Background: an optimization exercise with open tools, aiming at small area and a short achievable clock period. Do not read the settings as production practice. The RTL was checked by simulation tests, not by an equivalence proof against the original design. The series may have gaps, and a smaller design here may also do less where the tests do not look.

[design/flow/config.mk]
export PLATFORM = sky130hd
export DESIGN_NAME = pa_pipeline
export DESIGN_NICKNAME = pa_pipeline
export VERILOG_FILES = /design/flow/design.v
export SDC_FILE = /design/flow/constraint.sdc
export NUM_CORES = 4
export LEC_CHECK = 0
export CAP_MARGIN = 20
export CORE_MARGIN = 2
export CORE_UTILIZATION = 40
export SLEW_MARGIN = 20
[design/flow/constraint.sdc]
create_clock -name core_clock -period 80.0 [get_ports {clk}]
set_input_delay 16.0000 -clock core_clock [delete_from_list [all_inputs] [get_ports {clk}]]
set_output_delay 16.0000 -clock core_clock [all_outputs]
set_load 0.01 [all_outputs]
[design/flow/design.v]
module fetch(output reg [31:0] instr,
             output reg [1:0]  op,
             input [31:0]      instr_in,
             input [1:0]       op_in,
             input             rst,
             input             clk);
   always @(posedge clk) begin
      if (rst) begin
         instr <= 32'd0;
         op    <= 2'b00;
      end else begin
         instr <= instr_in;
         op    <= op_in;
      end
   end
endmodule  
module decode (output reg [4:0]  write_dest,
               output reg [31:0] read_reg_1,
               output reg [31:0] read_reg_2,
               output reg [1:0]  op_out,
               input [31:0]      instr,
               input [1:0]       op,
               input [1023:0]    regfile,
               input             rst,
               input             clk);
   always @ (posedge clk) begin
      if (rst) begin
         read_reg_1 <= 32'd0;
         read_reg_2 <= 32'd0;
         write_dest <= 5'd0;
         op_out     <= 2'b00;
      end else if (instr != 32'd0) begin
         read_reg_1 <= regfile[instr[25:21]*32 +: 32];
         read_reg_2 <= regfile[instr[20:16]*32 +: 32];
         write_dest <= instr[15:11];
         op_out     <= op;
      end
   end
endmodule  
module execute(output reg [31:0] aluresult,
               input [31:0] reg_a,
               input [31:0] reg_b,
               input [1:0]  opcode,
               input        rst,
               input        clk);
   always @ (posedge clk) begin
      if (rst)
        aluresult <= 32'd0;
      else
        case (opcode)
          2'b00: aluresult <= reg_a + reg_b;
          2'b01: aluresult <= reg_a - reg_b;
          2'b10: aluresult <= reg_a * reg_b;
          default: aluresult <= (reg_b == 32'd0) ? 32'hffffffff : reg_a / reg_b;
        endcase  
   end
endmodule  
module writeback(output [1023:0] regfile,
                 input [4:0]     write_addr,
                 input [31:0]    write_data,
                 input           rst,
                 input           clk);
   localparam [1023:0] INIT = {
      32'h45bafcea, 32'hee5789aa, 32'hea0c5a27, 32'h6f96f3f7,
      32'hf949358b, 32'h7542d788, 32'h0e2b660c, 32'hd2f99200,
      32'h9e5e40fb, 32'haf87bfe2, 32'h011635f4, 32'h786740fd,
      32'ha44e5587, 32'h87bbdd41, 32'hc75a7602, 32'hf3b1fbfa,
      32'h16de2d22, 32'h40b81c62, 32'he8064845, 32'h505200eb,
      32'h49afad3b, 32'hd369366a, 32'h5d7358e9, 32'h93d13470,
      32'h6604223b, 32'h187dfe03, 32'ha3c8a3e3, 32'haf33e6a0,
      32'h7b3cee55, 32'h2411d091, 32'h5db58acc, 32'h00000000};
   reg [1023:0] rf;
   assign regfile = rf;
   genvar i;
   generate
      for (i = 0; i < 32; i = i + 1) begin : g_reg
         always @ (posedge clk) begin
            if (rst)
              rf[i*32 +: 32] <= INIT[i*32 +: 32];
            else if (write_addr == i)
              rf[i*32 +: 32] <= write_data;
         end
      end
   endgenerate
endmodule  
module inter_reg_32b(output reg [31:0] val_out,
                     input [31:0] val_in,
                     input        rst,
                     input        clk);
   always @ (posedge clk) begin
      if (rst) val_out <= 32'd0;
      else     val_out <= val_in;
   end
endmodule  
module inter_reg_5b(output reg [4:0] val_out,
                    input [4:0] val_in,
                    input       rst,
                    input       clk);
   always @ (posedge clk) begin
      if (rst) val_out <= 5'd0;
      else     val_out <= val_in;
   end
endmodule  
module inter_reg_2b(output reg [1:0] val_out,
                    input [1:0] val_in,
                    input       rst,
                    input       clk);
   always @ (posedge clk) begin
      if (rst) val_out <= 2'd0;
      else     val_out <= val_in;
   end
endmodule  
module pa_pipeline(input         clk,
                   input         rst,
                   input [31:0]  instr_in,
                   input [1:0]   op_in,
                   output [4:0]  wb_addr,
                   output [31:0] wb_data);
   wire [31:0]   instr;
   wire [1:0]    op;
   wire [31:0]   instr_out;
   wire [1:0]    op_out;
   wire [4:0]    write_dest;
   wire [31:0]   read_reg_1;
   wire [31:0]   read_reg_2;
   wire [1:0]    dec_op;
   wire [4:0]    rd_out;
   wire [31:0]   ra_out;
   wire [31:0]   rb_out;
   wire [1:0]    opc_out;
   wire [31:0]   aluresult;
   wire [31:0]   res_out;
   wire [4:0]    rdd_out;
   wire [4:0]    rde_out;
   wire [1023:0] regfile;
   fetch m0(instr, op, instr_in, op_in, rst, clk);
   inter_reg_32b r0(instr_out, instr, rst, clk);
   inter_reg_2b  r1(op_out, op, rst, clk);
   decode m1(write_dest, read_reg_1, read_reg_2, dec_op, instr_out, op_out,
             regfile, rst, clk);
   inter_reg_5b  rd(rd_out, write_dest, rst, clk);
   inter_reg_32b rs(ra_out, read_reg_1, rst, clk);
   inter_reg_32b rt(rb_out, read_reg_2, rst, clk);
   inter_reg_2b  ro_op(opc_out, dec_op, rst, clk);
   execute m2(aluresult, ra_out, rb_out, opc_out, rst, clk);
   inter_reg_5b  rde(rde_out, rd_out, rst, clk);
   inter_reg_32b ro(res_out, aluresult, rst, clk);
   inter_reg_5b  rdd(rdd_out, rde_out, rst, clk);
   writeback m3(regfile, rdd_out, res_out, rst, clk);
   assign wb_addr = rdd_out;
   assign wb_data = res_out;
endmodule  
[design/flow/run.sh]
#!/bin/bash
# synth_recipe.tcl (not shown) runs the flow's synth.tcl, then flattens the netlist and writes it again
# the make line also repeats each setting of config.mk as NAME=value (left out here)
make -C /OpenROAD-flow-scripts/flow DESIGN_CONFIG=/design/flow/config.mk WORK_HOME=/design/flow/orfs CLKGATE_MAP_FILE= SYNTH_SCRIPT=/design/flow/synth_recipe.tcl finish
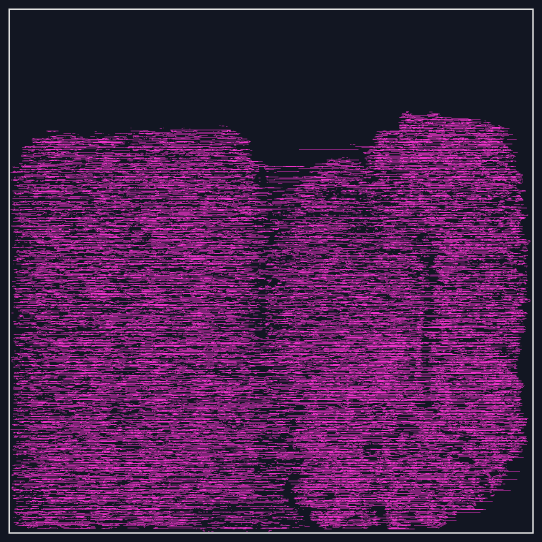
Fig. 1. Metal 1 (run 1).
Scale: 1 px per um.
longest straight run = 104 um
nets with wire on the layer = 13,053
wire length on this layer = 168 mm
WL final: 427.7 mm
M1 GR Usage: 39.81%
via count: 98,070

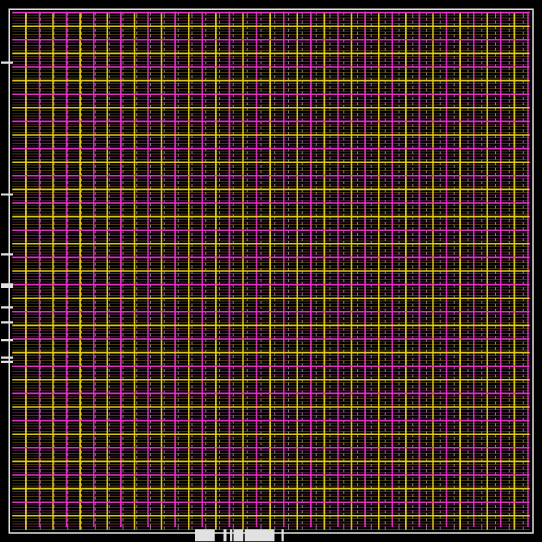
Fig. 2. Floorplan with the power grid (run 1).
Scale: 1 px per um. Pins as bars on the die edge. Tap cells in gray.
yellow -> VSS
magenta -> VDD
met1 rails = 191
signal pins = 73
met5 straps = 38
met4 straps = 38

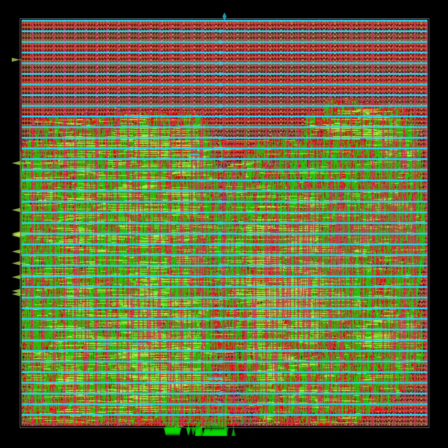
Fig. 3. Full-chip view from the flow's report step (run 1).
die height: 522.1 um
IO Count: 73
final cell count without fillers: 16,200
die area: 272,600 um^2

run 1: cell families after synthesis:
logic type	share of synthesized area, %
AO/OA/AOI/OAI	14.26
AND/OR/NAND/NOR	22.41
XOR/XNOR	3.793
adder cells (fa/ha/maj)	15.63
multiplexers	14.05
flip-flops	24.38
buffers and inverters	5.481
run 1: area by class of cell:
class	instances	share of cell area [%]
antenna	4	0.008510
clock buffer	216	3.682
tap	3552	3.779
clock inverter	51	0.4564
inverter	657	2.099
multi-input combinational	9980	64.69
sequential	1308	22.30
timing repair buffer	433	2.991
run 1: layout by cell type, fill, tap and decap left out, types with 251 or more instances in the layout:
master    synthesis  routed
nor2b_1         254     252
o21ai_0         255     251
buf_4             2     353
a21oi_1         983     978
mux4_2          551     551
inv_1           654     643
nand3b_1        508     508
ha_1            687     687
nor2_1          692     661
nand2_1        2941    2906
fa_1            409     409
dfxtp_1        1308    1294
xnor2_1         309     309
run 1: what timing repair did:
item | 4_1_cts | 5_1_grt
hold buffers | 0 | 0
setup buffers | 0 | 9
pin swaps | 0 | 7
endpoints found under the hold margin | 0 | 0
resized for setup | 3 | 73
endpoints found under the setup margin | 1 | 3
gates cloned | 0 | 2
run 1: critical path, delay by kind of cell, from the launching register on:
kind / cells / cell delay (ns)
multiplexers: 1 / 0.38
flip-flops: 1 / 0.62
AND/OR/NAND/NOR: 81 / 19.18
AO/OA/AOI/OAI: 163 / 40.86
adder cells (fa/ha/maj): 31 / 9.29
buffers and inverters: 24 / 4.76
run 1: registers in the layout, indices dropped and copies added (netlist names), 32 cells and up:
register and count:
m2.aluresult 32, m1.read_reg_1 32, m1.read_reg_2 32, m0.instr 32
m3.rf 1024, rs.val_out 32, ro.val_out 32, r0.val_out 32
rt.val_out 32
run 1: how the worst min path moves through the flow:
stage,end,slack (ns),cells past startpoint
after global placement,r0.val_out[2]$_SDFF_PP0_,0.42,1
after global routing,r0.val_out[16]$_SDFF_PP0_,0.44,1
after detailed placement,ro.val_out[6]$_SDFF_PP0_,0.43,1
final,r0.val_out[26]$_SDFF_PP0_,0.43,1
after floorplan,r0.val_out[0]$_SDFF_PP0_,0.41,1
after CTS,r0.val_out[12]$_SDFF_PP0_,0.43,1
==> summary.txt, run 1 <==
status=finished clean; Avg Cell Area, Syn=8.363 um^2; global-route wire length before repair=628.4 mm; # rows=190; vias in the first global route=93,410; drc violations=0; slowest cell on the critical path=or4b_2; Worst setup SP type=flop; Slew headroom=15.19%; clock sink count=1,308; Worst Hold Class=reg -> reg; post-route ant nets=0; clk latency of the worst-skew pair=0.82 ns; final hold slack=0.4296 ns; routed wl met2=191.6 mm; Starting Density=40.15%; Place WS=-0.2678 ns; Sequential Area=26,220 um^2; via/cell ratio=6.053; Hold Crit Start=m0.instr[26]$_SDFF_PP0_; Met3 Routed Length=42.50 mm; RR Endpoint=m2.aluresult[0]$_SDFF_PP0_; Worst Max-Slew Pin Slew=1.272 ns; global route hottest layer=met2; Distinct cells, synth=113; critical path arrival=76.09 ns; Slew Limit Fails=0; Die Span X=522.1 um; Detailed Routing Iterations Pass 1=8; Max Buffers Root-to-Sink=3; Clk Tree Root Cell=clkbuf_16; setup TNS=0 ns; Area contributors post-synth=dfxtp_1, mux4_2, nand2_1, ha_1, fa_1; Fmax=0.01325 GHz; DP Cell Count=15,920; Final setup viols=0; CP max stage delay=0.77 ns; DP Area=112,300 um^2; area grow syn2layout=9.525%; TritonCTS clock tree=yes; final HPWL from detailed placement=284.9 mm; H-tree levels=4; All-Layer GR Usage=30.62%; yosys warns=7; largest net degree at the start of global routing=232; synthesized area=107,400 um^2; count leader, synth=nand2_1; Synth area leader=dfxtp_1; core area=267,400 um^2; register bit count reported by yosys=1,308; final period utilization=94.34%; met3 Track Usage GR=5.530%; top_reg_cell synth=dfxtp_1; M1 WL=168.3 mm; global route overflow=0; final hold vios=0; Final Cell Area=117,600 um^2; most used cell, CP=ha_1; top cell type's share of synthesized area=24.38%; Core Util, Final=43.98%; fin nets=13,660; FF-to-FF Start=rt.val_out[18]$_SDFF_PP0_; area occupied by multi-input gates=76,080 um^2; cells after synthesis=12,840; Worst-path clk slew=0.06 ns; WP data required=80.62 ns; ys async rst share=0%; worst setup path class=reg -> reg; Post-synth top cells=nand2_1, dfxtp_1, a21oi_1; Max FO, Critical Path=43; first-iteration detailed-routing DRC count=12,010; skew final=0.04148 ns; sequential share of the synthesized area=24.38%; Synth Net Count=13,970; maxcap violations=0; critical path endpoint category=flop; min Tclk post-route=75.47 ns; Wirelength per Cell=26.40 um; reg2reg path depth=300; Critical path origin=rt.val_out[18]$_SDFF_PP0_; Critical Path End=m2.aluresult[0]$_SDFF_PP0_; Final WS setup=4.528 ns; met2 usage=48.61%; Top Layer Used=met5; initial antenna violation count=17; Post-synth EDFFs=0; R2R Setup Slk=4.53 ns; layout cells sized above 1=11.85%; # fillers=26,380; CTS buffer count=148; IO buf count=72
==> run 2: a larger rewrite; changed files in full <==
==> design/flow/design.v <==
module fetch(output reg [4:0] rs,
             output reg [4:0] rt,
             output reg [4:0] rd,
             output reg [1:0] op,
             output reg       valid,
             input [31:0]     instr_in,
             input [1:0]      op_in,
             input            rst,
             input            clk);
   always @(posedge clk) begin
      valid <= ~rst & (instr_in != 32'd0);
      rs    <= instr_in[25:21];
      rt    <= instr_in[20:16];
      rd    <= instr_in[15:11];
      op    <= op_in;
   end
endmodule  
module decode (output reg [31:0] a,
               output reg [31:0] b,
               output reg [4:0]  rd,
               output reg [1:0]  op,
               output reg        zero,
               input [4:0]       f_rs,
               input [4:0]       f_rt,
               input [4:0]       f_rd,
               input [1:0]       f_op,
               input             f_valid,
               input [1023:0]    regfile,
               input             rst,
               input             clk);
   always @(posedge clk) begin
      if (rst)
        zero <= 1'b1;
      else if (f_valid)
        zero <= 1'b0;
      if (f_valid) begin
         a  <= regfile[f_rs*32 +: 32];
         b  <= regfile[f_rt*32 +: 32];
         rd <= f_rd;
         op <= f_op;
      end
   end
endmodule  
module execute(output reg [4:0]  out_rd,
               output reg [31:0] out_data,
               output [4:0]      wr_addr,
               output [31:0]     wr_data,
               input [31:0]      a,
               input [31:0]      b,
               input [4:0]       rd,
               input [1:0]       op,
               input             zero,
               input             rst,
               input             clk);
   localparam J1 = 20, J2 = 12, J3 = 5;
   function [32:0] div_row;    
      input [31:0] rem;
      input [31:0] d;
      input integer j;
      reg [32:0] t, diff;
      reg        dz, ge;
      integer    k;
      begin
         t  = {1'b0, rem} >> j;
         dz = 1'b1;
         for (k = 0; k < 32; k = k + 1)
           if (k >= 32 - j && d[k]) dz = 1'b0;
         diff = t - {1'b0, d & (32'hffffffff >> j)};
         ge = ~diff[32] & dz;
         div_row[31:0] = rem;
         for (k = 0; k < 32; k = k + 1)
           if (k >= j && ge) div_row[k] = diff[k - j];
         div_row[32] = ge;
      end
   endfunction
   reg [31:0] r1, q1, res1;
   always @* begin : c1
      reg [32:0] row;
      integer j;
      r1 = a;
      q1 = 32'd0;
      for (j = 31; j >= J1; j = j - 1) begin
         row = div_row(r1, b, j);
         r1 = row[31:0];
         q1[j] = row[32];
      end
      case (op)
        2'b00, 2'b01: res1 = a + (b ^ {32{op[0]}}) + op[0];
        2'b10: res1 = a * b;
        default: res1 = b;
      endcase
   end
   reg [31:0]      s2_rem, s2_d;
   reg [31:J1]     s2_q;
   reg             s2_div, s2_zero;
   reg [4:0]       s2_rd;
   always @(posedge clk) begin
      s2_rem  <= r1;
      s2_q    <= q1[31:J1];
      s2_d    <= res1;
      s2_div  <= op == 2'b11;
      s2_rd   <= rd;
      s2_zero <= rst | zero;
   end
   reg [31:0] r2, q2;
   always @* begin : c2
      reg [32:0] row;
      integer j;
      r2 = s2_rem;
      q2 = 32'd0;
      q2[31:J1] = s2_q;
      for (j = J1 - 1; j >= J2; j = j - 1) begin
         row = div_row(r2, s2_d, j);
         r2 = row[31:0];
         q2[j] = row[32];
      end
   end
   reg [31:0]      s3_rem, s3_d;
   reg [31:J2]     s3_q;
   reg             s3_div, s3_zero;
   reg [4:0]       s3_rd;
   always @(posedge clk) begin
      s3_rem  <= r2;
      s3_q    <= q2[31:J2];
      s3_d    <= s2_d;
      s3_div  <= s2_div;
      s3_rd   <= s2_rd;
      s3_zero <= rst | s2_zero;
   end
   reg [31:0] r3, q3;
   always @* begin : c3
      reg [32:0] row;
      integer j;
      r3 = s3_rem;
      q3 = 32'd0;
      q3[31:J2] = s3_q;
      for (j = J2 - 1; j >= J3; j = j - 1) begin
         row = div_row(r3, s3_d, j);
         r3 = row[31:0];
         q3[j] = row[32];
      end
   end
   reg [31:0]      s4_rem, s4_d;
   reg [31:J3]     s4_q;
   reg             s4_div, s4_zero;
   reg [4:0]       s4_rd;
   always @(posedge clk) begin
      s4_rem  <= r3;
      s4_q    <= q3[31:J3];
      s4_d    <= s3_d;
      s4_div  <= s3_div;
      s4_rd   <= s3_rd;
      s4_zero <= rst | s3_zero;
   end
   reg [31:0] r4, q4;
   always @* begin : c4
      reg [32:0] row;
      integer j;
      r4 = s4_rem;
      q4 = 32'd0;
      q4[31:J3] = s4_q;
      for (j = J3 - 1; j >= 0; j = j - 1) begin
         row = div_row(r4, s4_d, j);
         r4 = row[31:0];
         q4[j] = row[32];
      end
   end
   assign wr_addr = s4_zero ? 5'd0 : s4_rd;
   assign wr_data = s4_zero ? 32'd0 : (s4_div ? q4 : s4_d);
   always @(posedge clk) begin
      if (rst) begin
         out_rd   <= 5'd0;
         out_data <= 32'd0;
      end else begin
         out_rd   <= wr_addr;
         out_data <= wr_data;
      end
   end
endmodule  
module writeback(output [1023:0] regfile,
                 input [4:0]     write_addr,
                 input [31:0]    write_data,
                 input           rst,
                 input           clk);
   localparam [1023:0] INIT = {
      32'h45bafcea, 32'hee5789aa, 32'hea0c5a27, 32'h6f96f3f7,
      32'hf949358b, 32'h7542d788, 32'h0e2b660c, 32'hd2f99200,
      32'h9e5e40fb, 32'haf87bfe2, 32'h011635f4, 32'h786740fd,
      32'ha44e5587, 32'h87bbdd41, 32'hc75a7602, 32'hf3b1fbfa,
      32'h16de2d22, 32'h40b81c62, 32'he8064845, 32'h505200eb,
      32'h49afad3b, 32'hd369366a, 32'h5d7358e9, 32'h93d13470,
      32'h6604223b, 32'h187dfe03, 32'ha3c8a3e3, 32'haf33e6a0,
      32'h7b3cee55, 32'h2411d091, 32'h5db58acc, 32'h00000000};
   reg [1023:0] rf;
   assign regfile = rf;
   genvar i;
   generate
      for (i = 0; i < 32; i = i + 1) begin : g_reg
         always @ (posedge clk) begin
            if (rst)
              rf[i*32 +: 32] <= INIT[i*32 +: 32];
            else if (write_addr == i)
              rf[i*32 +: 32] <= write_data;
         end
      end
   endgenerate
endmodule  
module pa_pipeline(input         clk,
                   input         rst,
                   input [31:0]  instr_in,
                   input [1:0]   op_in,
                   output [4:0]  wb_addr,
                   output [31:0] wb_data);
   wire [4:0]    f_rs, f_rt, f_rd;
   wire [1:0]    f_op;
   wire          f_valid;
   wire [31:0]   a, b;
   wire [4:0]    rd;
   wire [1:0]    op;
   wire          zero;
   wire [4:0]    wr_addr;
   wire [31:0]   wr_data;
   wire [1023:0] regfile;
   fetch m0(f_rs, f_rt, f_rd, f_op, f_valid, instr_in, op_in, rst, clk);
   decode m1(a, b, rd, op, zero, f_rs, f_rt, f_rd, f_op, f_valid,
             regfile, rst, clk);
   execute m2(wb_addr, wb_data, wr_addr, wr_data, a, b, rd, op, zero,
              rst, clk);
   writeback m3(regfile, wr_addr, wr_data, rst, clk);
endmodule  
==> run 2 against run 1 <==
  * Non-clock buffer count down 189
  * Global-route usage shrank 3.8 points
  * Critical endpoint is now m2.s2_rem[22]$_DFF_P_
  * Count of clock-buffer cells in the layout is 7 lower
  * Setup slack better by 49 ns
  * Sequential cell count up 115
  * Still clean
  * Critical path type unchanged
==> summary.txt, run 2 <==
status=finished clean; Max Buffers Root-to-Sink=3 (unchanged); vias in the first global route=90,390 (-3.2%); Worst Hold Class=reg -> reg; met2 usage=43.86% (-4.8 points); largest family of logic cells by synthesized area=multiplexers; cells after synthesis=12,020 (-6.4%); post-CTS setup buffers=0 (unchanged); mux share of post-synthesis cell area=16.69% (+2.6 points); Worst-path clk slew=0.06 ns (about the same); Detailed Routing Iterations Pass 1=7 (-1); slowest cell on the critical path=o31ai_1; clk latency of the worst-skew pair=0.84 ns (+0.02 ns); area occupied by multi-input gates=73,100 um^2 (-3.9%); WHS Path Cells=0 (-1); Top Family by Delay on Critical Path=compound AO/OA/AOI/OAI gates; core area=268,400 um^2 (+0.36%); Compound-Gate Fraction of Synth Area=16.37% (+2.1 points); critical path endpoint category=flop; PostCTS Resize Cnt=0 (-3); drc violations=0 (unchanged); Final setup viols=0 (unchanged); WP data required=80.69 ns (+0.07 ns); H-tree levels=4 (unchanged); most common cell after layout, fill and taps aside=nand2_1; count leader, synth=nand2_1; routed wl met2=173.9 mm (-9.2%); Worst Hold Path EP=m2.s3_div$_DFF_P_; Worst setup SP type=flop; area grow syn2layout=8.787%; All-Layer GR Usage=26.85% (-3.8 points); IO Count=73 (unchanged); first-iteration detailed-routing DRC count=8,968 (-25%); simple-gate portion of the synthesized area=14.47% (-7.9 points); Sequential Area=29,240 um^2 (+11%); met3 Track Usage GR=4.454% (-1.1 points); Synth Net Count=13,180 (-5.7%); final hold vios=0 (unchanged); reg2reg path depth=104 (-65%); global route overflow=0 (unchanged); FF-to-FF Start=m1.b[13]$_DFFE_PP_; min Tclk post-route=26.22 ns (-49.25 ns); skew final=0.05463 ns (+0.01314 ns); sequential share of the synthesized area=26.99% (+2.6 points); # hold bufs at CTS=0 (unchanged); Wirelength per Cell=24.43 um (-7.4%); final HPWL from detailed placement=251.2 mm (-12%); Max FO, Critical Path=22 (-49%); synthesized area=108,200 um^2 (+0.73%); Crit path buffers/inverters=9 (-63%); maxcap violations=0 (unchanged); Clk Tree Root Cell=clkbuf_16; Most flops, register=m3.rf; initial antenna violation count=23 (+6); Slew headroom=19.81% (+4.6 points); Hold Crit Start=m2.s2_div$_DFF_P_; DP Area=112,100 um^2 (-0.14%); ys async rst share=0% (unchanged); final period utilization=32.78% (-62 points); Area contributors post-synth=dfxtp_1, mux4_2, fa_1, ha_1, nand2_1; Slew Limit Fails=0 (unchanged); M1 WL=151.5 mm (-10%); commonest non-fill, non-tap cells in the layout=nand2_1, nor2_1, dfxtp_1; setup TNS=0 ns (unchanged); worst setup path class=reg -> reg; layout cells sized above 1=12.61% (+0.75 points); Distinct cells, synth=100 (-12%); clock sink count=1,423 (+8.8%); top_reg_cell synth=dfxtp_1; Top Layer Used=met5; Post-synth EDFFs=71 (+71); CTS buffer count=155 (+4.7%); Worst Max-Slew Pin Slew=1.203 ns (-0.06928 ns); largest net degree at the start of global routing=196 (-16%); global route hottest layer=met2; Synth Area in XOR/XNOR=3.627% (-0.17 points); Die Span X=524.0 um (+0.36%); Adder-Cell Fraction of Synth Area=16.12% (+0.49 points); via/cell ratio=5.981 (-1.2%); Met3 Routed Length=29.87 mm (-30%); register bit count reported by yosys=1,423 (+8.8%); RR Endpoint=m2.s2_rem[22]$_DFF_P_; Starting Density=40.30% (+0.15 points); most used cell, CP=o21ai_0; post-route ant nets=0 (unchanged); top cell type's share of synthesized area=25.02% (+0.64 points); fin nets=12,820 (-6.1%); yosys warns=500 (+493); Core Util, Final=43.84% (-0.13 points); global-route wire length before repair=562.5 mm (-10%); Fmax=0.03814 GHz (+190%); # fillers=25,600 (-2.9%); CP max stage delay=0.79 ns (+0.02 ns)
run 2: cell count changes in the layout (fill, tap and decap cells not counted), sizes merged, moves of 167 or more:
cell	before	now
nand2	2941	1460
nor2	693	1360
nand3b	508	8
o211ai	79	512
inv	664	893
mux2	57	254
buf	362	173
nor2b	254	87
run 2: layout make-up:
type,instances,share of cell area [%]
Antenna cell,11,0.02339
Clock buffer,209,3.768
Clock inverter,80,0.8761
Inverter,882,2.820
Multi-Input combinational cell,8948,62.12
Sequential cell,1423,24.84
Tap cell,3552,3.777
Timing Repair Buffer,244,1.774
run 2: kinds of logic (layout without fill, tap and decap cells):
group | Yosys count | after routing
AO/OA/AOI/OAI | 2737 | 2737
XOR/XNOR | 448 | 448
adder cells (fa/ha/maj) | 1130 | 1130
buffers and inverters | 1644 | 1415
flip-flops | 1423 | 1423
multiplexers | 971 | 971
other | 0 | 11
AND/OR/NAND/NOR | 3662 | 3662
run 2: worst max path at each step:
stage | start | endpoint | slack, ns | depth (start not counted)
detailed placement | m1.b[13]$_DFFE_PP_ | m2.s2_rem[22]$_DFF_P_ | 54.04 | 103
CTS | m1.b[13]$_DFFE_PP_ | m2.s2_rem[22]$_DFF_P_ | 53.90 | 104
finish | m1.b[13]$_DFFE_PP_ | m2.s2_rem[22]$_DFF_P_ | 53.78 | 104
floorplan | m1.b[27]$_DFFE_PP_ | m2.s2_rem[22]$_DFF_P_ | 59.01 | 106
global placement | m1.b[13]$_DFFE_PP_ | m2.s2_rem[22]$_DFF_P_ | 53.95 | 104
global route | m1.b[13]$_DFFE_PP_ | m2.s2_rem[22]$_DFF_P_ | 51.27 | 104
run 2: through the flow:
stage / hold WS [ns] / instances / setup WS, ns
3_5_place_dp: 0.3121 / 15050 / 54.04
6_report: 0.3099 / 15350 / 53.78
4_1_cts: 0.3057 / 15340 / 53.90
2_1_floorplan: 0.3096 / 12020 / 59.01
3_3_place_gp: 0.3100 / 15050 / 53.95
5_1_grt: 0.3135 / 15340 / 51.27
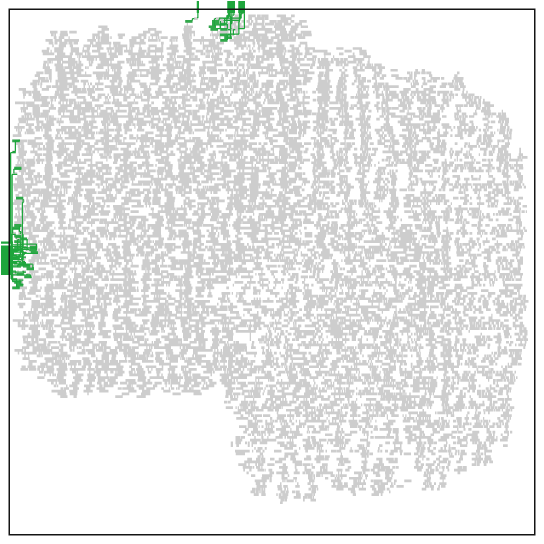
Fig. 4. I/O nets highlighted (run 2).
Scale: 1 px per um.
green -> wb_data  # bits 32, direction output, end cells 32, buffers 32, wire 1,100 um

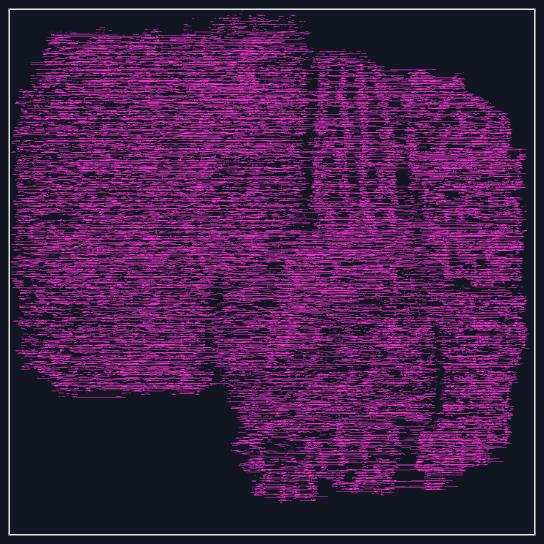
Fig. 5. Metal 1 (run 2).
Scale: 1 px per um.
main direction = horizontal
longest straight run = 205 um
wire length on this layer = 151 mm
via count: 91,800
WL final: 375.0 mm
M1 GR Usage: 34.50%

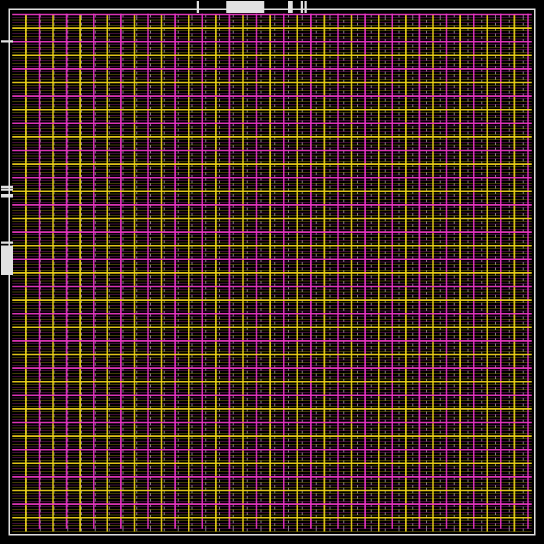
Fig. 6. Floorplan with the power grid (run 2).
Scale: 1 px per um. Pins as bars on the die edge. Tap cells in gray.
yellow -> VSS
magenta -> VDD
met1 rails = 191
met5 straps = 38

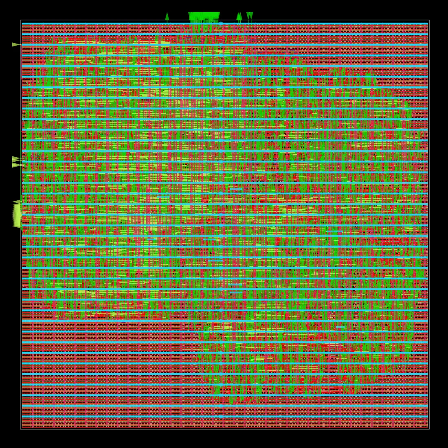
Fig. 7. Full-chip view from the flow's report step (run 2).
Final Cell Area: 117,700 um^2
die height: 524.0 um
final cell count without fillers: 15,350
die area: 274,600 um^2
# rows: 190

==> run 3: a larger rewrite; changed files in full <==
==> design/flow/design.v <==
module fetch(output reg [4:0] rs,
             output reg [4:0] rt,
             output reg [4:0] rd,
             output reg [1:0] op,
             output reg       valid,
             input [31:0]     instr_in,
             input [1:0]      op_in,
             input            rst,
             input            clk);
   always @(posedge clk) begin
      valid <= ~rst & (instr_in != 32'd0);
      rs    <= instr_in[25:21];
      rt    <= instr_in[20:16];
      rd    <= instr_in[15:11];
      op    <= op_in;
   end
endmodule  
module decode (output [31:0]  read_a,
               output [31:0]  read_b,
               input [4:0]    f_rs,
               input [4:0]    f_rt,
               input [1023:0] regfile);
   reg [31:0] a, b;
   integer    i;
   always @* begin
      a = 32'd0;
      b = 32'd0;
      for (i = 0; i < 32; i = i + 1) begin
         a = a | (regfile[i*32 +: 32] & {32{f_rs == i}});
         b = b | (regfile[i*32 +: 32] & {32{f_rt == i}});
      end
   end
   assign read_a = a;
   assign read_b = b;
endmodule  
module execute(output reg [4:0]  out_rd,
               output reg [31:0] out_data,
               output [4:0]      wr_addr,
               output [31:0]     wr_data,
               input [31:0]      read_a,
               input [31:0]      read_b,
               input [4:0]       f_rd,
               input [1:0]       f_op,
               input             f_valid,
               input             rst,
               input             clk);
   localparam J0 = 24, J1 = 17, J2 = 11, J3 = 5;
   localparam WBK = 18;    
   function automatic [32:0] div_row;    
      input [31:0] rem;
      input [31:0] d;
      input integer j;
      input integer kind;
      reg [31:0] t, G, P, Gn, Pn;
      reg        dz, ge;
      integer    k, s, w, l;
      begin
         w = 32 - j;
         t = rem >> j;
         dz = 1'b1;
         for (k = 0; k < 32; k = k + 1)
           if (k >= w && d[k]) dz = 1'b0;
         for (k = 0; k < 32; k = k + 1) begin
            G[k] = ~t[k] & d[k];
            P[k] = ~t[k] | d[k];
         end
         if (kind == 0) begin
            for (s = 1; s < 32; s = s * 2) begin
               Gn = G; Pn = P;
               for (k = 0; k < 32; k = k + 1)
                 if (k >= s && k < w) begin
                    Gn[k] = G[k] | (P[k] & G[k-s]);
                    Pn[k] = P[k] & P[k-s];
                 end
               G = Gn; P = Pn;
            end
         end else if (kind == 1) begin
            for (s = 1; s < 32; s = s * 2)
              for (k = 2*s - 1; k < 32; k = k + 2*s)
                if (k < w) begin
                   G[k] = G[k] | (P[k] & G[k-s]);
                   P[k] = P[k] & P[k-s];
                end
            for (s = 8; s >= 1; s = s / 2)
              for (k = 3*s - 1; k < 32; k = k + 2*s)
                if (k < w) begin
                   G[k] = G[k] | (P[k] & G[k-s]);
                   P[k] = P[k] & P[k-s];
                end
         end else if (kind == 2) begin
            for (k = 1; k < 32; k = k + 1)
              if (k < w) begin
                 G[k] = G[k] | (P[k] & G[k-1]);
                 P[k] = P[k] & P[k-1];
              end
         end else begin
            for (s = 1; s < 32; s = s * 2)
              for (k = 0; k < 32; k = k + 1)
                if ((k & s) && k < w) begin
                   G[k] = G[k] | (P[k] & G[(k & ~(s-1)) - 1]);
                   P[k] = P[k] & P[(k & ~(s-1)) - 1];
                end
         end
         ge = dz & ~G[w-1];
         div_row[31:0] = rem;
         for (k = 0; k < 32; k = k + 1)
           if (k < w)
             div_row[j+k] = t[k] ^ (ge & (d[k] ^ (k == 0 ? 1'b0 : G[k-1])));
         div_row[32] = ge;
      end
   endfunction
   reg [31:0] r0, q0;
   always @* begin : c0
      reg [32:0] row;
      integer j;
      r0 = read_a;
      q0 = 32'd0;
      for (j = 31; j >= J0; j = j - 1) begin
         row = div_row(r0, read_b, j, 32 - j >= WBK ? 1 : 2);
         r0 = row[31:0];
         q0[j] = row[32];
      end
      if (f_op != 2'b11)
        r0 = read_a;
   end
   reg [31:0]  s1_rem, s1_b;
   reg [31:J0] s1_q;
   reg [1:0]   s1_op;
   reg [4:0]   s1_rd;
   reg         s1_zero;
   always @(posedge clk) begin
      if (rst)
        s1_zero <= 1'b1;
      else if (f_valid)
        s1_zero <= 1'b0;
      if (f_valid) begin
         s1_rem <= r0;
         s1_q   <= q0[31:J0];
         s1_b   <= read_b;
         s1_op  <= f_op;
         s1_rd  <= f_rd;
      end
   end
   reg [31:0] r1, q1, res1;
   always @* begin : c1
      reg [32:0] row;
      integer j;
      r1 = s1_rem;
      q1 = 32'd0;
      q1[31:J0] = s1_q;
      for (j = J0 - 1; j >= J1; j = j - 1) begin
         row = div_row(r1, s1_b, j, 32 - j >= WBK ? 1 : 2);
         r1 = row[31:0];
         q1[j] = row[32];
      end
      case (s1_op)
        2'b00, 2'b01: res1 = s1_rem + (s1_b ^ {32{s1_op[0]}}) + s1_op[0];
        2'b10: res1 = s1_rem * s1_b;
        default: res1 = s1_b;
      endcase
   end
   reg [31:0]  s2_rem, s2_d;
   reg [31:J1] s2_q;
   reg         s2_div, s2_zero;
   reg [4:0]   s2_rd;
   always @(posedge clk) begin
      s2_rem  <= r1;
      s2_q    <= q1[31:J1];
      s2_d    <= res1;
      s2_div  <= s1_op == 2'b11;
      s2_rd   <= s1_rd;
      s2_zero <= rst | s1_zero;
   end
   reg [31:0] r2, q2;
   always @* begin : c2
      reg [32:0] row;
      integer j;
      r2 = s2_rem;
      q2 = 32'd0;
      q2[31:J1] = s2_q;
      for (j = J1 - 1; j >= J2; j = j - 1) begin
         row = div_row(r2, s2_d, j, 32 - j >= WBK ? 1 : 2);
         r2 = row[31:0];
         q2[j] = row[32];
      end
   end
   reg [31:0]  s3_rem, s3_d;
   reg [31:J2] s3_q;
   reg         s3_div, s3_zero;
   reg [4:0]   s3_rd;
   always @(posedge clk) begin
      s3_rem  <= r2;
      s3_q    <= q2[31:J2];
      s3_d    <= s2_d;
      s3_div  <= s2_div;
      s3_rd   <= s2_rd;
      s3_zero <= rst | s2_zero;
   end
   reg [31:0] r3, q3;
   always @* begin : c3
      reg [32:0] row;
      integer j;
      r3 = s3_rem;
      q3 = 32'd0;
      q3[31:J2] = s3_q;
      for (j = J2 - 1; j >= J3; j = j - 1) begin
         row = div_row(r3, s3_d, j, 32 - j >= WBK ? 1 : 2);
         r3 = row[31:0];
         q3[j] = row[32];
      end
   end
   reg [31:0]  s4_rem, s4_d;
   reg [31:J3] s4_q;
   reg         s4_div, s4_zero;
   reg [4:0]   s4_rd;
   always @(posedge clk) begin
      s4_rem  <= r3;
      s4_q    <= q3[31:J3];
      s4_d    <= s3_d;
      s4_div  <= s3_div;
      s4_rd   <= s3_rd;
      s4_zero <= rst | s3_zero;
   end
   reg [31:0] r4, q4;
   always @* begin : c4
      reg [32:0] row;
      integer j;
      r4 = s4_rem;
      q4 = 32'd0;
      q4[31:J3] = s4_q;
      for (j = J3 - 1; j >= 0; j = j - 1) begin
         row = div_row(r4, s4_d, j, 32 - j >= WBK ? 1 : 2);
         r4 = row[31:0];
         q4[j] = row[32];
      end
   end
   assign wr_addr = s4_zero ? 5'd0 : s4_rd;
   assign wr_data = s4_zero ? 32'd0 : (s4_div ? q4 : s4_d);
   always @(posedge clk) begin
      if (rst) begin
         out_rd   <= 5'd0;
         out_data <= 32'd0;
      end else begin
         out_rd   <= wr_addr;
         out_data <= wr_data;
      end
   end
endmodule  
module writeback(output [1023:0] regfile,
                 input [4:0]     write_addr,
                 input [31:0]    write_data,
                 input           rst,
                 input           clk);
   localparam [1023:0] INIT = {
      32'h45bafcea, 32'hee5789aa, 32'hea0c5a27, 32'h6f96f3f7,
      32'hf949358b, 32'h7542d788, 32'h0e2b660c, 32'hd2f99200,
      32'h9e5e40fb, 32'haf87bfe2, 32'h011635f4, 32'h786740fd,
      32'ha44e5587, 32'h87bbdd41, 32'hc75a7602, 32'hf3b1fbfa,
      32'h16de2d22, 32'h40b81c62, 32'he8064845, 32'h505200eb,
      32'h49afad3b, 32'hd369366a, 32'h5d7358e9, 32'h93d13470,
      32'h6604223b, 32'h187dfe03, 32'ha3c8a3e3, 32'haf33e6a0,
      32'h7b3cee55, 32'h2411d091, 32'h5db58acc, 32'h00000000};
   reg          rst_q;
   reg [1023:0] rf;
   assign regfile = rf;
   always @(posedge clk)
     rst_q <= rst;
   wire [31:0] data1 = write_data | {32{rst_q}};
   wire [31:0] data0 = write_data & ~{32{rst_q}};
   genvar i, b;
   generate
      for (i = 0; i < 32; i = i + 1) begin : g_reg
         wire en = rst_q | (write_addr == i);
         for (b = 0; b < 32; b = b + 1) begin : g_bit
            always @(posedge clk)
              if (en)
                rf[i*32 + b] <= INIT[i*32 + b] ? data1[b] : data0[b];
         end
      end
   endgenerate
endmodule  
module pa_pipeline(input         clk,
                   input         rst,
                   input [31:0]  instr_in,
                   input [1:0]   op_in,
                   output [4:0]  wb_addr,
                   output [31:0] wb_data);
   wire [4:0]    f_rs, f_rt, f_rd;
   wire [1:0]    f_op;
   wire          f_valid;
   wire [31:0]   read_a, read_b;
   wire [4:0]    wr_addr;
   wire [31:0]   wr_data;
   wire [1023:0] regfile;
   fetch m0(f_rs, f_rt, f_rd, f_op, f_valid, instr_in, op_in, rst, clk);
   decode m1(read_a, read_b, f_rs, f_rt, regfile);
   execute m2(wb_addr, wb_data, wr_addr, wr_data, read_a, read_b, f_rd,
              f_op, f_valid, rst, clk);
   writeback m3(regfile, wr_addr, wr_data, rst, clk);
endmodule  
==> run 3 against run 2 <==
  * Still clean on timing, DRC and antenna
  * Cell area down 2.1%
  * Non-clock buffer count rose by 136
  * Clock skew grew 0.063 ns
  * Synthesized cell count is 9.8% lower
  * Count of clock-buffer cells in the layout down 26
  * Highest routed layer unchanged
==> summary.txt, run 3 <==
status=finished clean; Place WS=59.16 ns (+5.119 ns); commonest non-fill, non-tap cells in the layout=edfxtp_1, nand2_1, xnor2_1; Post-synth EDFFs=1,103 (+1500%); Fmax=0.04732 GHz (+24%); fin nets=11,250 (-12%); largest family of logic cells by synthesized area=compound AO/OA/AOI/OAI gates; Worst-path clk slew=0.06 ns (about the same); Final setup viols=0 (unchanged); Top Family by Delay on Critical Path=compound AO/OA/AOI/OAI gates; Worst setup SP type=flop; register bit count reported by yosys=1,436 (+0.91%); critical path endpoint category=flop; Clk Tree Root Cell=clkbuf_16; Max FO, Critical Path=30 (+36%); core area=262,000 um^2 (-2.4%); CTS buffer count=154 (-0.65%); final hold slack=0.2701 ns (-0.03978 ns); mux share of post-synthesis cell area=1.017% (-16 points); Synth Net Count=11,440 (-13%); Worst Max-Slew Pin Slew=1.391 ns (+0.1883 ns); simple-gate portion of the synthesized area=16.48% (+2.0 points); Slew headroom=5.427% (-14 points); CP max stage delay=0.84 ns (+0.05 ns); final hold vios=0 (unchanged); Final WS setup=58.87 ns (+5.088 ns); synthesized area=105,200 um^2 (-2.8%); Starting Density=40.13% (-0.17 points); initial antenna violation count=36 (+57%); Avg Cell Area, Syn=9.703 um^2; via/cell ratio=6.735 (+13%); vias in the first global route=91,200 (+0.89%); drc violations=0 (unchanged); top cell type's share of synthesized area=31.50% (+6.5 points); sequential share of the synthesized area=37.84% (+11 points); DP Area=109,500 um^2 (-2.3%); most common cell after layout, fill and taps aside=edfxtp_1; GP Congestion=0.9770; Synth Area in XOR/XNOR=7.467% (+3.8 points); post-route ant nets=0 (unchanged); final period utilization=26.42% (-6.4 points); # hold bufs at CTS=0 (unchanged); Wirelength per Cell=32.32 um (+32%); Distinct cells, synth=176 (+76%); post-CTS setup buffers=0 (unchanged); clock sink count=1,436 (+0.91%); slowest cell on the critical path=a2111oi_2; Core Util, Final=43.95% (+0.11 points); top_reg_cell synth=edfxtp_1; Post-synth top cells=edfxtp_1, nand2_1, xnor2_1; max reg flops=1,024; min Tclk post-route=21.13 ns (-5.088 ns); Synth area leader=edfxtp_1; clk latency of the worst-skew pair=0.89 ns (+0.05 ns); final HPWL from detailed placement=295.5 mm (+18%); first-iteration detailed-routing DRC count=15,340 (+71%); IO Count=73 (unchanged); yosys warns=1,399 (+180%); DP Cell Count=14,010 (-6.9%); Worst Hold Class=reg -> reg; Crit path buffers/inverters=6 (-3); area grow syn2layout=9.522%; critical path arrival=21.56 ns; WP data required=80.43 ns (-0.26 ns); All-Layer GR Usage=33.54% (+6.7 points); skew final=0.1179 ns (+0.06326 ns); PostCTS Resize Cnt=0 (unchanged); Most flops, register=m3.rf; count leader, synth=edfxtp_1; Compound-Gate Fraction of Synth Area=19.64% (+3.3 points); Detailed Routing Iterations Pass 1=12 (+5); worst setup path class=reg -> reg; global-route wire length before repair=651.8 mm (+16%); Adder-Cell Fraction of Synth Area=11.65% (-4.5 points); global route overflow=0 (unchanged); TritonCTS clock tree=yes; H-tree levels=4 (unchanged); ys async rst share=0% (unchanged); cells after synthesis=10,840 (-9.8%); Area contributors post-synth=edfxtp_1, fa_1, dfxtp_1, xnor2_1, a22oi_1; RSZ-0062 raised after global routing=no; maxcap violations=0 (unchanged); largest net degree at the start of global routing=66 (-66%); Slew Limit Fails=0 (unchanged); Max Buffers Root-to-Sink=3 (unchanged); layout cells sized above 1=10.55% (-2.1 points); Final Cell Area=115,200 um^2 (-2.1%); setup TNS=0 ns (unchanged)
run 3: cell count changes after synthesis, sizes merged, moves of 404 or more:
| cell | delta |
|---|---|
| edfxtp | +1032 |
| xnor2 | +450 |
| ha | -538 |
| dfxtp | -1019 |
| a22oi | +658 |
| nor2 | -677 |
| mux4 | -640 |
| a21oi | -562 |
| o211ai | -428 |
| nand2 | -404 |
run 3: final timing paths:
check	from	to	slack, ns	cells after the start
setup / recovery	m2.s4_d[2]$_DFF_P_	m3.rf[640]$_DFFE_PP_	58.87	61
hold reg to reg	m2.s2_q[27]$_DFF_P_	m2.s3_q[27]$_DFF_P_	0.27	0
setup reg to reg	m2.s4_d[2]$_DFF_P_	m3.rf[640]$_DFFE_PP_	58.87	61
hold / removal	m2.s2_q[27]$_DFF_P_	m2.s3_q[27]$_DFF_P_	0.27	0
run 3: cells by family after synthesis:
family          count (synthesis)
simple gates                 3445
compound gates               2754
buf+inv                      1441
flops                        1436
xor+xnor                      888
fa+ha+maj                     770
mux                           104
run 3: routing by layer:
metal  global-route usage, %  vias to the layer above  part of all wire (%)
li1                        -                    39460                     -
met1                   41.44                    47040                    36
met2                   49.35                     7816                    42
met3                   12.50                     2185                    14
met4                   20.87                       22                   7.9
met5                  0.2884                        -                 0.043
run 3: worst reg2reg max path, delay by kind of cell, from the launching register on:
family / cells / cell delay (ns)
flops: 1 / 0.64
fa+ha+maj: 4 / 1.50
buf+inv: 6 / 1.87
xor+xnor: 1 / 0.15
simple gates: 13 / 4.11
compound gates: 37 / 12.48
run 3: cell type report:
type,instances,area (um^2)
fillers,24910,146900
inverters,716,2694
repair buffers,380,3069
diodes,36,90.09
clock buffers,183,4094
clock inverters,103,1277
well taps,3515,4398
multi-input cells,7961,59750
flip-flops and latches,1436,39800
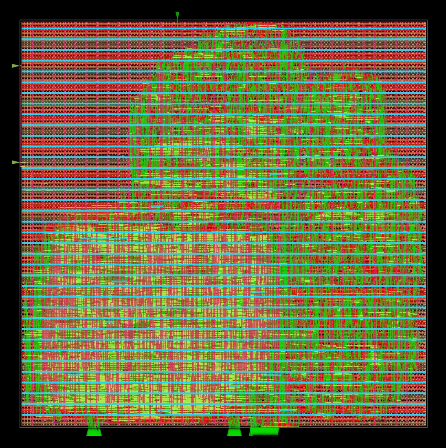
Fig. 8. Full-chip view from the flow's report step (run 3).
WL final: 463.2 mm
Die Span X: 516.7 um
final cell count without fillers: 14,330
die area: 267,000 um^2
# rows: 188

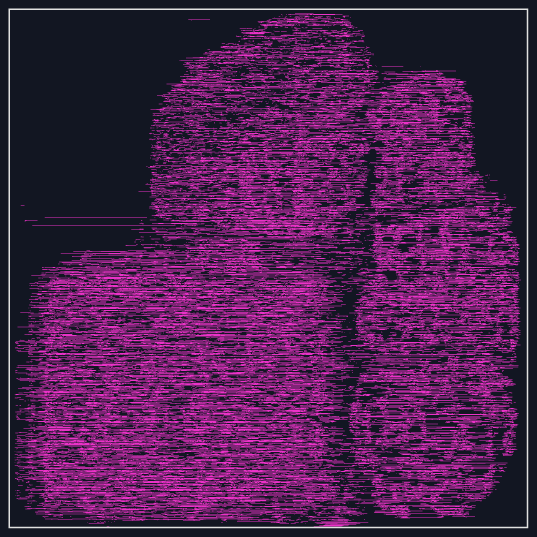
Fig. 9. Metal 1 (run 3).
Scale: 1 px per um.
share of all routed wire = 36%
wire length on this layer = 168 mm
main direction = horizontal
longest straight run = 143 um
nets with wire on the layer = 10,624
via count: 96,520
M1 GR Usage: 41.44%

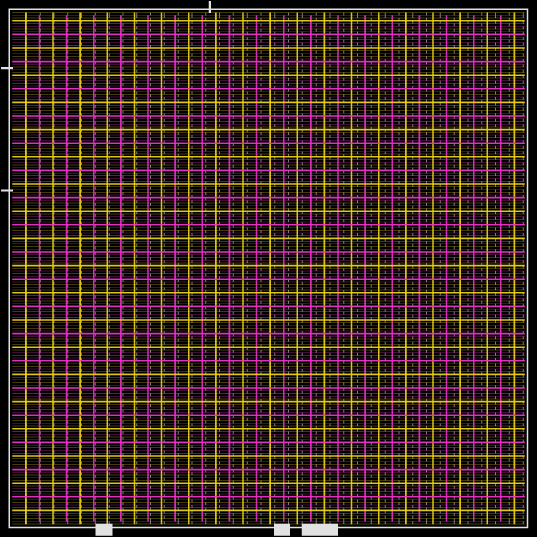
Fig. 10. Floorplan with the power grid (run 3).
Scale: 1 px per um. Pins as bars on the die edge. Tap cells in gray.
magenta -> VDD
yellow -> VSS
rows = 188
tap cells = 3,515

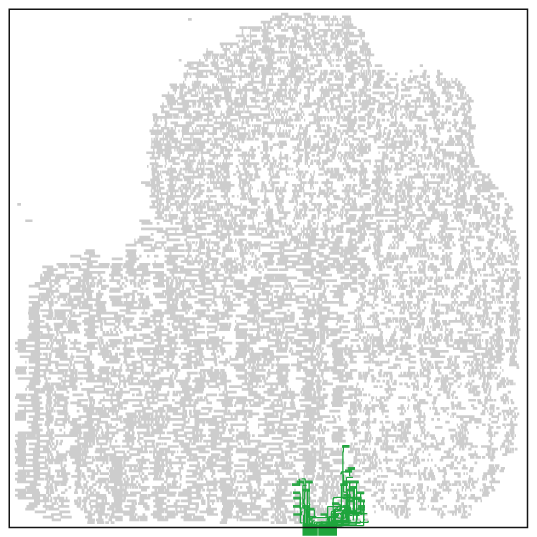
Fig. 11. I/O nets highlighted (run 3).
Scale: 1 px per um.
green -> wb_data  # bits 32, direction output, end cells 32, buffers 32, wire 1,750 um
IO buf count: 72

==> run 4, diff against run 3 <==
--- a/design/flow/design.v
+++ b/design/flow/design.v
@@ -1,6 +1,6 @@
-module fetch(output reg [4:0] rs,
-             output reg [4:0] rt,
-             output reg [4:0] rd,
+module fetch(output [4:0]     rs,
+             output [4:0]     rt,
+             output [4:0]     rd,
              output reg [1:0] op,
-             output reg       valid,
+             output           valid,
              input [31:0]     instr_in,
@@ -9,9 +9,13 @@
              input            clk);
+   reg [31:0] instr;
+   reg        live;
    always @(posedge clk) begin
-      valid <= ~rst & (instr_in != 32'd0);
-      rs    <= instr_in[25:21];
-      rt    <= instr_in[20:16];
-      rd    <= instr_in[15:11];
+      live  <= ~rst;
+      instr <= instr_in;
       op    <= op_in;
    end
+   assign valid = live & (instr != 32'd0);
+   assign rs = instr[25:21];
+   assign rt = instr[20:16];
+   assign rd = instr[15:11];
 endmodule  
@@ -37,2 +41,3 @@
                output reg [31:0] out_data,
+               output            wr_en,
                output [4:0]      wr_addr,
@@ -46,3 +51,3 @@
                input             clk);
-   localparam J0 = 24, J1 = 17, J2 = 11, J3 = 5;
+   localparam J0 = 25, J1 = 17, J2 = 11, J3 = 5;
    localparam WBK = 18;    
@@ -111,2 +116,27 @@
    endfunction
+   function automatic [31:0] booth_mul;
+      input [31:0] a;
+      input [31:0] b;
+      reg [32:0] bx;
+      reg [31:0] pp, sum;
+      reg [2:0]  dig;
+      reg        one, two, neg;
+      integer    i, k;
+      begin
+         bx = {b, 1'b0};
+         sum = 32'd0;
+         for (i = 0; i < 16; i = i + 1) begin
+            dig = bx[2*i +: 3];
+            one = dig[0] ^ dig[1];
+            two = (dig == 3'b011) | (dig == 3'b100);
+            neg = dig[2] & ~(dig[1] & dig[0]);
+            pp = 32'd0;
+            for (k = 0; k < 32; k = k + 1)
+              if (k >= 2*i)
+                pp[k] = ((one & a[k-2*i]) | (two & (k > 2*i ? a[k-2*i-1] : 1'b0))) ^ neg;
+            sum = sum + pp + ({31'd0, neg} << (2*i));
+         end
+         booth_mul = sum;
+      end
+   endfunction
    reg [31:0] r0, q0;
@@ -129,15 +159,10 @@
    reg [4:0]   s1_rd;
-   reg         s1_zero;
+   reg         s1_v;
    always @(posedge clk) begin
-      if (rst)
-        s1_zero <= 1'b1;
-      else if (f_valid)
-        s1_zero <= 1'b0;
-      if (f_valid) begin
-         s1_rem <= r0;
-         s1_q   <= q0[31:J0];
-         s1_b   <= read_b;
-         s1_op  <= f_op;
-         s1_rd  <= f_rd;
-      end
+      s1_v   <= f_valid & ~rst;
+      s1_rem <= r0;
+      s1_q   <= q0[31:J0];
+      s1_b   <= read_b;
+      s1_op  <= f_op;
+      s1_rd  <= f_rd;
    end
@@ -157,3 +182,3 @@
         2'b00, 2'b01: res1 = s1_rem + (s1_b ^ {32{s1_op[0]}}) + s1_op[0];
-        2'b10: res1 = s1_rem * s1_b;
+        2'b10: res1 = booth_mul(s1_rem, s1_b);
         default: res1 = s1_b;
@@ -163,3 +188,3 @@
    reg [31:J1] s2_q;
-   reg         s2_div, s2_zero;
+   reg         s2_div, s2_v;
    reg [4:0]   s2_rd;
@@ -171,3 +196,3 @@
       s2_rd   <= s1_rd;
-      s2_zero <= rst | s1_zero;
+      s2_v    <= s1_v & ~rst;
    end
@@ -188,3 +213,3 @@
    reg [31:J2] s3_q;
-   reg         s3_div, s3_zero;
+   reg         s3_div, s3_v;
    reg [4:0]   s3_rd;
@@ -196,3 +221,3 @@
       s3_rd   <= s2_rd;
-      s3_zero <= rst | s2_zero;
+      s3_v    <= s2_v & ~rst;
    end
@@ -213,3 +238,3 @@
    reg [31:J3] s4_q;
-   reg         s4_div, s4_zero;
+   reg         s4_div, s4_v;
    reg [4:0]   s4_rd;
@@ -221,3 +246,3 @@
       s4_rd   <= s3_rd;
-      s4_zero <= rst | s3_zero;
+      s4_v    <= s3_v & ~rst;
    end
@@ -236,4 +261,5 @@
    end
-   assign wr_addr = s4_zero ? 5'd0 : s4_rd;
-   assign wr_data = s4_zero ? 32'd0 : (s4_div ? q4 : s4_d);
+   assign wr_en   = s4_v;
+   assign wr_addr = s4_rd;
+   assign wr_data = s4_div ? q4 : s4_d;
    always @(posedge clk) begin
@@ -242,3 +268,3 @@
          out_data <= 32'd0;
-      end else begin
+      end else if (s4_v) begin
          out_rd   <= wr_addr;
@@ -249,2 +275,3 @@
 module writeback(output [1023:0] regfile,
+                 input           write_en,
                  input [4:0]     write_addr,
@@ -272,3 +299,3 @@
       for (i = 0; i < 32; i = i + 1) begin : g_reg
-         wire en = rst_q | (write_addr == i);
+         wire en = rst_q | (write_en & (write_addr == i));
          for (b = 0; b < 32; b = b + 1) begin : g_bit
@@ -291,2 +318,3 @@
    wire [31:0]   read_a, read_b;
+   wire          wr_en;
    wire [4:0]    wr_addr;
@@ -296,5 +324,5 @@
    decode m1(read_a, read_b, f_rs, f_rt, regfile);
-   execute m2(wb_addr, wb_data, wr_addr, wr_data, read_a, read_b, f_rd,
+   execute m2(wb_addr, wb_data, wr_en, wr_addr, wr_data, read_a, read_b, f_rd,
               f_op, f_valid, rst, clk);
-   writeback m3(regfile, wr_addr, wr_data, rst, clk);
+   writeback m3(regfile, wr_en, wr_addr, wr_data, rst, clk);
 endmodule  
==> design/flow/flow/run.sh (new file) <==
#!/bin/bash
# Own flow: the standard layout (standard synthesis, same clock and
# constraints), with the timing repair steps asked to leave 62.5 ns of
# setup slack at the 80 ns clock, so that they size and buffer the logic
# instead of stopping as soon as the 80 ns clock is met, and with plain
# buffers (buf_4) as the port buffers.
export SETUP_SLACK_MARGIN=62.5
echo "export SETUP_SLACK_MARGIN = 62.5" >> config.mk
echo "export BUFFER_PORTS_ARGS = -buffer_cell sky130_fd_sc_hd__buf_4" >> config.mk
cp config.mk config_used.txt
bash standard.sh > standard.log 2>&1
==> design/flow/standard.sh (new file) <==
#!/bin/bash
# synth_recipe.tcl (not shown) runs the flow's synth.tcl, then flattens the netlist and writes it again
# the make line also repeats each setting of config.mk as NAME=value (left out here)
make -C /OpenROAD-flow-scripts/flow DESIGN_CONFIG=/design/flow/config.mk WORK_HOME=/design/flow/orfs CLKGATE_MAP_FILE= SYNTH_SCRIPT=/design/flow/synth_recipe.tcl "${@:-finish}"
--- a/design/flow/config.mk
+++ b/design/flow/config.mk
@@ -7,5 +7,8 @@
 export LEC_CHECK = 0
+export ABC_AREA = 1
 export CAP_MARGIN = 20
 export CORE_MARGIN = 2
-export CORE_UTILIZATION = 40
+export CORE_UTILIZATION = 50
 export SLEW_MARGIN = 20
+export SETUP_SLACK_MARGIN = 62.5
+export BUFFER_PORTS_ARGS = -buffer_cell sky130_fd_sc_hd__buf_4
removed: design/flow/run.sh
==> run 4 against run 3 <==
  * Synthesized cell count grew 3.0%
  * Critical path depth shrank 60
  * Global-route usage grew 5.9 points
  * First-iteration DRC count shrank 26%
  * Still clean on timing, DRC and antenna
  * Critical endpoint is now wb_data[4]
  * Critical path type is now reg -> out
  * Area after synthesis shrank 12%
  * Sequential cell count grew 16
==> summary.txt, run 4 <==
status=finished clean; setup TNS=0 ns (unchanged); top_reg_cell synth=edfxtp_1; Slew headroom=8.572% (+3.1 points); sequential share of the synthesized area=42.26% (+4.4 points); die area=189,500 um^2 (-29%); max reg flops=1,024 (unchanged); Final Cell Area=102,600 um^2 (-11%); Fmax=0.05772 GHz (+22%); FF-to-FF Start=m2.s1_b[28]$_DFF_P_; area grow syn2layout=10.26%; Area contributors post-synth=edfxtp_1, nand2_1, dfxtp_1, xor2_1, inv_1; Max Buffers Root-to-Sink=3 (unchanged); H-tree levels=4 (unchanged); critical path endpoint category=primary output; RR Endpoint=m2.s2_rem[17]$_DFF_P_; # rows=158 (-16%); IO buf count=72 (unchanged); WP data required=64.00 ns (-16.43 ns); min Tclk post-route=17.32 ns (-3.808 ns); worst setup path class=reg -> out; stages on the worst setup path=1 (-98%); IO Count=73 (unchanged); top cell type's share of synthesized area=33.05% (+1.6 points); layout cells sized above 1=8.999% (-1.5 points); Slew Limit Fails=0 (unchanged); global route overflow=0 (unchanged); commonest non-fill, non-tap cells in the layout=nand2_1, inv_1, edfxtp_1; Distinct cells, synth=84 (-52%); yosys warns=1,399 (unchanged); synthesized area=93,040 um^2 (-12%); vias in the first global route=78,920 (-13%); count leader, synth=nand2_1; Worst setup SP type=flop; CTS buffer count=157 (+1.9%); final HPWL from detailed placement=271.3 mm (-8.2%); Detailed Routing Iterations Pass 1=7 (-5); final period utilization=21.65% (-4.8 points); ys async rst share=0% (unchanged); All-Layer GR Usage=39.42% (+5.9 points); final hold vios=0 (unchanged); most common cell after layout, fill and taps aside=nand2_1; final hold slack=0.3070 ns (+0.03684 ns); # fillers=17,070 (-31%); global-route wire length before repair=547.8 mm (-16%); critical-path cell list=buf_4; via/cell ratio=6.181 (-8.2%); skew final=0.05155 ns (-0.06634 ns); reg2reg path depth=110 (+80%); Critical path origin=m2.out_data[4]$_SDFFE_PP0P_; largest net degree at the start of global routing=65 (-1.5%); Worst Hold Class=reg -> reg; CP max stage delay=0.34 ns (-0.50 ns); Final setup viols=0 (unchanged); cells after synthesis=11,160 (+3.0%); RSZ-0062 raised after global routing=no; Most flops, register=m3.rf; TritonCTS clock tree=yes; Synth area leader=edfxtp_1; Post-synth top cells=nand2_1, inv_1, edfxtp_1; Worst Max-Slew Pin Slew=1.371 ns (-0.01965 ns); initial antenna violation count=19 (-47%); first-iteration detailed-routing DRC count=11,410 (-26%); slowest cell on the critical path=dfxtp_1; fin nets=11,600 (+3.1%); Core Util, Final=55.38% (+11 points); clk latency of the worst-skew pair=0.86 ns (-0.03 ns); Synth Net Count=11,550 (+0.98%); post-route ant nets=0 (unchanged); GP Congestion=0.9982 (+2.2%); Wirelength per Cell=27.90 um (-14%); maxcap violations=0 (unchanged); register bit count reported by yosys=1,452 (+1.1%); Critical Path End=wb_data[4]; Clk Tree Root Cell=clkbuf_16; drc violations=0 (unchanged); clock sink count=1,452 (+1.1%); Post-synth EDFFs=1,024 (-7.2%); # hold bufs at CTS=0 (unchanged); DP Area=97,120 um^2 (-11%); Top Family by Delay on Critical Path=flip-flops; Max FO, Critical Path=2 (-93%); critical path arrival=1.32 ns (-20.24 ns); Avg Cell Area, Syn=8.334 um^2 (-14%); via count=85,510 (-11%); Crit path buffers/inverters=1 (-5); R2R Setup Slk=64.10 ns (+5.23 ns); Starting Density=50.23% (+10 points); Worst-path clk slew=0.06 ns (about the same)
-- run 4: logic make-up after synthesis --
group / share of synthesized area [%]
and+or+nand+nor: 20.90
buffers and inverters: 8.481
AOI/OAI and AO/OA: 14.27
muxes: 0.2152
adders and majority gates: 6.311
xor gates and xnor gates: 7.565
DFF: 42.26
-- run 4: worst min path at each step --
stage	start	endpoint	slack, ns	cells past startpoint
after floorplan	m2.s1_q[25]$_DFF_P_	m2.s2_q[25]$_DFF_P_	0.31	0
after global placement	m2.s2_rd[4]$_DFF_P_	m2.s3_rd[4]$_DFF_P_	0.31	0
after detailed placement	m2.s2_div$_DFF_P_	m2.s3_div$_DFF_P_	0.31	0
after CTS	m2.s3_q[28]$_DFF_P_	m2.s4_q[28]$_DFF_P_	0.30	0
after global routing	m2.s3_q[28]$_DFF_P_	m2.s4_q[28]$_DFF_P_	0.31	0
final	m2.s2_q[20]$_DFF_P_	m2.s3_q[20]$_DFF_P_	0.31	0
-- run 4: final cells by class --
| class | instances | area [um^2] | share of cell area [%] |
|---|---|---|---|
| repair buffers | 336 | 2540 | 2.476 |
| clock inverters | 71 | 789.5 | 0.7696 |
| clock buffers | 218 | 4425 | 4.314 |
| flip-flops and latches | 1452 | 39330 | 38.34 |
| inverters | 1555 | 5859 | 5.712 |
| well taps | 2480 | 3103 | 3.025 |
| multi-input cells | 7714 | 46520 | 45.35 |
| diodes | 7 | 17.52 | 0.01708 |
-- run 4: timing repair --
item,in CTS,in global routing
resized for setup,0,25
endpoints found under the setup margin,0,84
setup buffers,0,6
-- run 4: metrics by stage --
stage,instances,worst slack [ns]
floorplan,11160,63.37
global placement,13530,63.02
detailed placement,13530,62.68
CTS,13820,62.60
global route,13830,62.51
finish,13830,62.68
-- run 4: layer usage --
metal	global-route usage [%]	wire (um)	vias to the layer above
met5	0	112	-
li1	-	-	38060
met2	60.48	166700	5358
met1	49.24	144200	40590
met4	26.28	31500	18
met3	9.833	43410	1483
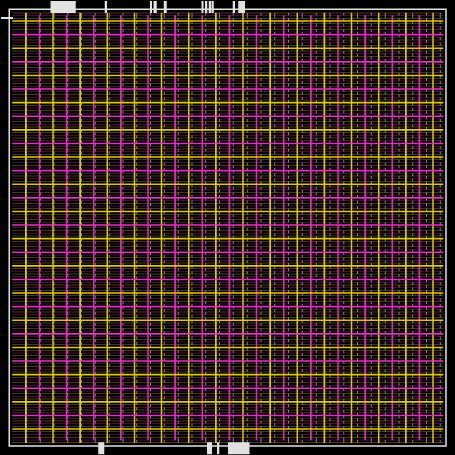
Fig. 12. Floorplan with the power grid (run 4).
Scale: 1 px per um. Pins as bars on the die edge. Tap cells in gray.
magenta -> VDD
yellow -> VSS
signal pins = 73
met5 straps = 31
rows = 158
core area: 185,200 um^2
Die Span X: 435.4 um
die height: 435.4 um

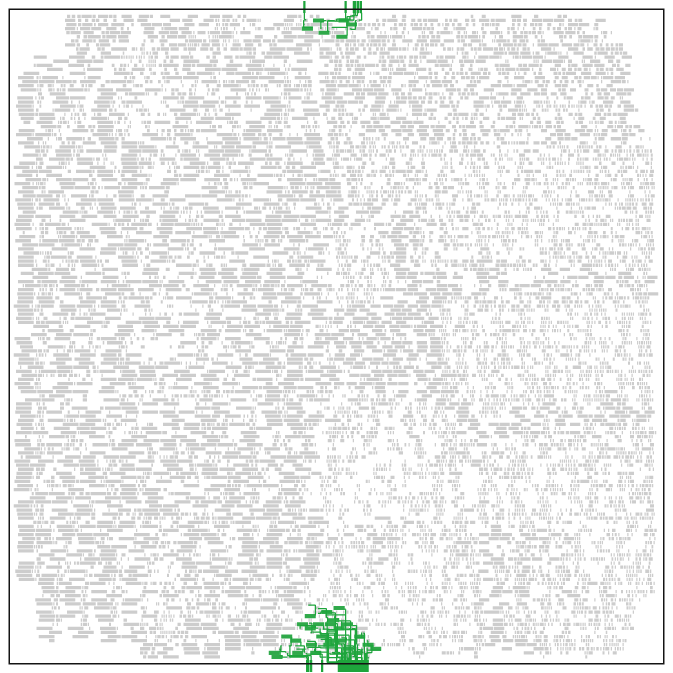
Fig. 13. I/O nets highlighted (run 4).
Scale: 1.5 px per um.
green -> wb_data  # bits 32, direction output, end cells 32, buffers 32, wire 1,080 um

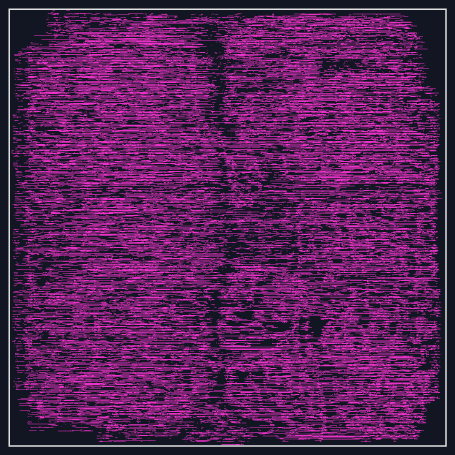
Fig. 14. Metal 1 (run 4).
Scale: 1 px per um.
wire length on this layer = 144 mm
share of all routed wire = 37%
M1 GR Usage: 49.24%
WL final: 385.9 mm

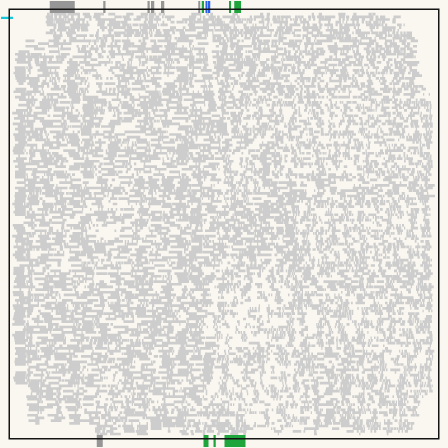
Fig. 15. I/O pins on the die edge (run 4).
Pins as bars across the die edge, other pins in gray.
blue -> op_in  # pins 2, direction input, edge top
green -> wb_data  # pins 32, direction output, edge 26 bottom, 6 top
cyan -> clk  # pins 1, direction input, edge left
all pins by edge = 41 top, 31 bottom, 1 left

==> run 5, diff against run 4 <==
--- a/design/flow/config.mk
+++ b/design/flow/config.mk
@@ -11,2 +11,4 @@
 export CORE_UTILIZATION = 50
+export CTS_CLUSTER_DIAMETER = 60
+export CTS_CLUSTER_SIZE = 24
 export SLEW_MARGIN = 20
==> run 5 against run 4 <==
  * Largest cell class unchanged
  * Non-clock buffer count unchanged
  * Still clean
  * Sequential share of layout area is 0.41 points higher
  * Critical path type unchanged
  * Fmax about the same
==> summary.txt, run 5 <==
status=finished clean; TritonCTS clock tree=yes; global route hottest layer=met2; Starting Density=50.23% (unchanged); Slew headroom=13.33% (+4.8 points); critical path arrival=1.31 ns (about the same); RR Endpoint=m2.s4_rem[28]$_DFF_P_; layout cells sized above 1=8.715% (-0.28 points); global-route wire length before repair=545.3 mm (-0.45%); maxcap violations=0 (unchanged); Detailed Routing Iterations Pass 1=7 (unchanged); global route overflow=0 (unchanged); critical path endpoint category=primary output; WP data required=64.00 ns (about the same); drc violations=0 (unchanged); synthesized area=93,040 um^2 (unchanged); first-iteration detailed-routing DRC count=11,200 (-1.8%); Clk Tree Root Cell=clkbuf_16; met3 Track Usage GR=8.971% (-0.86 points); GP Congestion=0.9982 (unchanged); reg2reg path depth=104 (-5.5%); Area contributors post-synth=edfxtp_1, nand2_1, dfxtp_1, xor2_1, inv_1; # fillers=17,180 (+0.61%); top cell type's share of synthesized area=33.05% (unchanged); clk latency of the worst-skew pair=0.84 ns (-0.02 ns); Wirelength per Cell=27.89 um (about the same); count leader, synth=nand2_1; H-tree levels=3 (-1); setup TNS=0 ns (unchanged); critical-path cell list=buf_4; CTS buffer count=111 (-29%); skew final=0.1167 ns (+0.06512 ns); Place WS=62.68 ns (unchanged); Compound-Gate Fraction of Synth Area=14.27% (unchanged); cells after synthesis=11,160 (unchanged); Max FO, Critical Path=2 (unchanged); min Tclk post-route=17.31 ns (-0.01730 ns); Crit path buffers/inverters=1 (unchanged); area occupied by multi-input gates=46,520 um^2 (about the same); clock sink count=1,452 (unchanged); met2 usage=60.34% (-0.15 points); sequential share of the synthesized area=42.26% (unchanged); fin nets=11,550 (-0.40%); # hold bufs at CTS=0 (unchanged); Adder-Cell Fraction of Synth Area=6.311% (unchanged); Fmax=0.05778 GHz (about the same); final hold vios=0 (unchanged); Sequential Area=39,330 um^2 (unchanged); area grow syn2layout=9.097%; slowest cell on the critical path=dfxtp_1; Critical Path End=wb_data[9]; max reg flops=1,024 (unchanged); All-Layer GR Usage=39.21% (-0.21 points); Worst setup SP type=flop; largest net degree at the start of global routing=65 (unchanged); final HPWL from detailed placement=271.3 mm (unchanged); most common cell after layout, fill and taps aside=nand2_1; Final WS setup=62.69 ns (+0.01730 ns); Distinct cells, synth=84 (unchanged); Post-synth EDFFs=1,024 (unchanged); simple-gate portion of the synthesized area=20.90% (unchanged); Core Util, Final=54.80% (-0.58 points); die height=435.4 um (unchanged)
run 5: cell counts after synthesis:
Identical to the previous run, type by type.
run 5: worst reg2reg max path: cells and delay by family, from the launching register on:
family	cells	cell delay (ns)
fa+ha+maj	2	0.67
xor+xnor	1	0.22
simple gates	61	7.02
flops	1	0.60
compound gates	32	5.41
buf+inv	8	1.67
run 5: cells by family after synthesis:
kind of cell	count (synthesis)
and+or+nand+nor	4541
buffers and inverters	2000
AOI/OAI and AO/OA	1993
DFF	1452
xor gates and xnor gates	801
adders and majority gates	358
muxes	19
run 5: worst min path at each step:
stage          cells past startpoint              endpoint  slack (ns)            startpoint
2_1_floorplan                      0   m2.s2_q[25]$_DFF_P_        0.31   m2.s1_q[25]$_DFF_P_
3_3_place_gp                       0   m2.s3_rd[4]$_DFF_P_        0.31   m2.s2_rd[4]$_DFF_P_
3_5_place_dp                       0     m2.s3_div$_DFF_P_        0.31     m2.s2_div$_DFF_P_
4_1_cts                            0   m2.s4_q[27]$_DFF_P_        0.31   m2.s3_q[27]$_DFF_P_
5_1_grt                            0   m2.s4_q[27]$_DFF_P_        0.32   m2.s3_q[27]$_DFF_P_
6_report                           0  m2.s3_rem[0]$_DFF_P_        0.31  m2.s2_rem[0]$_DFF_P_
run 5: what timing repair did:
action,4_1_cts,5_1_grt
setup buffers,0,6
endpoints found under the setup margin,0,84
resized for setup,0,25
run 5: cell type report:
type,count,area share (%)
Multi-Input combinational cell,7714,45.83
Antenna cell,13,0.03205
Sequential cell,1452,38.75
Timing Repair Buffer,336,2.506
Inverter,1555,5.773
Clock buffer,120,2.803
Clock inverter,91,1.255
Tap cell,2480,3.057
run 5: stage by stage:
| step | cell area, um^2 | std cells |
|---|---|---|
| floorplan | 93040 | 11160 |
| global placement | 97110 | 13530 |
| detailed placement | 97120 | 13530 |
| CTS | 101200 | 13740 |
| global route | 101500 | 13750 |
| finish | 101500 | 13760 |
run 5: routing by layer:
metal | vias up | wire [um] | part of all wire [%]
li1 | 37920 | - | -
met1 | 40280 | 144100 | 38
met2 | 5273 | 165900 | 43
met3 | 1387 | 41980 | 11
met4 | 16 | 31640 | 8.2
met5 | - | 142 | 0.037
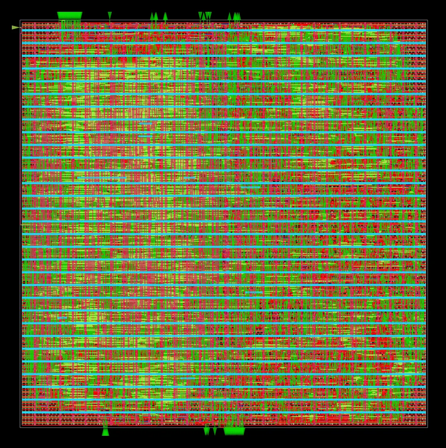
Fig. 16. Full-chip view from the flow's report step (run 5).
WL final: 383.8 mm
final cell count without fillers: 13,760
Final Cell Area: 101,500 um^2
# rows: 158

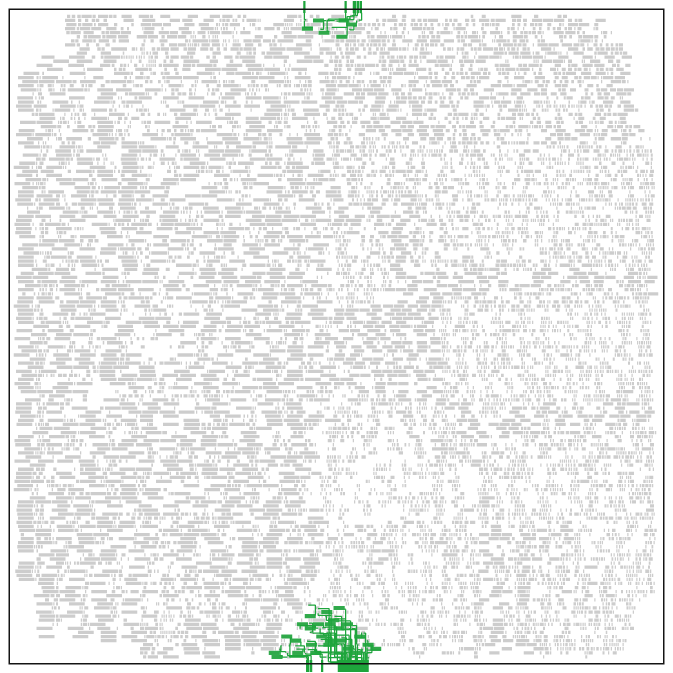
Fig. 17. I/O nets highlighted (run 5).
Scale: 1.5 px per um.
green -> wb_data  # bits 32, direction output, end cells 32, buffers 32, wire 1,080 um

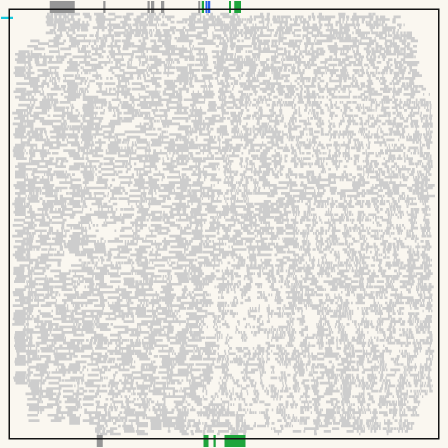
Fig. 18. I/O pins on the die edge (run 5).
Pins as bars across the die edge, other pins in gray.
blue -> op_in  # pins 2, direction input, edge top
cyan -> clk  # pins 1, direction input, edge left
green -> wb_data  # pins 32, direction output, edge 26 bottom, 6 top
all pins by edge = 41 top, 31 bottom, 1 left

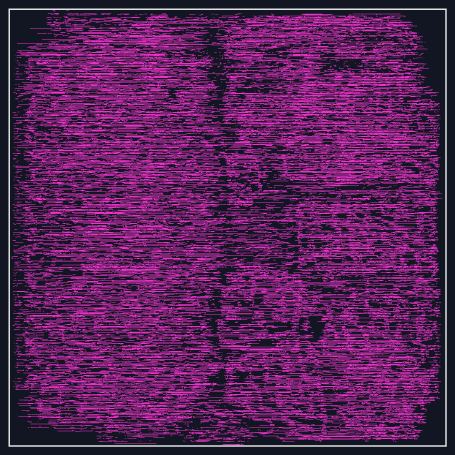
Fig. 19. Metal 1 (run 5).
Scale: 1 px per um.
wire length on this layer = 144 mm
longest straight run = 98.4 um
M1 GR Usage: 49.51%
via count: 84,870

==> run 6, diff against run 5 <==
--- a/design/flow/config.mk
+++ b/design/flow/config.mk
@@ -11,4 +11,4 @@
 export CORE_UTILIZATION = 50
-export CTS_CLUSTER_DIAMETER = 60
-export CTS_CLUSTER_SIZE = 24
+export CTS_CLUSTER_DIAMETER = 90
+export CTS_CLUSTER_SIZE = 20
 export SLEW_MARGIN = 20
==> run 6 against run 5 <==
  * Largest cell class unchanged
  * Highest routed layer unchanged
  * Cell area down 1.2%
  * Hold slack better by 0.010 ns
==> summary.txt, run 6 <==
critical path endpoint category=primary output; Distinct cells, synth=84 (unchanged); GP Congestion=0.9982 (unchanged); Place WS=62.68 ns (unchanged); fin nets=11,540 (-0.16%); via count=84,900 (+0.038%); critical path arrival=1.30 ns (about the same); H-tree levels=3 (unchanged); Worst setup SP type=flop; first-iteration detailed-routing DRC count=11,120 (-0.72%); top cell type's share of synthesized area=33.05% (unchanged); area grow syn2layout=7.814%; Crit path buffers/inverters=1 (unchanged); Worst Hold Path EP=m2.s3_rem[7]$_DFF_P_; final HPWL from detailed placement=271.3 mm (unchanged); final hold vios=0 (unchanged); die height=435.4 um (unchanged); RR Endpoint=m2.s3_rem[14]$_DFF_P_; synthesized area=93,040 um^2 (unchanged); skew final=0.06259 ns (-0.05408 ns); sequential share of the synthesized area=42.26% (unchanged); Wirelength per Cell=28.04 um (+0.54%); status=finished clean; All-Layer GR Usage=39.18% (about the same); maxcap violations=0 (unchanged); # rows=158 (unchanged); layout cells sized above 1=8.015% (-0.70 points); clk latency of the worst-skew pair=0.80 ns (-0.04 ns); Post-synth EDFFs=1,024 (unchanged); Starting Density=50.23% (unchanged); Max FO, Critical Path=2 (unchanged); DP Area=97,120 um^2 (unchanged); CTS buffer count=91 (-18%); Final Cell Area=100,300 um^2 (-1.2%); reg2reg path depth=109 (+4.8%); setup TNS=0 ns (unchanged); global route overflow=0 (unchanged); WP data required=64.00 ns (about the same); Slew headroom=11.62% (-1.7 points)
-- run 6: worst max-delay path by stage --
| stage | from | endpoint | slack [ns] | cells past startpoint |
|---|---|---|---|---|
| 2_1_floorplan | rst | m2.out_data[10]$_SDFFE_PP0P_ | 63.37 | 4 |
| 3_3_place_gp | rst | m2.out_data[2]$_SDFFE_PP0P_ | 63.02 | 5 |
| 3_5_place_dp | m2.s4_d[2]$_DFF_P_ | m3.rf[0]$_DFFE_PP_ | 62.68 | 101 |
| 4_1_cts | m2.s4_d[2]$_DFF_P_ | m3.rf[448]$_DFFE_PP_ | 62.62 | 101 |
| 5_1_grt | m2.s1_b[1]$_DFF_P_ | m2.s2_rem[17]$_DFF_P_ | 62.50 | 121 |
| 6_report | m2.out_data[9]$_SDFFE_PP0P_ | wb_data[9] | 62.70 | 1 |
-- run 6: timing repair --
item	4_1_cts	5_1_grt
buffers inserted	0	7
gates resized for setup	0	25
endpoints found under the setup margin	0	83
-- run 6: final cells by class --
class                      count  area, um^2
fill                       17260       84930
multi-input combinational   7714       46520
sequential                  1452       39330
inverter                    1555        5859
tap                         2480        3103
timing repair buffer         337        2551
clock buffer                 134        2522
clock inverter                25       404.1
antenna                       10       25.02
-- run 6: per-layer routing --
| layer | vias up | share of wire (%) | track usage (%) |
|---|---|---|---|
| met3 | 1395 | 11 | 9.100 |
| li1 | 37820 | - | - |
| met5 | - | 0.029 | 0 |
| met1 | 40420 | 37 | 49.33 |
| met2 | 5246 | 43 | 60.39 |
| met4 | 16 | 8.1 | 25.69 |
-- run 6: logic make-up after synthesis --
kind of cell             after synthesis  synth area share, %
AND/OR/NAND/NOR                     4541                20.90
buffers and inverters               2000                8.481
AO/OA/AOI/OAI                       1993                14.27
flip-flops                          1452                42.26
XOR/XNOR                             801                7.565
adder cells (fa/ha/maj)              358                6.311
multiplexers                          19               0.2152
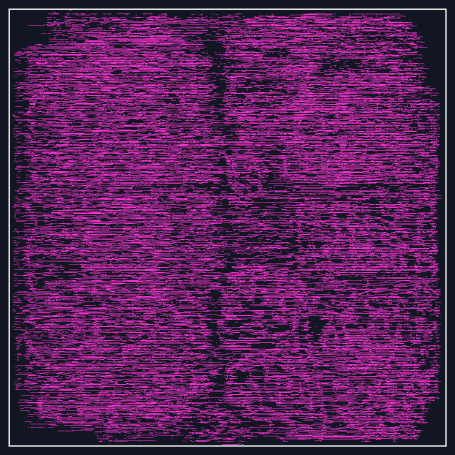
Fig. 20. Metal 1 (run 6).
Scale: 1 px per um.
wire length on this layer = 144 mm
share of all routed wire = 37%
main direction = horizontal
longest straight run = 92.9 um

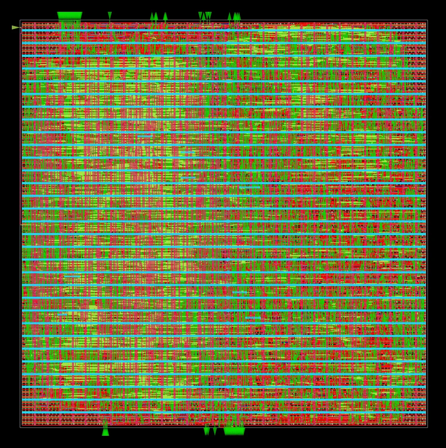
Fig. 21. Full-chip view from the flow's report step (run 6).
WL final: 384.4 mm
final cell count without fillers: 13,710

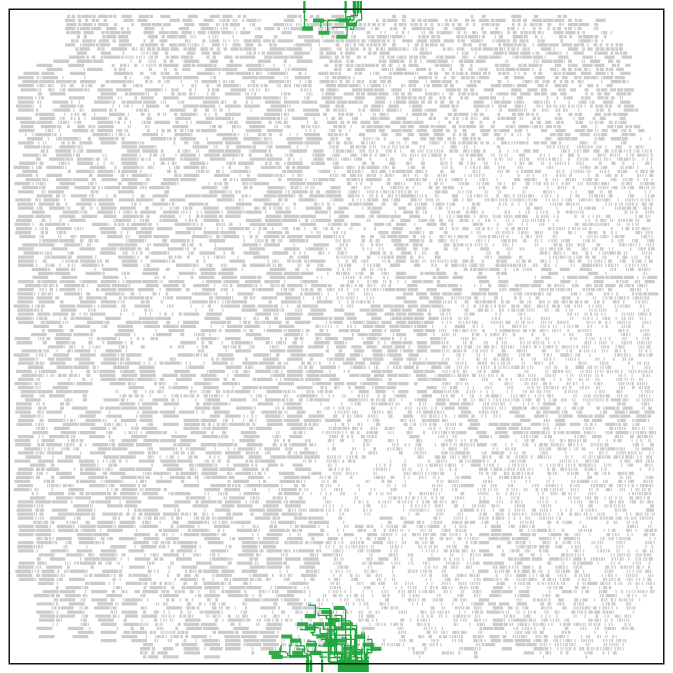
Fig. 22. I/O nets highlighted (run 6).
Scale: 1.5 px per um.
green -> wb_data  # bits 32, direction output, end cells 32, buffers 32, wire 1,070 um

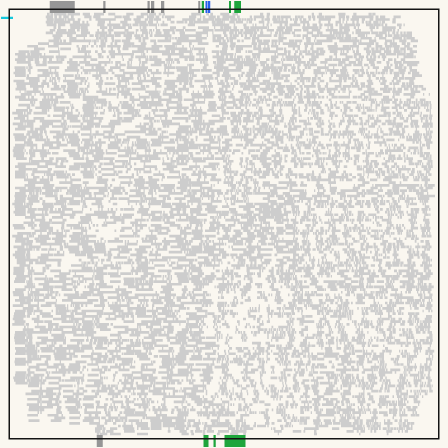
Fig. 23. I/O pins on the die edge (run 6).
Pins as bars across the die edge, other pins in gray.
blue -> op_in  # pins 2, direction input, edge top
cyan -> clk  # pins 1, direction input, edge left
green -> wb_data  # pins 32, direction output, edge 26 bottom, 6 top

==> run 7, diff against run 6 <==
--- a/design/flow/config.mk
+++ b/design/flow/config.mk
@@ -8,8 +8,7 @@
 export ABC_AREA = 1
-export CAP_MARGIN = 20
+export CAP_MARGIN = 40
 export CORE_MARGIN = 2
 export CORE_UTILIZATION = 50
-export CTS_CLUSTER_DIAMETER = 90
-export CTS_CLUSTER_SIZE = 20
-export SLEW_MARGIN = 20
+export CTS_BUF_LIST = sky130_fd_sc_hd__clkbuf_8
+export SLEW_MARGIN = 40
 export SETUP_SLACK_MARGIN = 62.5
==> run 7 against run 6 <==
  * Still clean on timing, DRC and antenna
  * First-iteration DRC count is essentially flat
  * Synthesized cell count is the same
  * Cell area grew 2.4%
  * Count of clock-buffer cells in the layout grew 131
  * Critical path depth is the same
  * Largest cell class unchanged
==> summary.txt, run 7 <==
core area=185,200 um^2; critical path arrival=1.49 ns (+0.19 ns); Crit path buffers/inverters=1 (unchanged); area grow syn2layout=10.39%; Wirelength per Cell=27.57 um (-1.7%); Max FO, Critical Path=2 (unchanged); status=finished clean; Distinct cells, synth=84 (unchanged); first-iteration detailed-routing DRC count=11,120 (-0.027%); All-Layer GR Usage=39.55% (+0.37 points); final hold slack=0.2998 ns; final hold vios=0 (unchanged); maxcap violations=0 (unchanged); synthesized area=93,040 um^2 (unchanged); top cell type's share of synthesized area=33.05% (unchanged); Synth area leader=edfxtp_1; cells after synthesis=11,160; commonest non-fill, non-tap cells in the layout=nand2_1, inv_1, edfxtp_1; global-route wire length before repair=550.4 mm; Slew headroom=33.19% (+22 points); Worst setup SP type=flop; GP Congestion=0.9982 (unchanged); CTS buffer count=238 (+160%); WP data required=64.00 ns (about the same); IO buf count=72; layout cells sized above 1=10.22% (+2.2 points); # rows=158 (unchanged); global route overflow=0 (unchanged); Most flops, register=m3.rf; Area contributors post-synth=edfxtp_1, nand2_1, dfxtp_1, xor2_1, inv_1; largest net degree at the start of global routing=65; clk latency of the worst-skew pair=1.06 ns (+0.26 ns); fin nets=11,700 (+1.4%); critical path endpoint category=primary output; WL final=386.6 mm (+0.58%); skew final=0.09959 ns (+0.03700 ns); sequential share of the synthesized area=42.26% (unchanged); die height=435.4 um (unchanged); via count=86,390 (+1.8%); max reg flops=1,024; Starting Density=50.23% (unchanged); Post-synth EDFFs=1,024 (unchanged); final HPWL from detailed placement=271.4 mm (about the same); Top Family by Delay on Critical Path=flip-flops; final cell count without fillers=14,020 (+2.3%); Worst Hold Class=reg -> reg; setup TNS=0 ns (unchanged)
## run 7: cell counts after synthesis
Identical to the previous run, type by type.
## run 7: cell families after synthesis
| kind of cell | after synthesis | share of synthesized area, % |
|---|---|---|
| AND/OR/NAND/NOR | 4541 | 20.90 |
| buffers and inverters | 2000 | 8.481 |
| AO/OA/AOI/OAI | 1993 | 14.27 |
| flip-flops | 1452 | 42.26 |
| XOR/XNOR | 801 | 7.565 |
| adder cells (fa/ha/maj) | 358 | 6.311 |
| multiplexers | 19 | 0.2152 |
## run 7: final timing paths
path / start / end / slack (ns) / depth (start not counted)
worst max-delay path: m2.out_rd[4]$_SDFFE_PP0P_ / wb_addr[4] / 62.51 / 1
worst min-delay path: m2.s3_q[15]$_DFF_P_ / m2.s4_q[15]$_DFF_P_ / 0.30 / 0
worst min register to register: m2.s3_q[15]$_DFF_P_ / m2.s4_q[15]$_DFF_P_ / 0.30 / 0
worst max register to register: m2.s1_b[28]$_DFF_P_ / m2.s2_rem[17]$_DFF_P_ / 64.00 / 110
## run 7: layout make-up
class / instances / area [um^2]
repair buffers: 353 / 2791
flip-flops and latches: 1452 / 39370
fillers: 17150 / 82530
diodes: 20 / 50.05
clock buffers: 265 / 3647
inverters: 1555 / 5863
clock inverters: 183 / 1290
well taps: 2480 / 3103
multi-input cells: 7714 / 46590
## run 7: what timing repair did
action	4_1_cts	5_1_grt
gates cloned	0	2
pin swaps	0	3
setup buffers	6	6
setup endpoints to repair	32	80
gates resized for setup	63	26
## run 7: per-layer routing
metal	vias up	global-route usage [%]	part of all wire [%]
li1	38310	-	-
met1	41110	49.96	37
met2	5575	61.01	44
met3	1391	9.313	11
met4	6	25.20	7.7
met5	-	0	0.015
## run 7: per-stage QoR
step / instance area [um^2] / setup slack, ns / util (%)
2_1_floorplan: 93040 / 63.37 / -
6_report: 102700 / 62.51 / 55.45
3_5_place_dp: 97250 / 62.98 / 52.50
5_1_grt: 102700 / 62.48 / 55.42
3_3_place_gp: 97110 / 63.02 / 52.43
4_1_cts: 102400 / 62.45 / 55.27
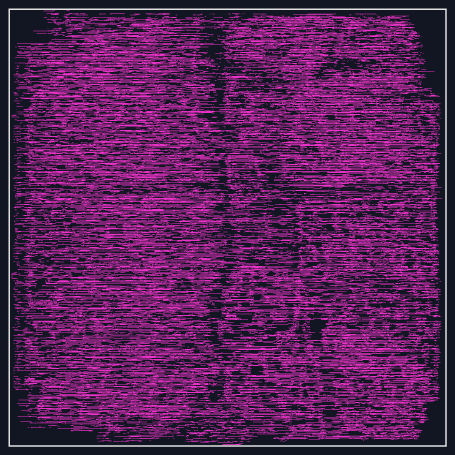
Fig. 24. Metal 1 (run 7).
Scale: 1 px per um.
share of all routed wire = 37%
wire length on this layer = 145 mm
longest straight run = 124 um
nets with wire on the layer = 11,147
main direction = horizontal

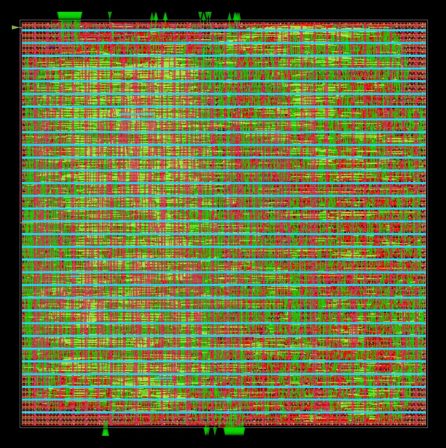
Fig. 25. Full-chip view from the flow's report step (run 7).
die area: 189,500 um^2
Final Cell Area: 102,700 um^2

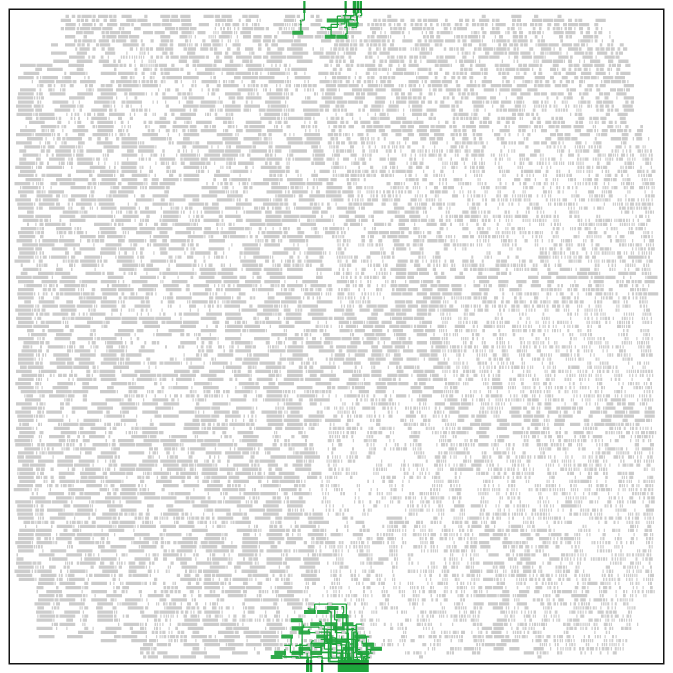
Fig. 26. I/O nets highlighted (run 7).
Scale: 1.5 px per um.
green -> wb_data  # bits 32, direction output, end cells 32, buffers 32, wire 1,100 um

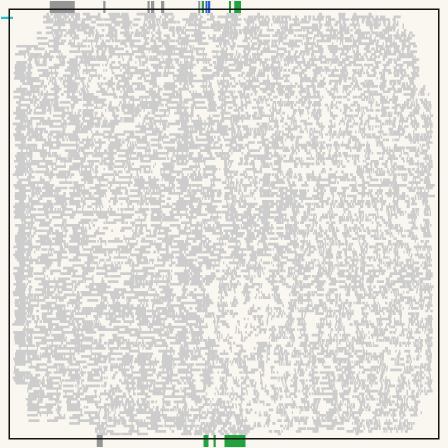
Fig. 27. I/O pins on the die edge (run 7).
Pins as bars across the die edge, other pins in gray.
cyan -> clk  # pins 1, direction input, edge left
green -> wb_data  # pins 32, direction output, edge 26 bottom, 6 top
blue -> op_in  # pins 2, direction input, edge top

==> run 8, diff against run 7 <==
==> design/flow/flow/run.sh (replaced) <==
#!/bin/bash
# Own flow: the standard layout (standard synthesis, same clock and
# constraints), with the timing repair steps asked to leave 63 ns of
# setup slack at the 80 ns clock, so that they size and buffer the logic
# instead of stopping as soon as the 80 ns clock is met, and with plain
# buffers (buf_4) as the port buffers.
export SETUP_SLACK_MARGIN=63
echo "export SETUP_SLACK_MARGIN = 63" >> config.mk
echo "export BUFFER_PORTS_ARGS = -buffer_cell sky130_fd_sc_hd__buf_4" >> config.mk
cp config.mk config_used.txt
bash standard.sh > standard.log 2>&1
==> design/flow/config.mk (replaced) <==
export PLATFORM = sky130hd
export DESIGN_NAME = pa_pipeline
export DESIGN_NICKNAME = pa_pipeline
export VERILOG_FILES = /design/flow/design.v
export SDC_FILE = /design/flow/constraint.sdc
export NUM_CORES = 4
export LEC_CHECK = 0
export ABC_AREA = 1
export CAP_MARGIN = 20
export CORE_MARGIN = 2
export CORE_UTILIZATION = 60
export SLEW_MARGIN = 20
export SETUP_SLACK_MARGIN = 63
export BUFFER_PORTS_ARGS = -buffer_cell sky130_fd_sc_hd__buf_4
==> run 8 against run 7 <==
  * Still clean on timing, DRC and antenna
  * Critical path depth stayed put
  * Setup slack gained 0.22 ns
  * Utilization is 11 points higher
  * Cell count shrank 4.0%
  * Count of clock-buffer cells in the layout decreased by 62
  * Wire length grew 4.4%
  * Sequential cell count stayed put
  * Die area down 17%
  * Non-clock buffer count grew 12
  * Cell area decreased by 0.31%
==> summary.txt, run 8 <==
IO buf count=72 (unchanged); Synth area leader=edfxtp_1; global route overflow=0 (unchanged); Distinct cells, synth=84 (unchanged); largest net degree at the start of global routing=75 (+15%); Place WS=62.59 ns (-0.3844 ns); layout cells sized above 1=9.377% (-0.84 points); fin nets=11,620 (-0.65%); critical path endpoint category=primary output; GP Congestion=1.057 (+5.9%); setup TNS=0 ns (unchanged); Crit path buffers/inverters=1 (unchanged); Max FO, Critical Path=2 (unchanged); WP data required=64.00 ns (about the same); skew final=0.07137 ns (-0.02822 ns); synthesized area=93,040 um^2 (unchanged); status=finished clean; die area=158,200 um^2 (-17%); area grow syn2layout=10.05%; # fillers=12,630 (-26%); Wirelength per Cell=29.97 um (+8.7%); critical path arrival=1.27 ns (-0.22 ns); Worst setup SP type=flop; Final WS setup=62.73 ns (+0.2158 ns); Starting Density=60.39% (+10 points); Slew headroom=6.324% (-27 points); cells after synthesis=11,160 (unchanged); CTS buffer count=150 (-37%); Post-synth EDFFs=1,024 (unchanged); max reg flops=1,024 (unchanged); Worst Hold Class=reg -> reg; sequential share of the synthesized area=42.26% (unchanged); final hold vios=0 (unchanged); Final Cell Area=102,400 um^2 (-0.31%); Area contributors post-synth=edfxtp_1, nand2_1, dfxtp_1, xor2_1, inv_1
==> run 8: cells by family (layout without fill, tap and decap cells) <==
| family | count (synthesis) | in the layout | synth area share, % |
|---|---|---|---|
| and+or+nand+nor | 4541 | 4542 | 20.90 |
| buffers and inverters | 2000 | 2193 | 8.481 |
| AOI/OAI and AO/OA | 1993 | 1993 | 14.27 |
| DFF | 1452 | 1452 | 42.26 |
| xor gates and xnor gates | 801 | 801 | 7.565 |
| adders and majority gates | 358 | 358 | 6.311 |
| muxes | 19 | 19 | 0.2152 |
| other | 0 | 60 | 0 |
==> run 8: area by class of cell <==
type / count / area, um^2 / area share, %
clock buffers: 203 / 4134 / 4.038
diodes: 60 / 150.1 / 0.1466
repair inverters: 1 / 5.005 / 0.004888
flip-flops and latches: 1452 / 39380 / 38.46
clock inverters: 69 / 864.6 / 0.8444
multi-input cells: 7713 / 46550 / 45.47
inverters: 1555 / 5861 / 5.724
repair buffers: 365 / 2884 / 2.817
well taps: 2044 / 2557 / 2.498
==> run 8: final timing paths <==
kind                             start                     to  slack, ns  depth (start not counted)
max          m2.out_rd[0]$_SDFFE_PP0P_             wb_addr[0]      62.73                          1
min                m2.s3_q[21]$_DFF_P_    m2.s4_q[21]$_DFF_P_       0.30                          0
max reg2reg       m0.instr[18]$_DFF_P_  m2.s1_rem[26]$_DFF_P_      63.66                         84
min reg2reg        m2.s3_q[21]$_DFF_P_    m2.s4_q[21]$_DFF_P_       0.30                          0
==> run 8: layer usage <==
metal,wire (um),track usage [%],part of all wire [%]
met2,158700,68.46,39
met4,34500,32.26,8.6
met1,140000,61.72,35
met3,69730,23.61,17
met5,517,2.421,0.13
==> run 8: worst reg2reg max path, delay by kind of cell (launching register included) <==
kind | cells | cell delay, ns
flops | 1 | 0.65
xor+xnor | 4 | 0.82
simple gates | 45 | 6.59
compound gates | 25 | 5.86
buf+inv | 9 | 1.96
fa+ha+maj | 1 | 0.36
==> run 8: through the flow <==
stage               instances  hold slack (ns)  utilization, %
floorplan               11160           0.3096               -
global placement        13110           0.3104           62.78
detailed placement      13110           0.3121           62.79
CTS                     13390           0.3171           66.21
global route            13410           0.3273           66.38
finish                  13460           0.3040           66.47
==> run 8: timing repair <==
action	4_1_cts	5_1_grt
hold buffers	0	0
cloned	0	2
endpoints found under the setup margin	37	128
resized for setup	74	24
buffers inserted	11	5
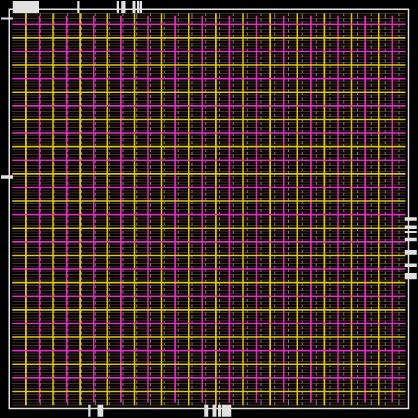
Fig. 28. Floorplan with the power grid (run 8).
Scale: 1 px per um. Pins as bars on the die edge. Tap cells in gray.
yellow -> VSS
magenta -> VDD
met4 straps = 28
tap cells = 2,044
rows = 144
met5 straps = 28
Die Span X: 397.8 um

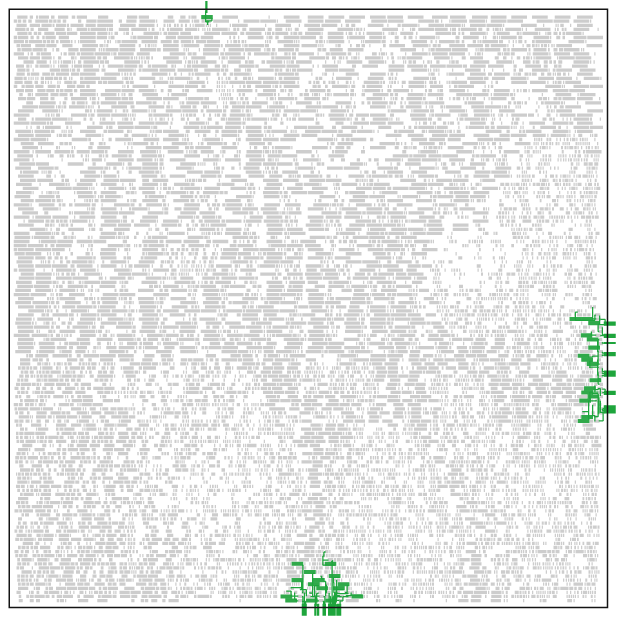
Fig. 29. I/O nets highlighted (run 8).
Scale: 1.5 px per um.
green -> wb_data  # bits 32, direction output, end cells 32, buffers 32, wire 677 um

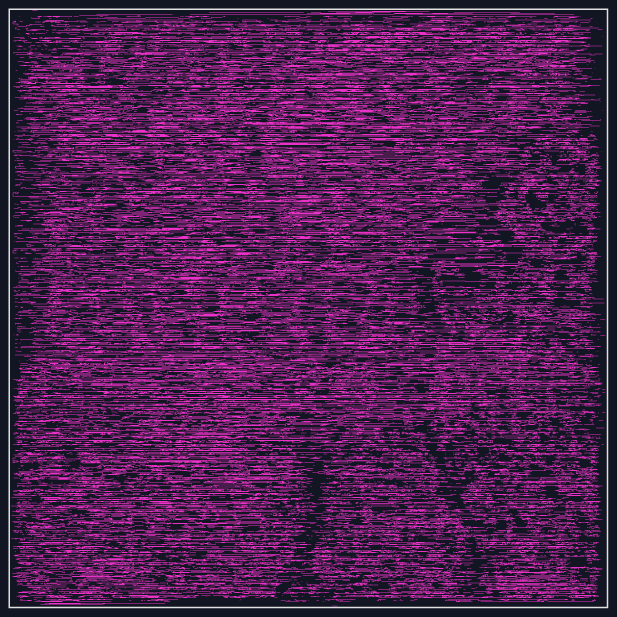
Fig. 30. Metal 1 (run 8).
Scale: 1.5 px per um.
main direction = horizontal
wire length on this layer = 140 mm
nets with wire on the layer = 11,043
share of all routed wire = 35%
longest straight run = 121 um
WL final: 403.4 mm
via count: 90,810

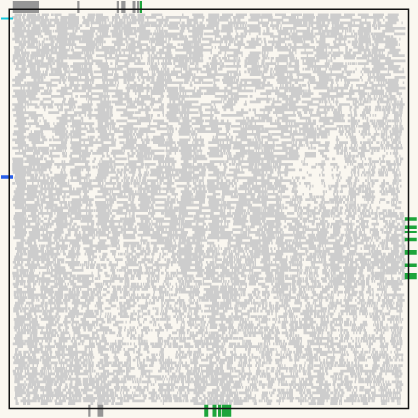
Fig. 31. I/O pins on the die edge (run 8).
Scale: 1 px per um. Pins as bars across the die edge, other pins in gray.
blue -> op_in  # pins 2, direction input, edge left
cyan -> clk  # pins 1, direction input, edge left
green -> wb_data  # pins 32, direction output, edge 16 right, 15 bottom, 1 top

==> run 9, diff against run 8 <==
==> design/flow/run.sh (new file) <==
#!/bin/bash
# synth_recipe.tcl (not shown) runs the flow's synth.tcl, then flattens the netlist and writes it again
# the make line also repeats each setting of config.mk as NAME=value (left out here)
make -C /OpenROAD-flow-scripts/flow DESIGN_CONFIG=/design/flow/config.mk WORK_HOME=/design/flow/orfs CLKGATE_MAP_FILE= SYNTH_SCRIPT=/design/flow/synth_recipe.tcl finish
--- a/design/flow/config.mk
+++ b/design/flow/config.mk
@@ -10,5 +10,5 @@
 export CORE_MARGIN = 2
-export CORE_UTILIZATION = 60
+export CORE_UTILIZATION = 50
+export CTS_CLUSTER_DIAMETER = 60
+export CTS_CLUSTER_SIZE = 24
 export SLEW_MARGIN = 20
-export SETUP_SLACK_MARGIN = 63
-export BUFFER_PORTS_ARGS = -buffer_cell sky130_fd_sc_hd__buf_4
removed: design/flow/flow/run.sh
removed: design/flow/standard.sh
==> run 9 against run 8 <==
  * Hold slack improved by 0.019 ns
  * Critical path type unchanged
  * Still clean on timing, DRC and antenna
  * Setup slack got worse by 0.44 ns
  * Highest routed layer unchanged
  * Utilization fell by 12 points
  * Synthesized cell count did not move
  * Sequential cell count did not move
  * Clock skew rose by 0.049 ns
==> summary.txt, run 9 <==
layout cells sized above 1=7.974% (-1.4 points); clock sink count=1,452; GP Congestion=0.9771 (-7.6%); R2R Setup Slk=63.02 ns (-0.64 ns); Slew headroom=12.54% (+6.2 points); Top Family by Delay on Critical Path=buffers and inverters; Avg Cell Area, Syn=8.334 um^2; stages on the worst setup path=1 (unchanged); # fillers=17,070 (+35%); Critical path origin=m2.out_data[0]$_SDFFE_PP0P_; M1 WL=139.8 mm (-0.16%); register bit count reported by yosys=1,452; setup TNS=0 ns (unchanged); final hold slack=0.3233 ns (+0.01927 ns); final HPWL from detailed placement=270.8 mm; Final Cell Area=101,600 um^2 (-0.74%); fin nets=11,560 (-0.55%); top_reg_cell synth=edfxtp_1; critical path arrival=1.71 ns (+0.44 ns); CP max stage delay=0.53 ns; IO buf count=72 (unchanged); worst setup path class=reg -> out; Clk Tree Root Cell=clkbuf_16; most common cell after layout, fill and taps aside=nand2_1; Detailed Routing Iterations Pass 1=9; H-tree levels=3; Top Layer Used=met5; reg2reg path depth=102 (+21%); Final WS setup=62.29 ns (-0.4377 ns); Synth Net Count=11,550; initial antenna violation count=19; commonest non-fill, non-tap cells in the layout=nand2_1, inv_1, edfxtp_1; status=finished clean; Wirelength per Cell=28.05 um (-6.4%); Max FO, Critical Path=2 (unchanged); Starting Density=50.23% (-10 points); area grow syn2layout=9.238%; Worst-path clk slew=0.09 ns; Distinct cells, synth=84 (unchanged); cells after synthesis=11,160 (unchanged); drc violations=0; global route overflow=0 (unchanged); Worst Hold Class=reg -> reg; top cell type's share of synthesized area=33.05%; Worst setup SP type=flop; Most flops, register=m3.rf; DP Cell Count=13,540 (+3.3%); clk latency of the worst-skew pair=0.86 ns; Post-synth EDFFs=1,024 (unchanged); Synth area leader=edfxtp_1; IO Count=73; slowest cell on the critical path=clkdlybuf4s50_1; RR Endpoint=m3.rf[160]$_DFFE_PP_; FF-to-FF Start=m2.s4_d[0]$_DFF_P_; maxcap violations=0; # hold bufs at CTS=0 (unchanged); synthesized area=93,040 um^2 (unchanged); Area contributors post-synth=edfxtp_1, nand2_1, dfxtp_1, xor2_1, inv_1; Place WS=62.55 ns (-0.04170 ns); sequential share of the synthesized area=42.26% (unchanged); Worst Max-Slew Pin Slew=1.307 ns; final hold vios=0 (unchanged); Max Buffers Root-to-Sink=3; count leader, synth=nand2_1; routed wl met2=169.8 mm (+7.0%); vias in the first global route=79,660; post-CTS setup buffers=0 (-11); WP data required=64.00 ns (about the same); TritonCTS clock tree=yes; critical path endpoint category=primary output; PostCTS Resize Cnt=0 (-100%); via count=85,540 (-5.8%); first-iteration detailed-routing DRC count=10,940; Critical Path End=wb_data[0]; yosys warns=1,399; Crit path buffers/inverters=1 (unchanged); DP Area=97,380 um^2; Final setup viols=0; max reg flops=1,024 (unchanged); CTS buffer count=114 (-24%); # rows=158; largest net degree at the start of global routing=76 (+1.3%); RSZ-0062 raised after global routing=no; Fmax=0.05647 GHz; die area=189,500 um^2 (+20%); critical-path cell list=clkdlybuf4s50_1; Met3 Routed Length=43.43 mm (-38%); core area=185,200 um^2; skew final=0.1208 ns (+0.04942 ns)
==> run 9: cell counts after synthesis <==
Identical to the previous run, type by type.
==> run 9: how the worst min path moves through the flow <==
stage	slack, ns	cells after the start	start	to
final	0.32	0	m2.s2_rem[2]$_DFF_P_	m2.s3_rem[2]$_DFF_P_
after global routing	0.33	0	m2.s2_rem[2]$_DFF_P_	m2.s3_rem[2]$_DFF_P_
after CTS	0.32	0	m2.s2_rem[2]$_DFF_P_	m2.s3_rem[2]$_DFF_P_
after detailed placement	0.31	0	m2.s3_div$_DFF_P_	m2.s4_div$_DFF_P_
after global placement	0.31	0	m2.s3_q[12]$_DFF_P_	m2.s4_q[12]$_DFF_P_
after floorplan	0.31	0	m2.s1_q[25]$_DFF_P_	m2.s2_q[25]$_DFF_P_
==> run 9: kinds of logic (layout without fill, tap and decap cells) <==
logic type / count (synthesis) / in the layout / synth area share [%]
AOI/OAI and AO/OA: 1993 / 1993 / 14.27
xor gates and xnor gates: 801 / 801 / 7.565
adders and majority gates: 358 / 358 / 6.311
buffers and inverters: 2000 / 2110 / 8.481
DFF: 1452 / 1452 / 42.26
muxes: 19 / 19 / 0.2152
other: 0 / 8 / 0
and+or+nand+nor: 4541 / 4541 / 20.90
==> run 9: layer usage <==
layer / vias to the layer above / global-route usage, %
met4: 14 / 26.53
met2: 5429 / 62.06
met5: - / 0
met3: 1531 / 10.01
li1: 37900 / -
met1: 40670 / 47.98
==> run 9: cell type report <==
type / count / area, um^2 / area share [%]
Multi-Input combinational cell: 7712 / 46450 / 45.70
Sequential cell: 1452 / 39320 / 38.69
Inverter: 1555 / 5839 / 5.746
Tap cell: 2480 / 3103 / 3.053
Clock buffer: 117 / 2885 / 2.839
Timing Repair Buffer: 339 / 2725 / 2.681
Clock inverter: 99 / 1287 / 1.267
Antenna cell: 8 / 20.02 / 0.01970
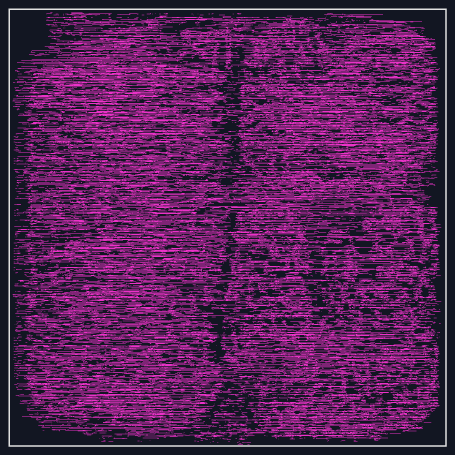
Fig. 32. Metal 1 (run 9).
Scale: 1 px per um.
wire length on this layer = 140 mm
longest straight run = 127 um
main direction = horizontal
share of all routed wire = 36%
nets with wire on the layer = 10,991

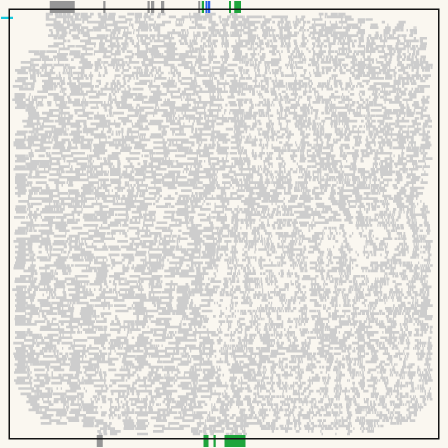
Fig. 33. I/O pins on the die edge (run 9).
Pins as bars across the die edge, other pins in gray.
green -> wb_data  # pins 32, direction output, edge 26 bottom, 6 top
cyan -> clk  # pins 1, direction input, edge left
blue -> op_in  # pins 2, direction input, edge top
all pins by edge = 41 top, 31 bottom, 1 left
Die Span X: 435.4 um

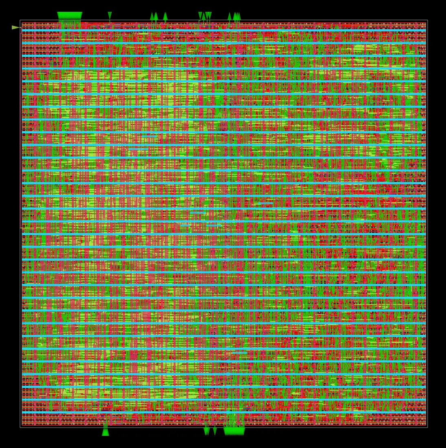
Fig. 34. Full-chip view from the flow's report step (run 9).
WL final: 386.1 mm
final cell count without fillers: 13,760
Core Util, Final: 54.87%

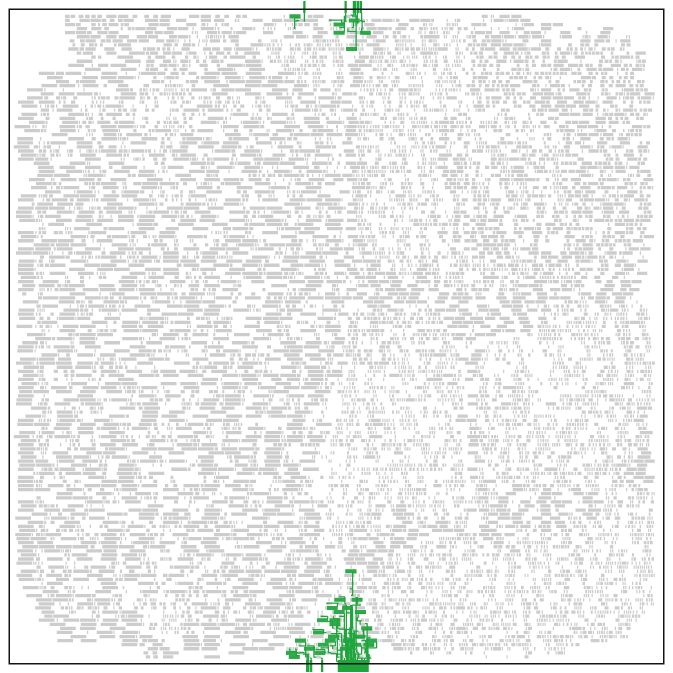
Fig. 35. I/O nets highlighted (run 9).
Scale: 1.5 px per um.
green -> wb_data  # bits 32, direction output, end cells 32, buffers 32, wire 974 um

port drivers added, routing unchanged:
Ports are ideal in the flow. The routed layouts listed here were re-timed in OpenROAD. Step 1, drivers: a clkbuf_16 drives clk and a buf_2 each remaining input, both assumed. Step 2 moves the port delays by t, midway between the first and last clock arrival at a register: inputs arrive t later, outputs are due t later. That takes back most of the time a late clock gives input paths. a / b / c = ideal / step 1 / step 2; a / b = the first two.
| run | t (ns) | slack for setup (ns) | worst setup path after step 2 | clock arrival spread, ns |
|---|---|---|---|---|
| run 1 | 0.891 | 4.528 / 4.528 / 4.528 | register to register | 0.045 / 0.045 |
| run 2 | 0.912 | 53.780 / 53.780 / 53.780 | register to register | 0.059 / 0.059 |
| run 3 | 0.918 | 58.868 / 58.868 / 58.868 | register to register | 0.118 / 0.118 |
| run 4 | 0.930 | 62.676 / 62.576 / 62.951 | input to register | 0.055 / 0.055 |
| run 5 | 0.879 | 62.693 / 62.603 / 62.961 | input to register | 0.125 / 0.124 |
| run 6 | 0.853 | 62.700 / 62.611 / 62.959 | input to register | 0.068 / 0.067 |
| run 7 | 1.094 | 62.514 / 62.432 / 62.914 | input to register | 0.108 / 0.107 |
| run 8 | 0.911 | 62.730 / 62.636 / 62.535 | input to register | 0.078 / 0.078 |
| run 9 | 0.893 | 62.292 / 62.203 / 62.522 | input to register | 0.121 / 0.121 |
After both steps every run listed still meets setup and hold. For run 8, which loses most, drivers alone change the setup slack by -0.094 ns; drivers and shift together by -0.195 ns.
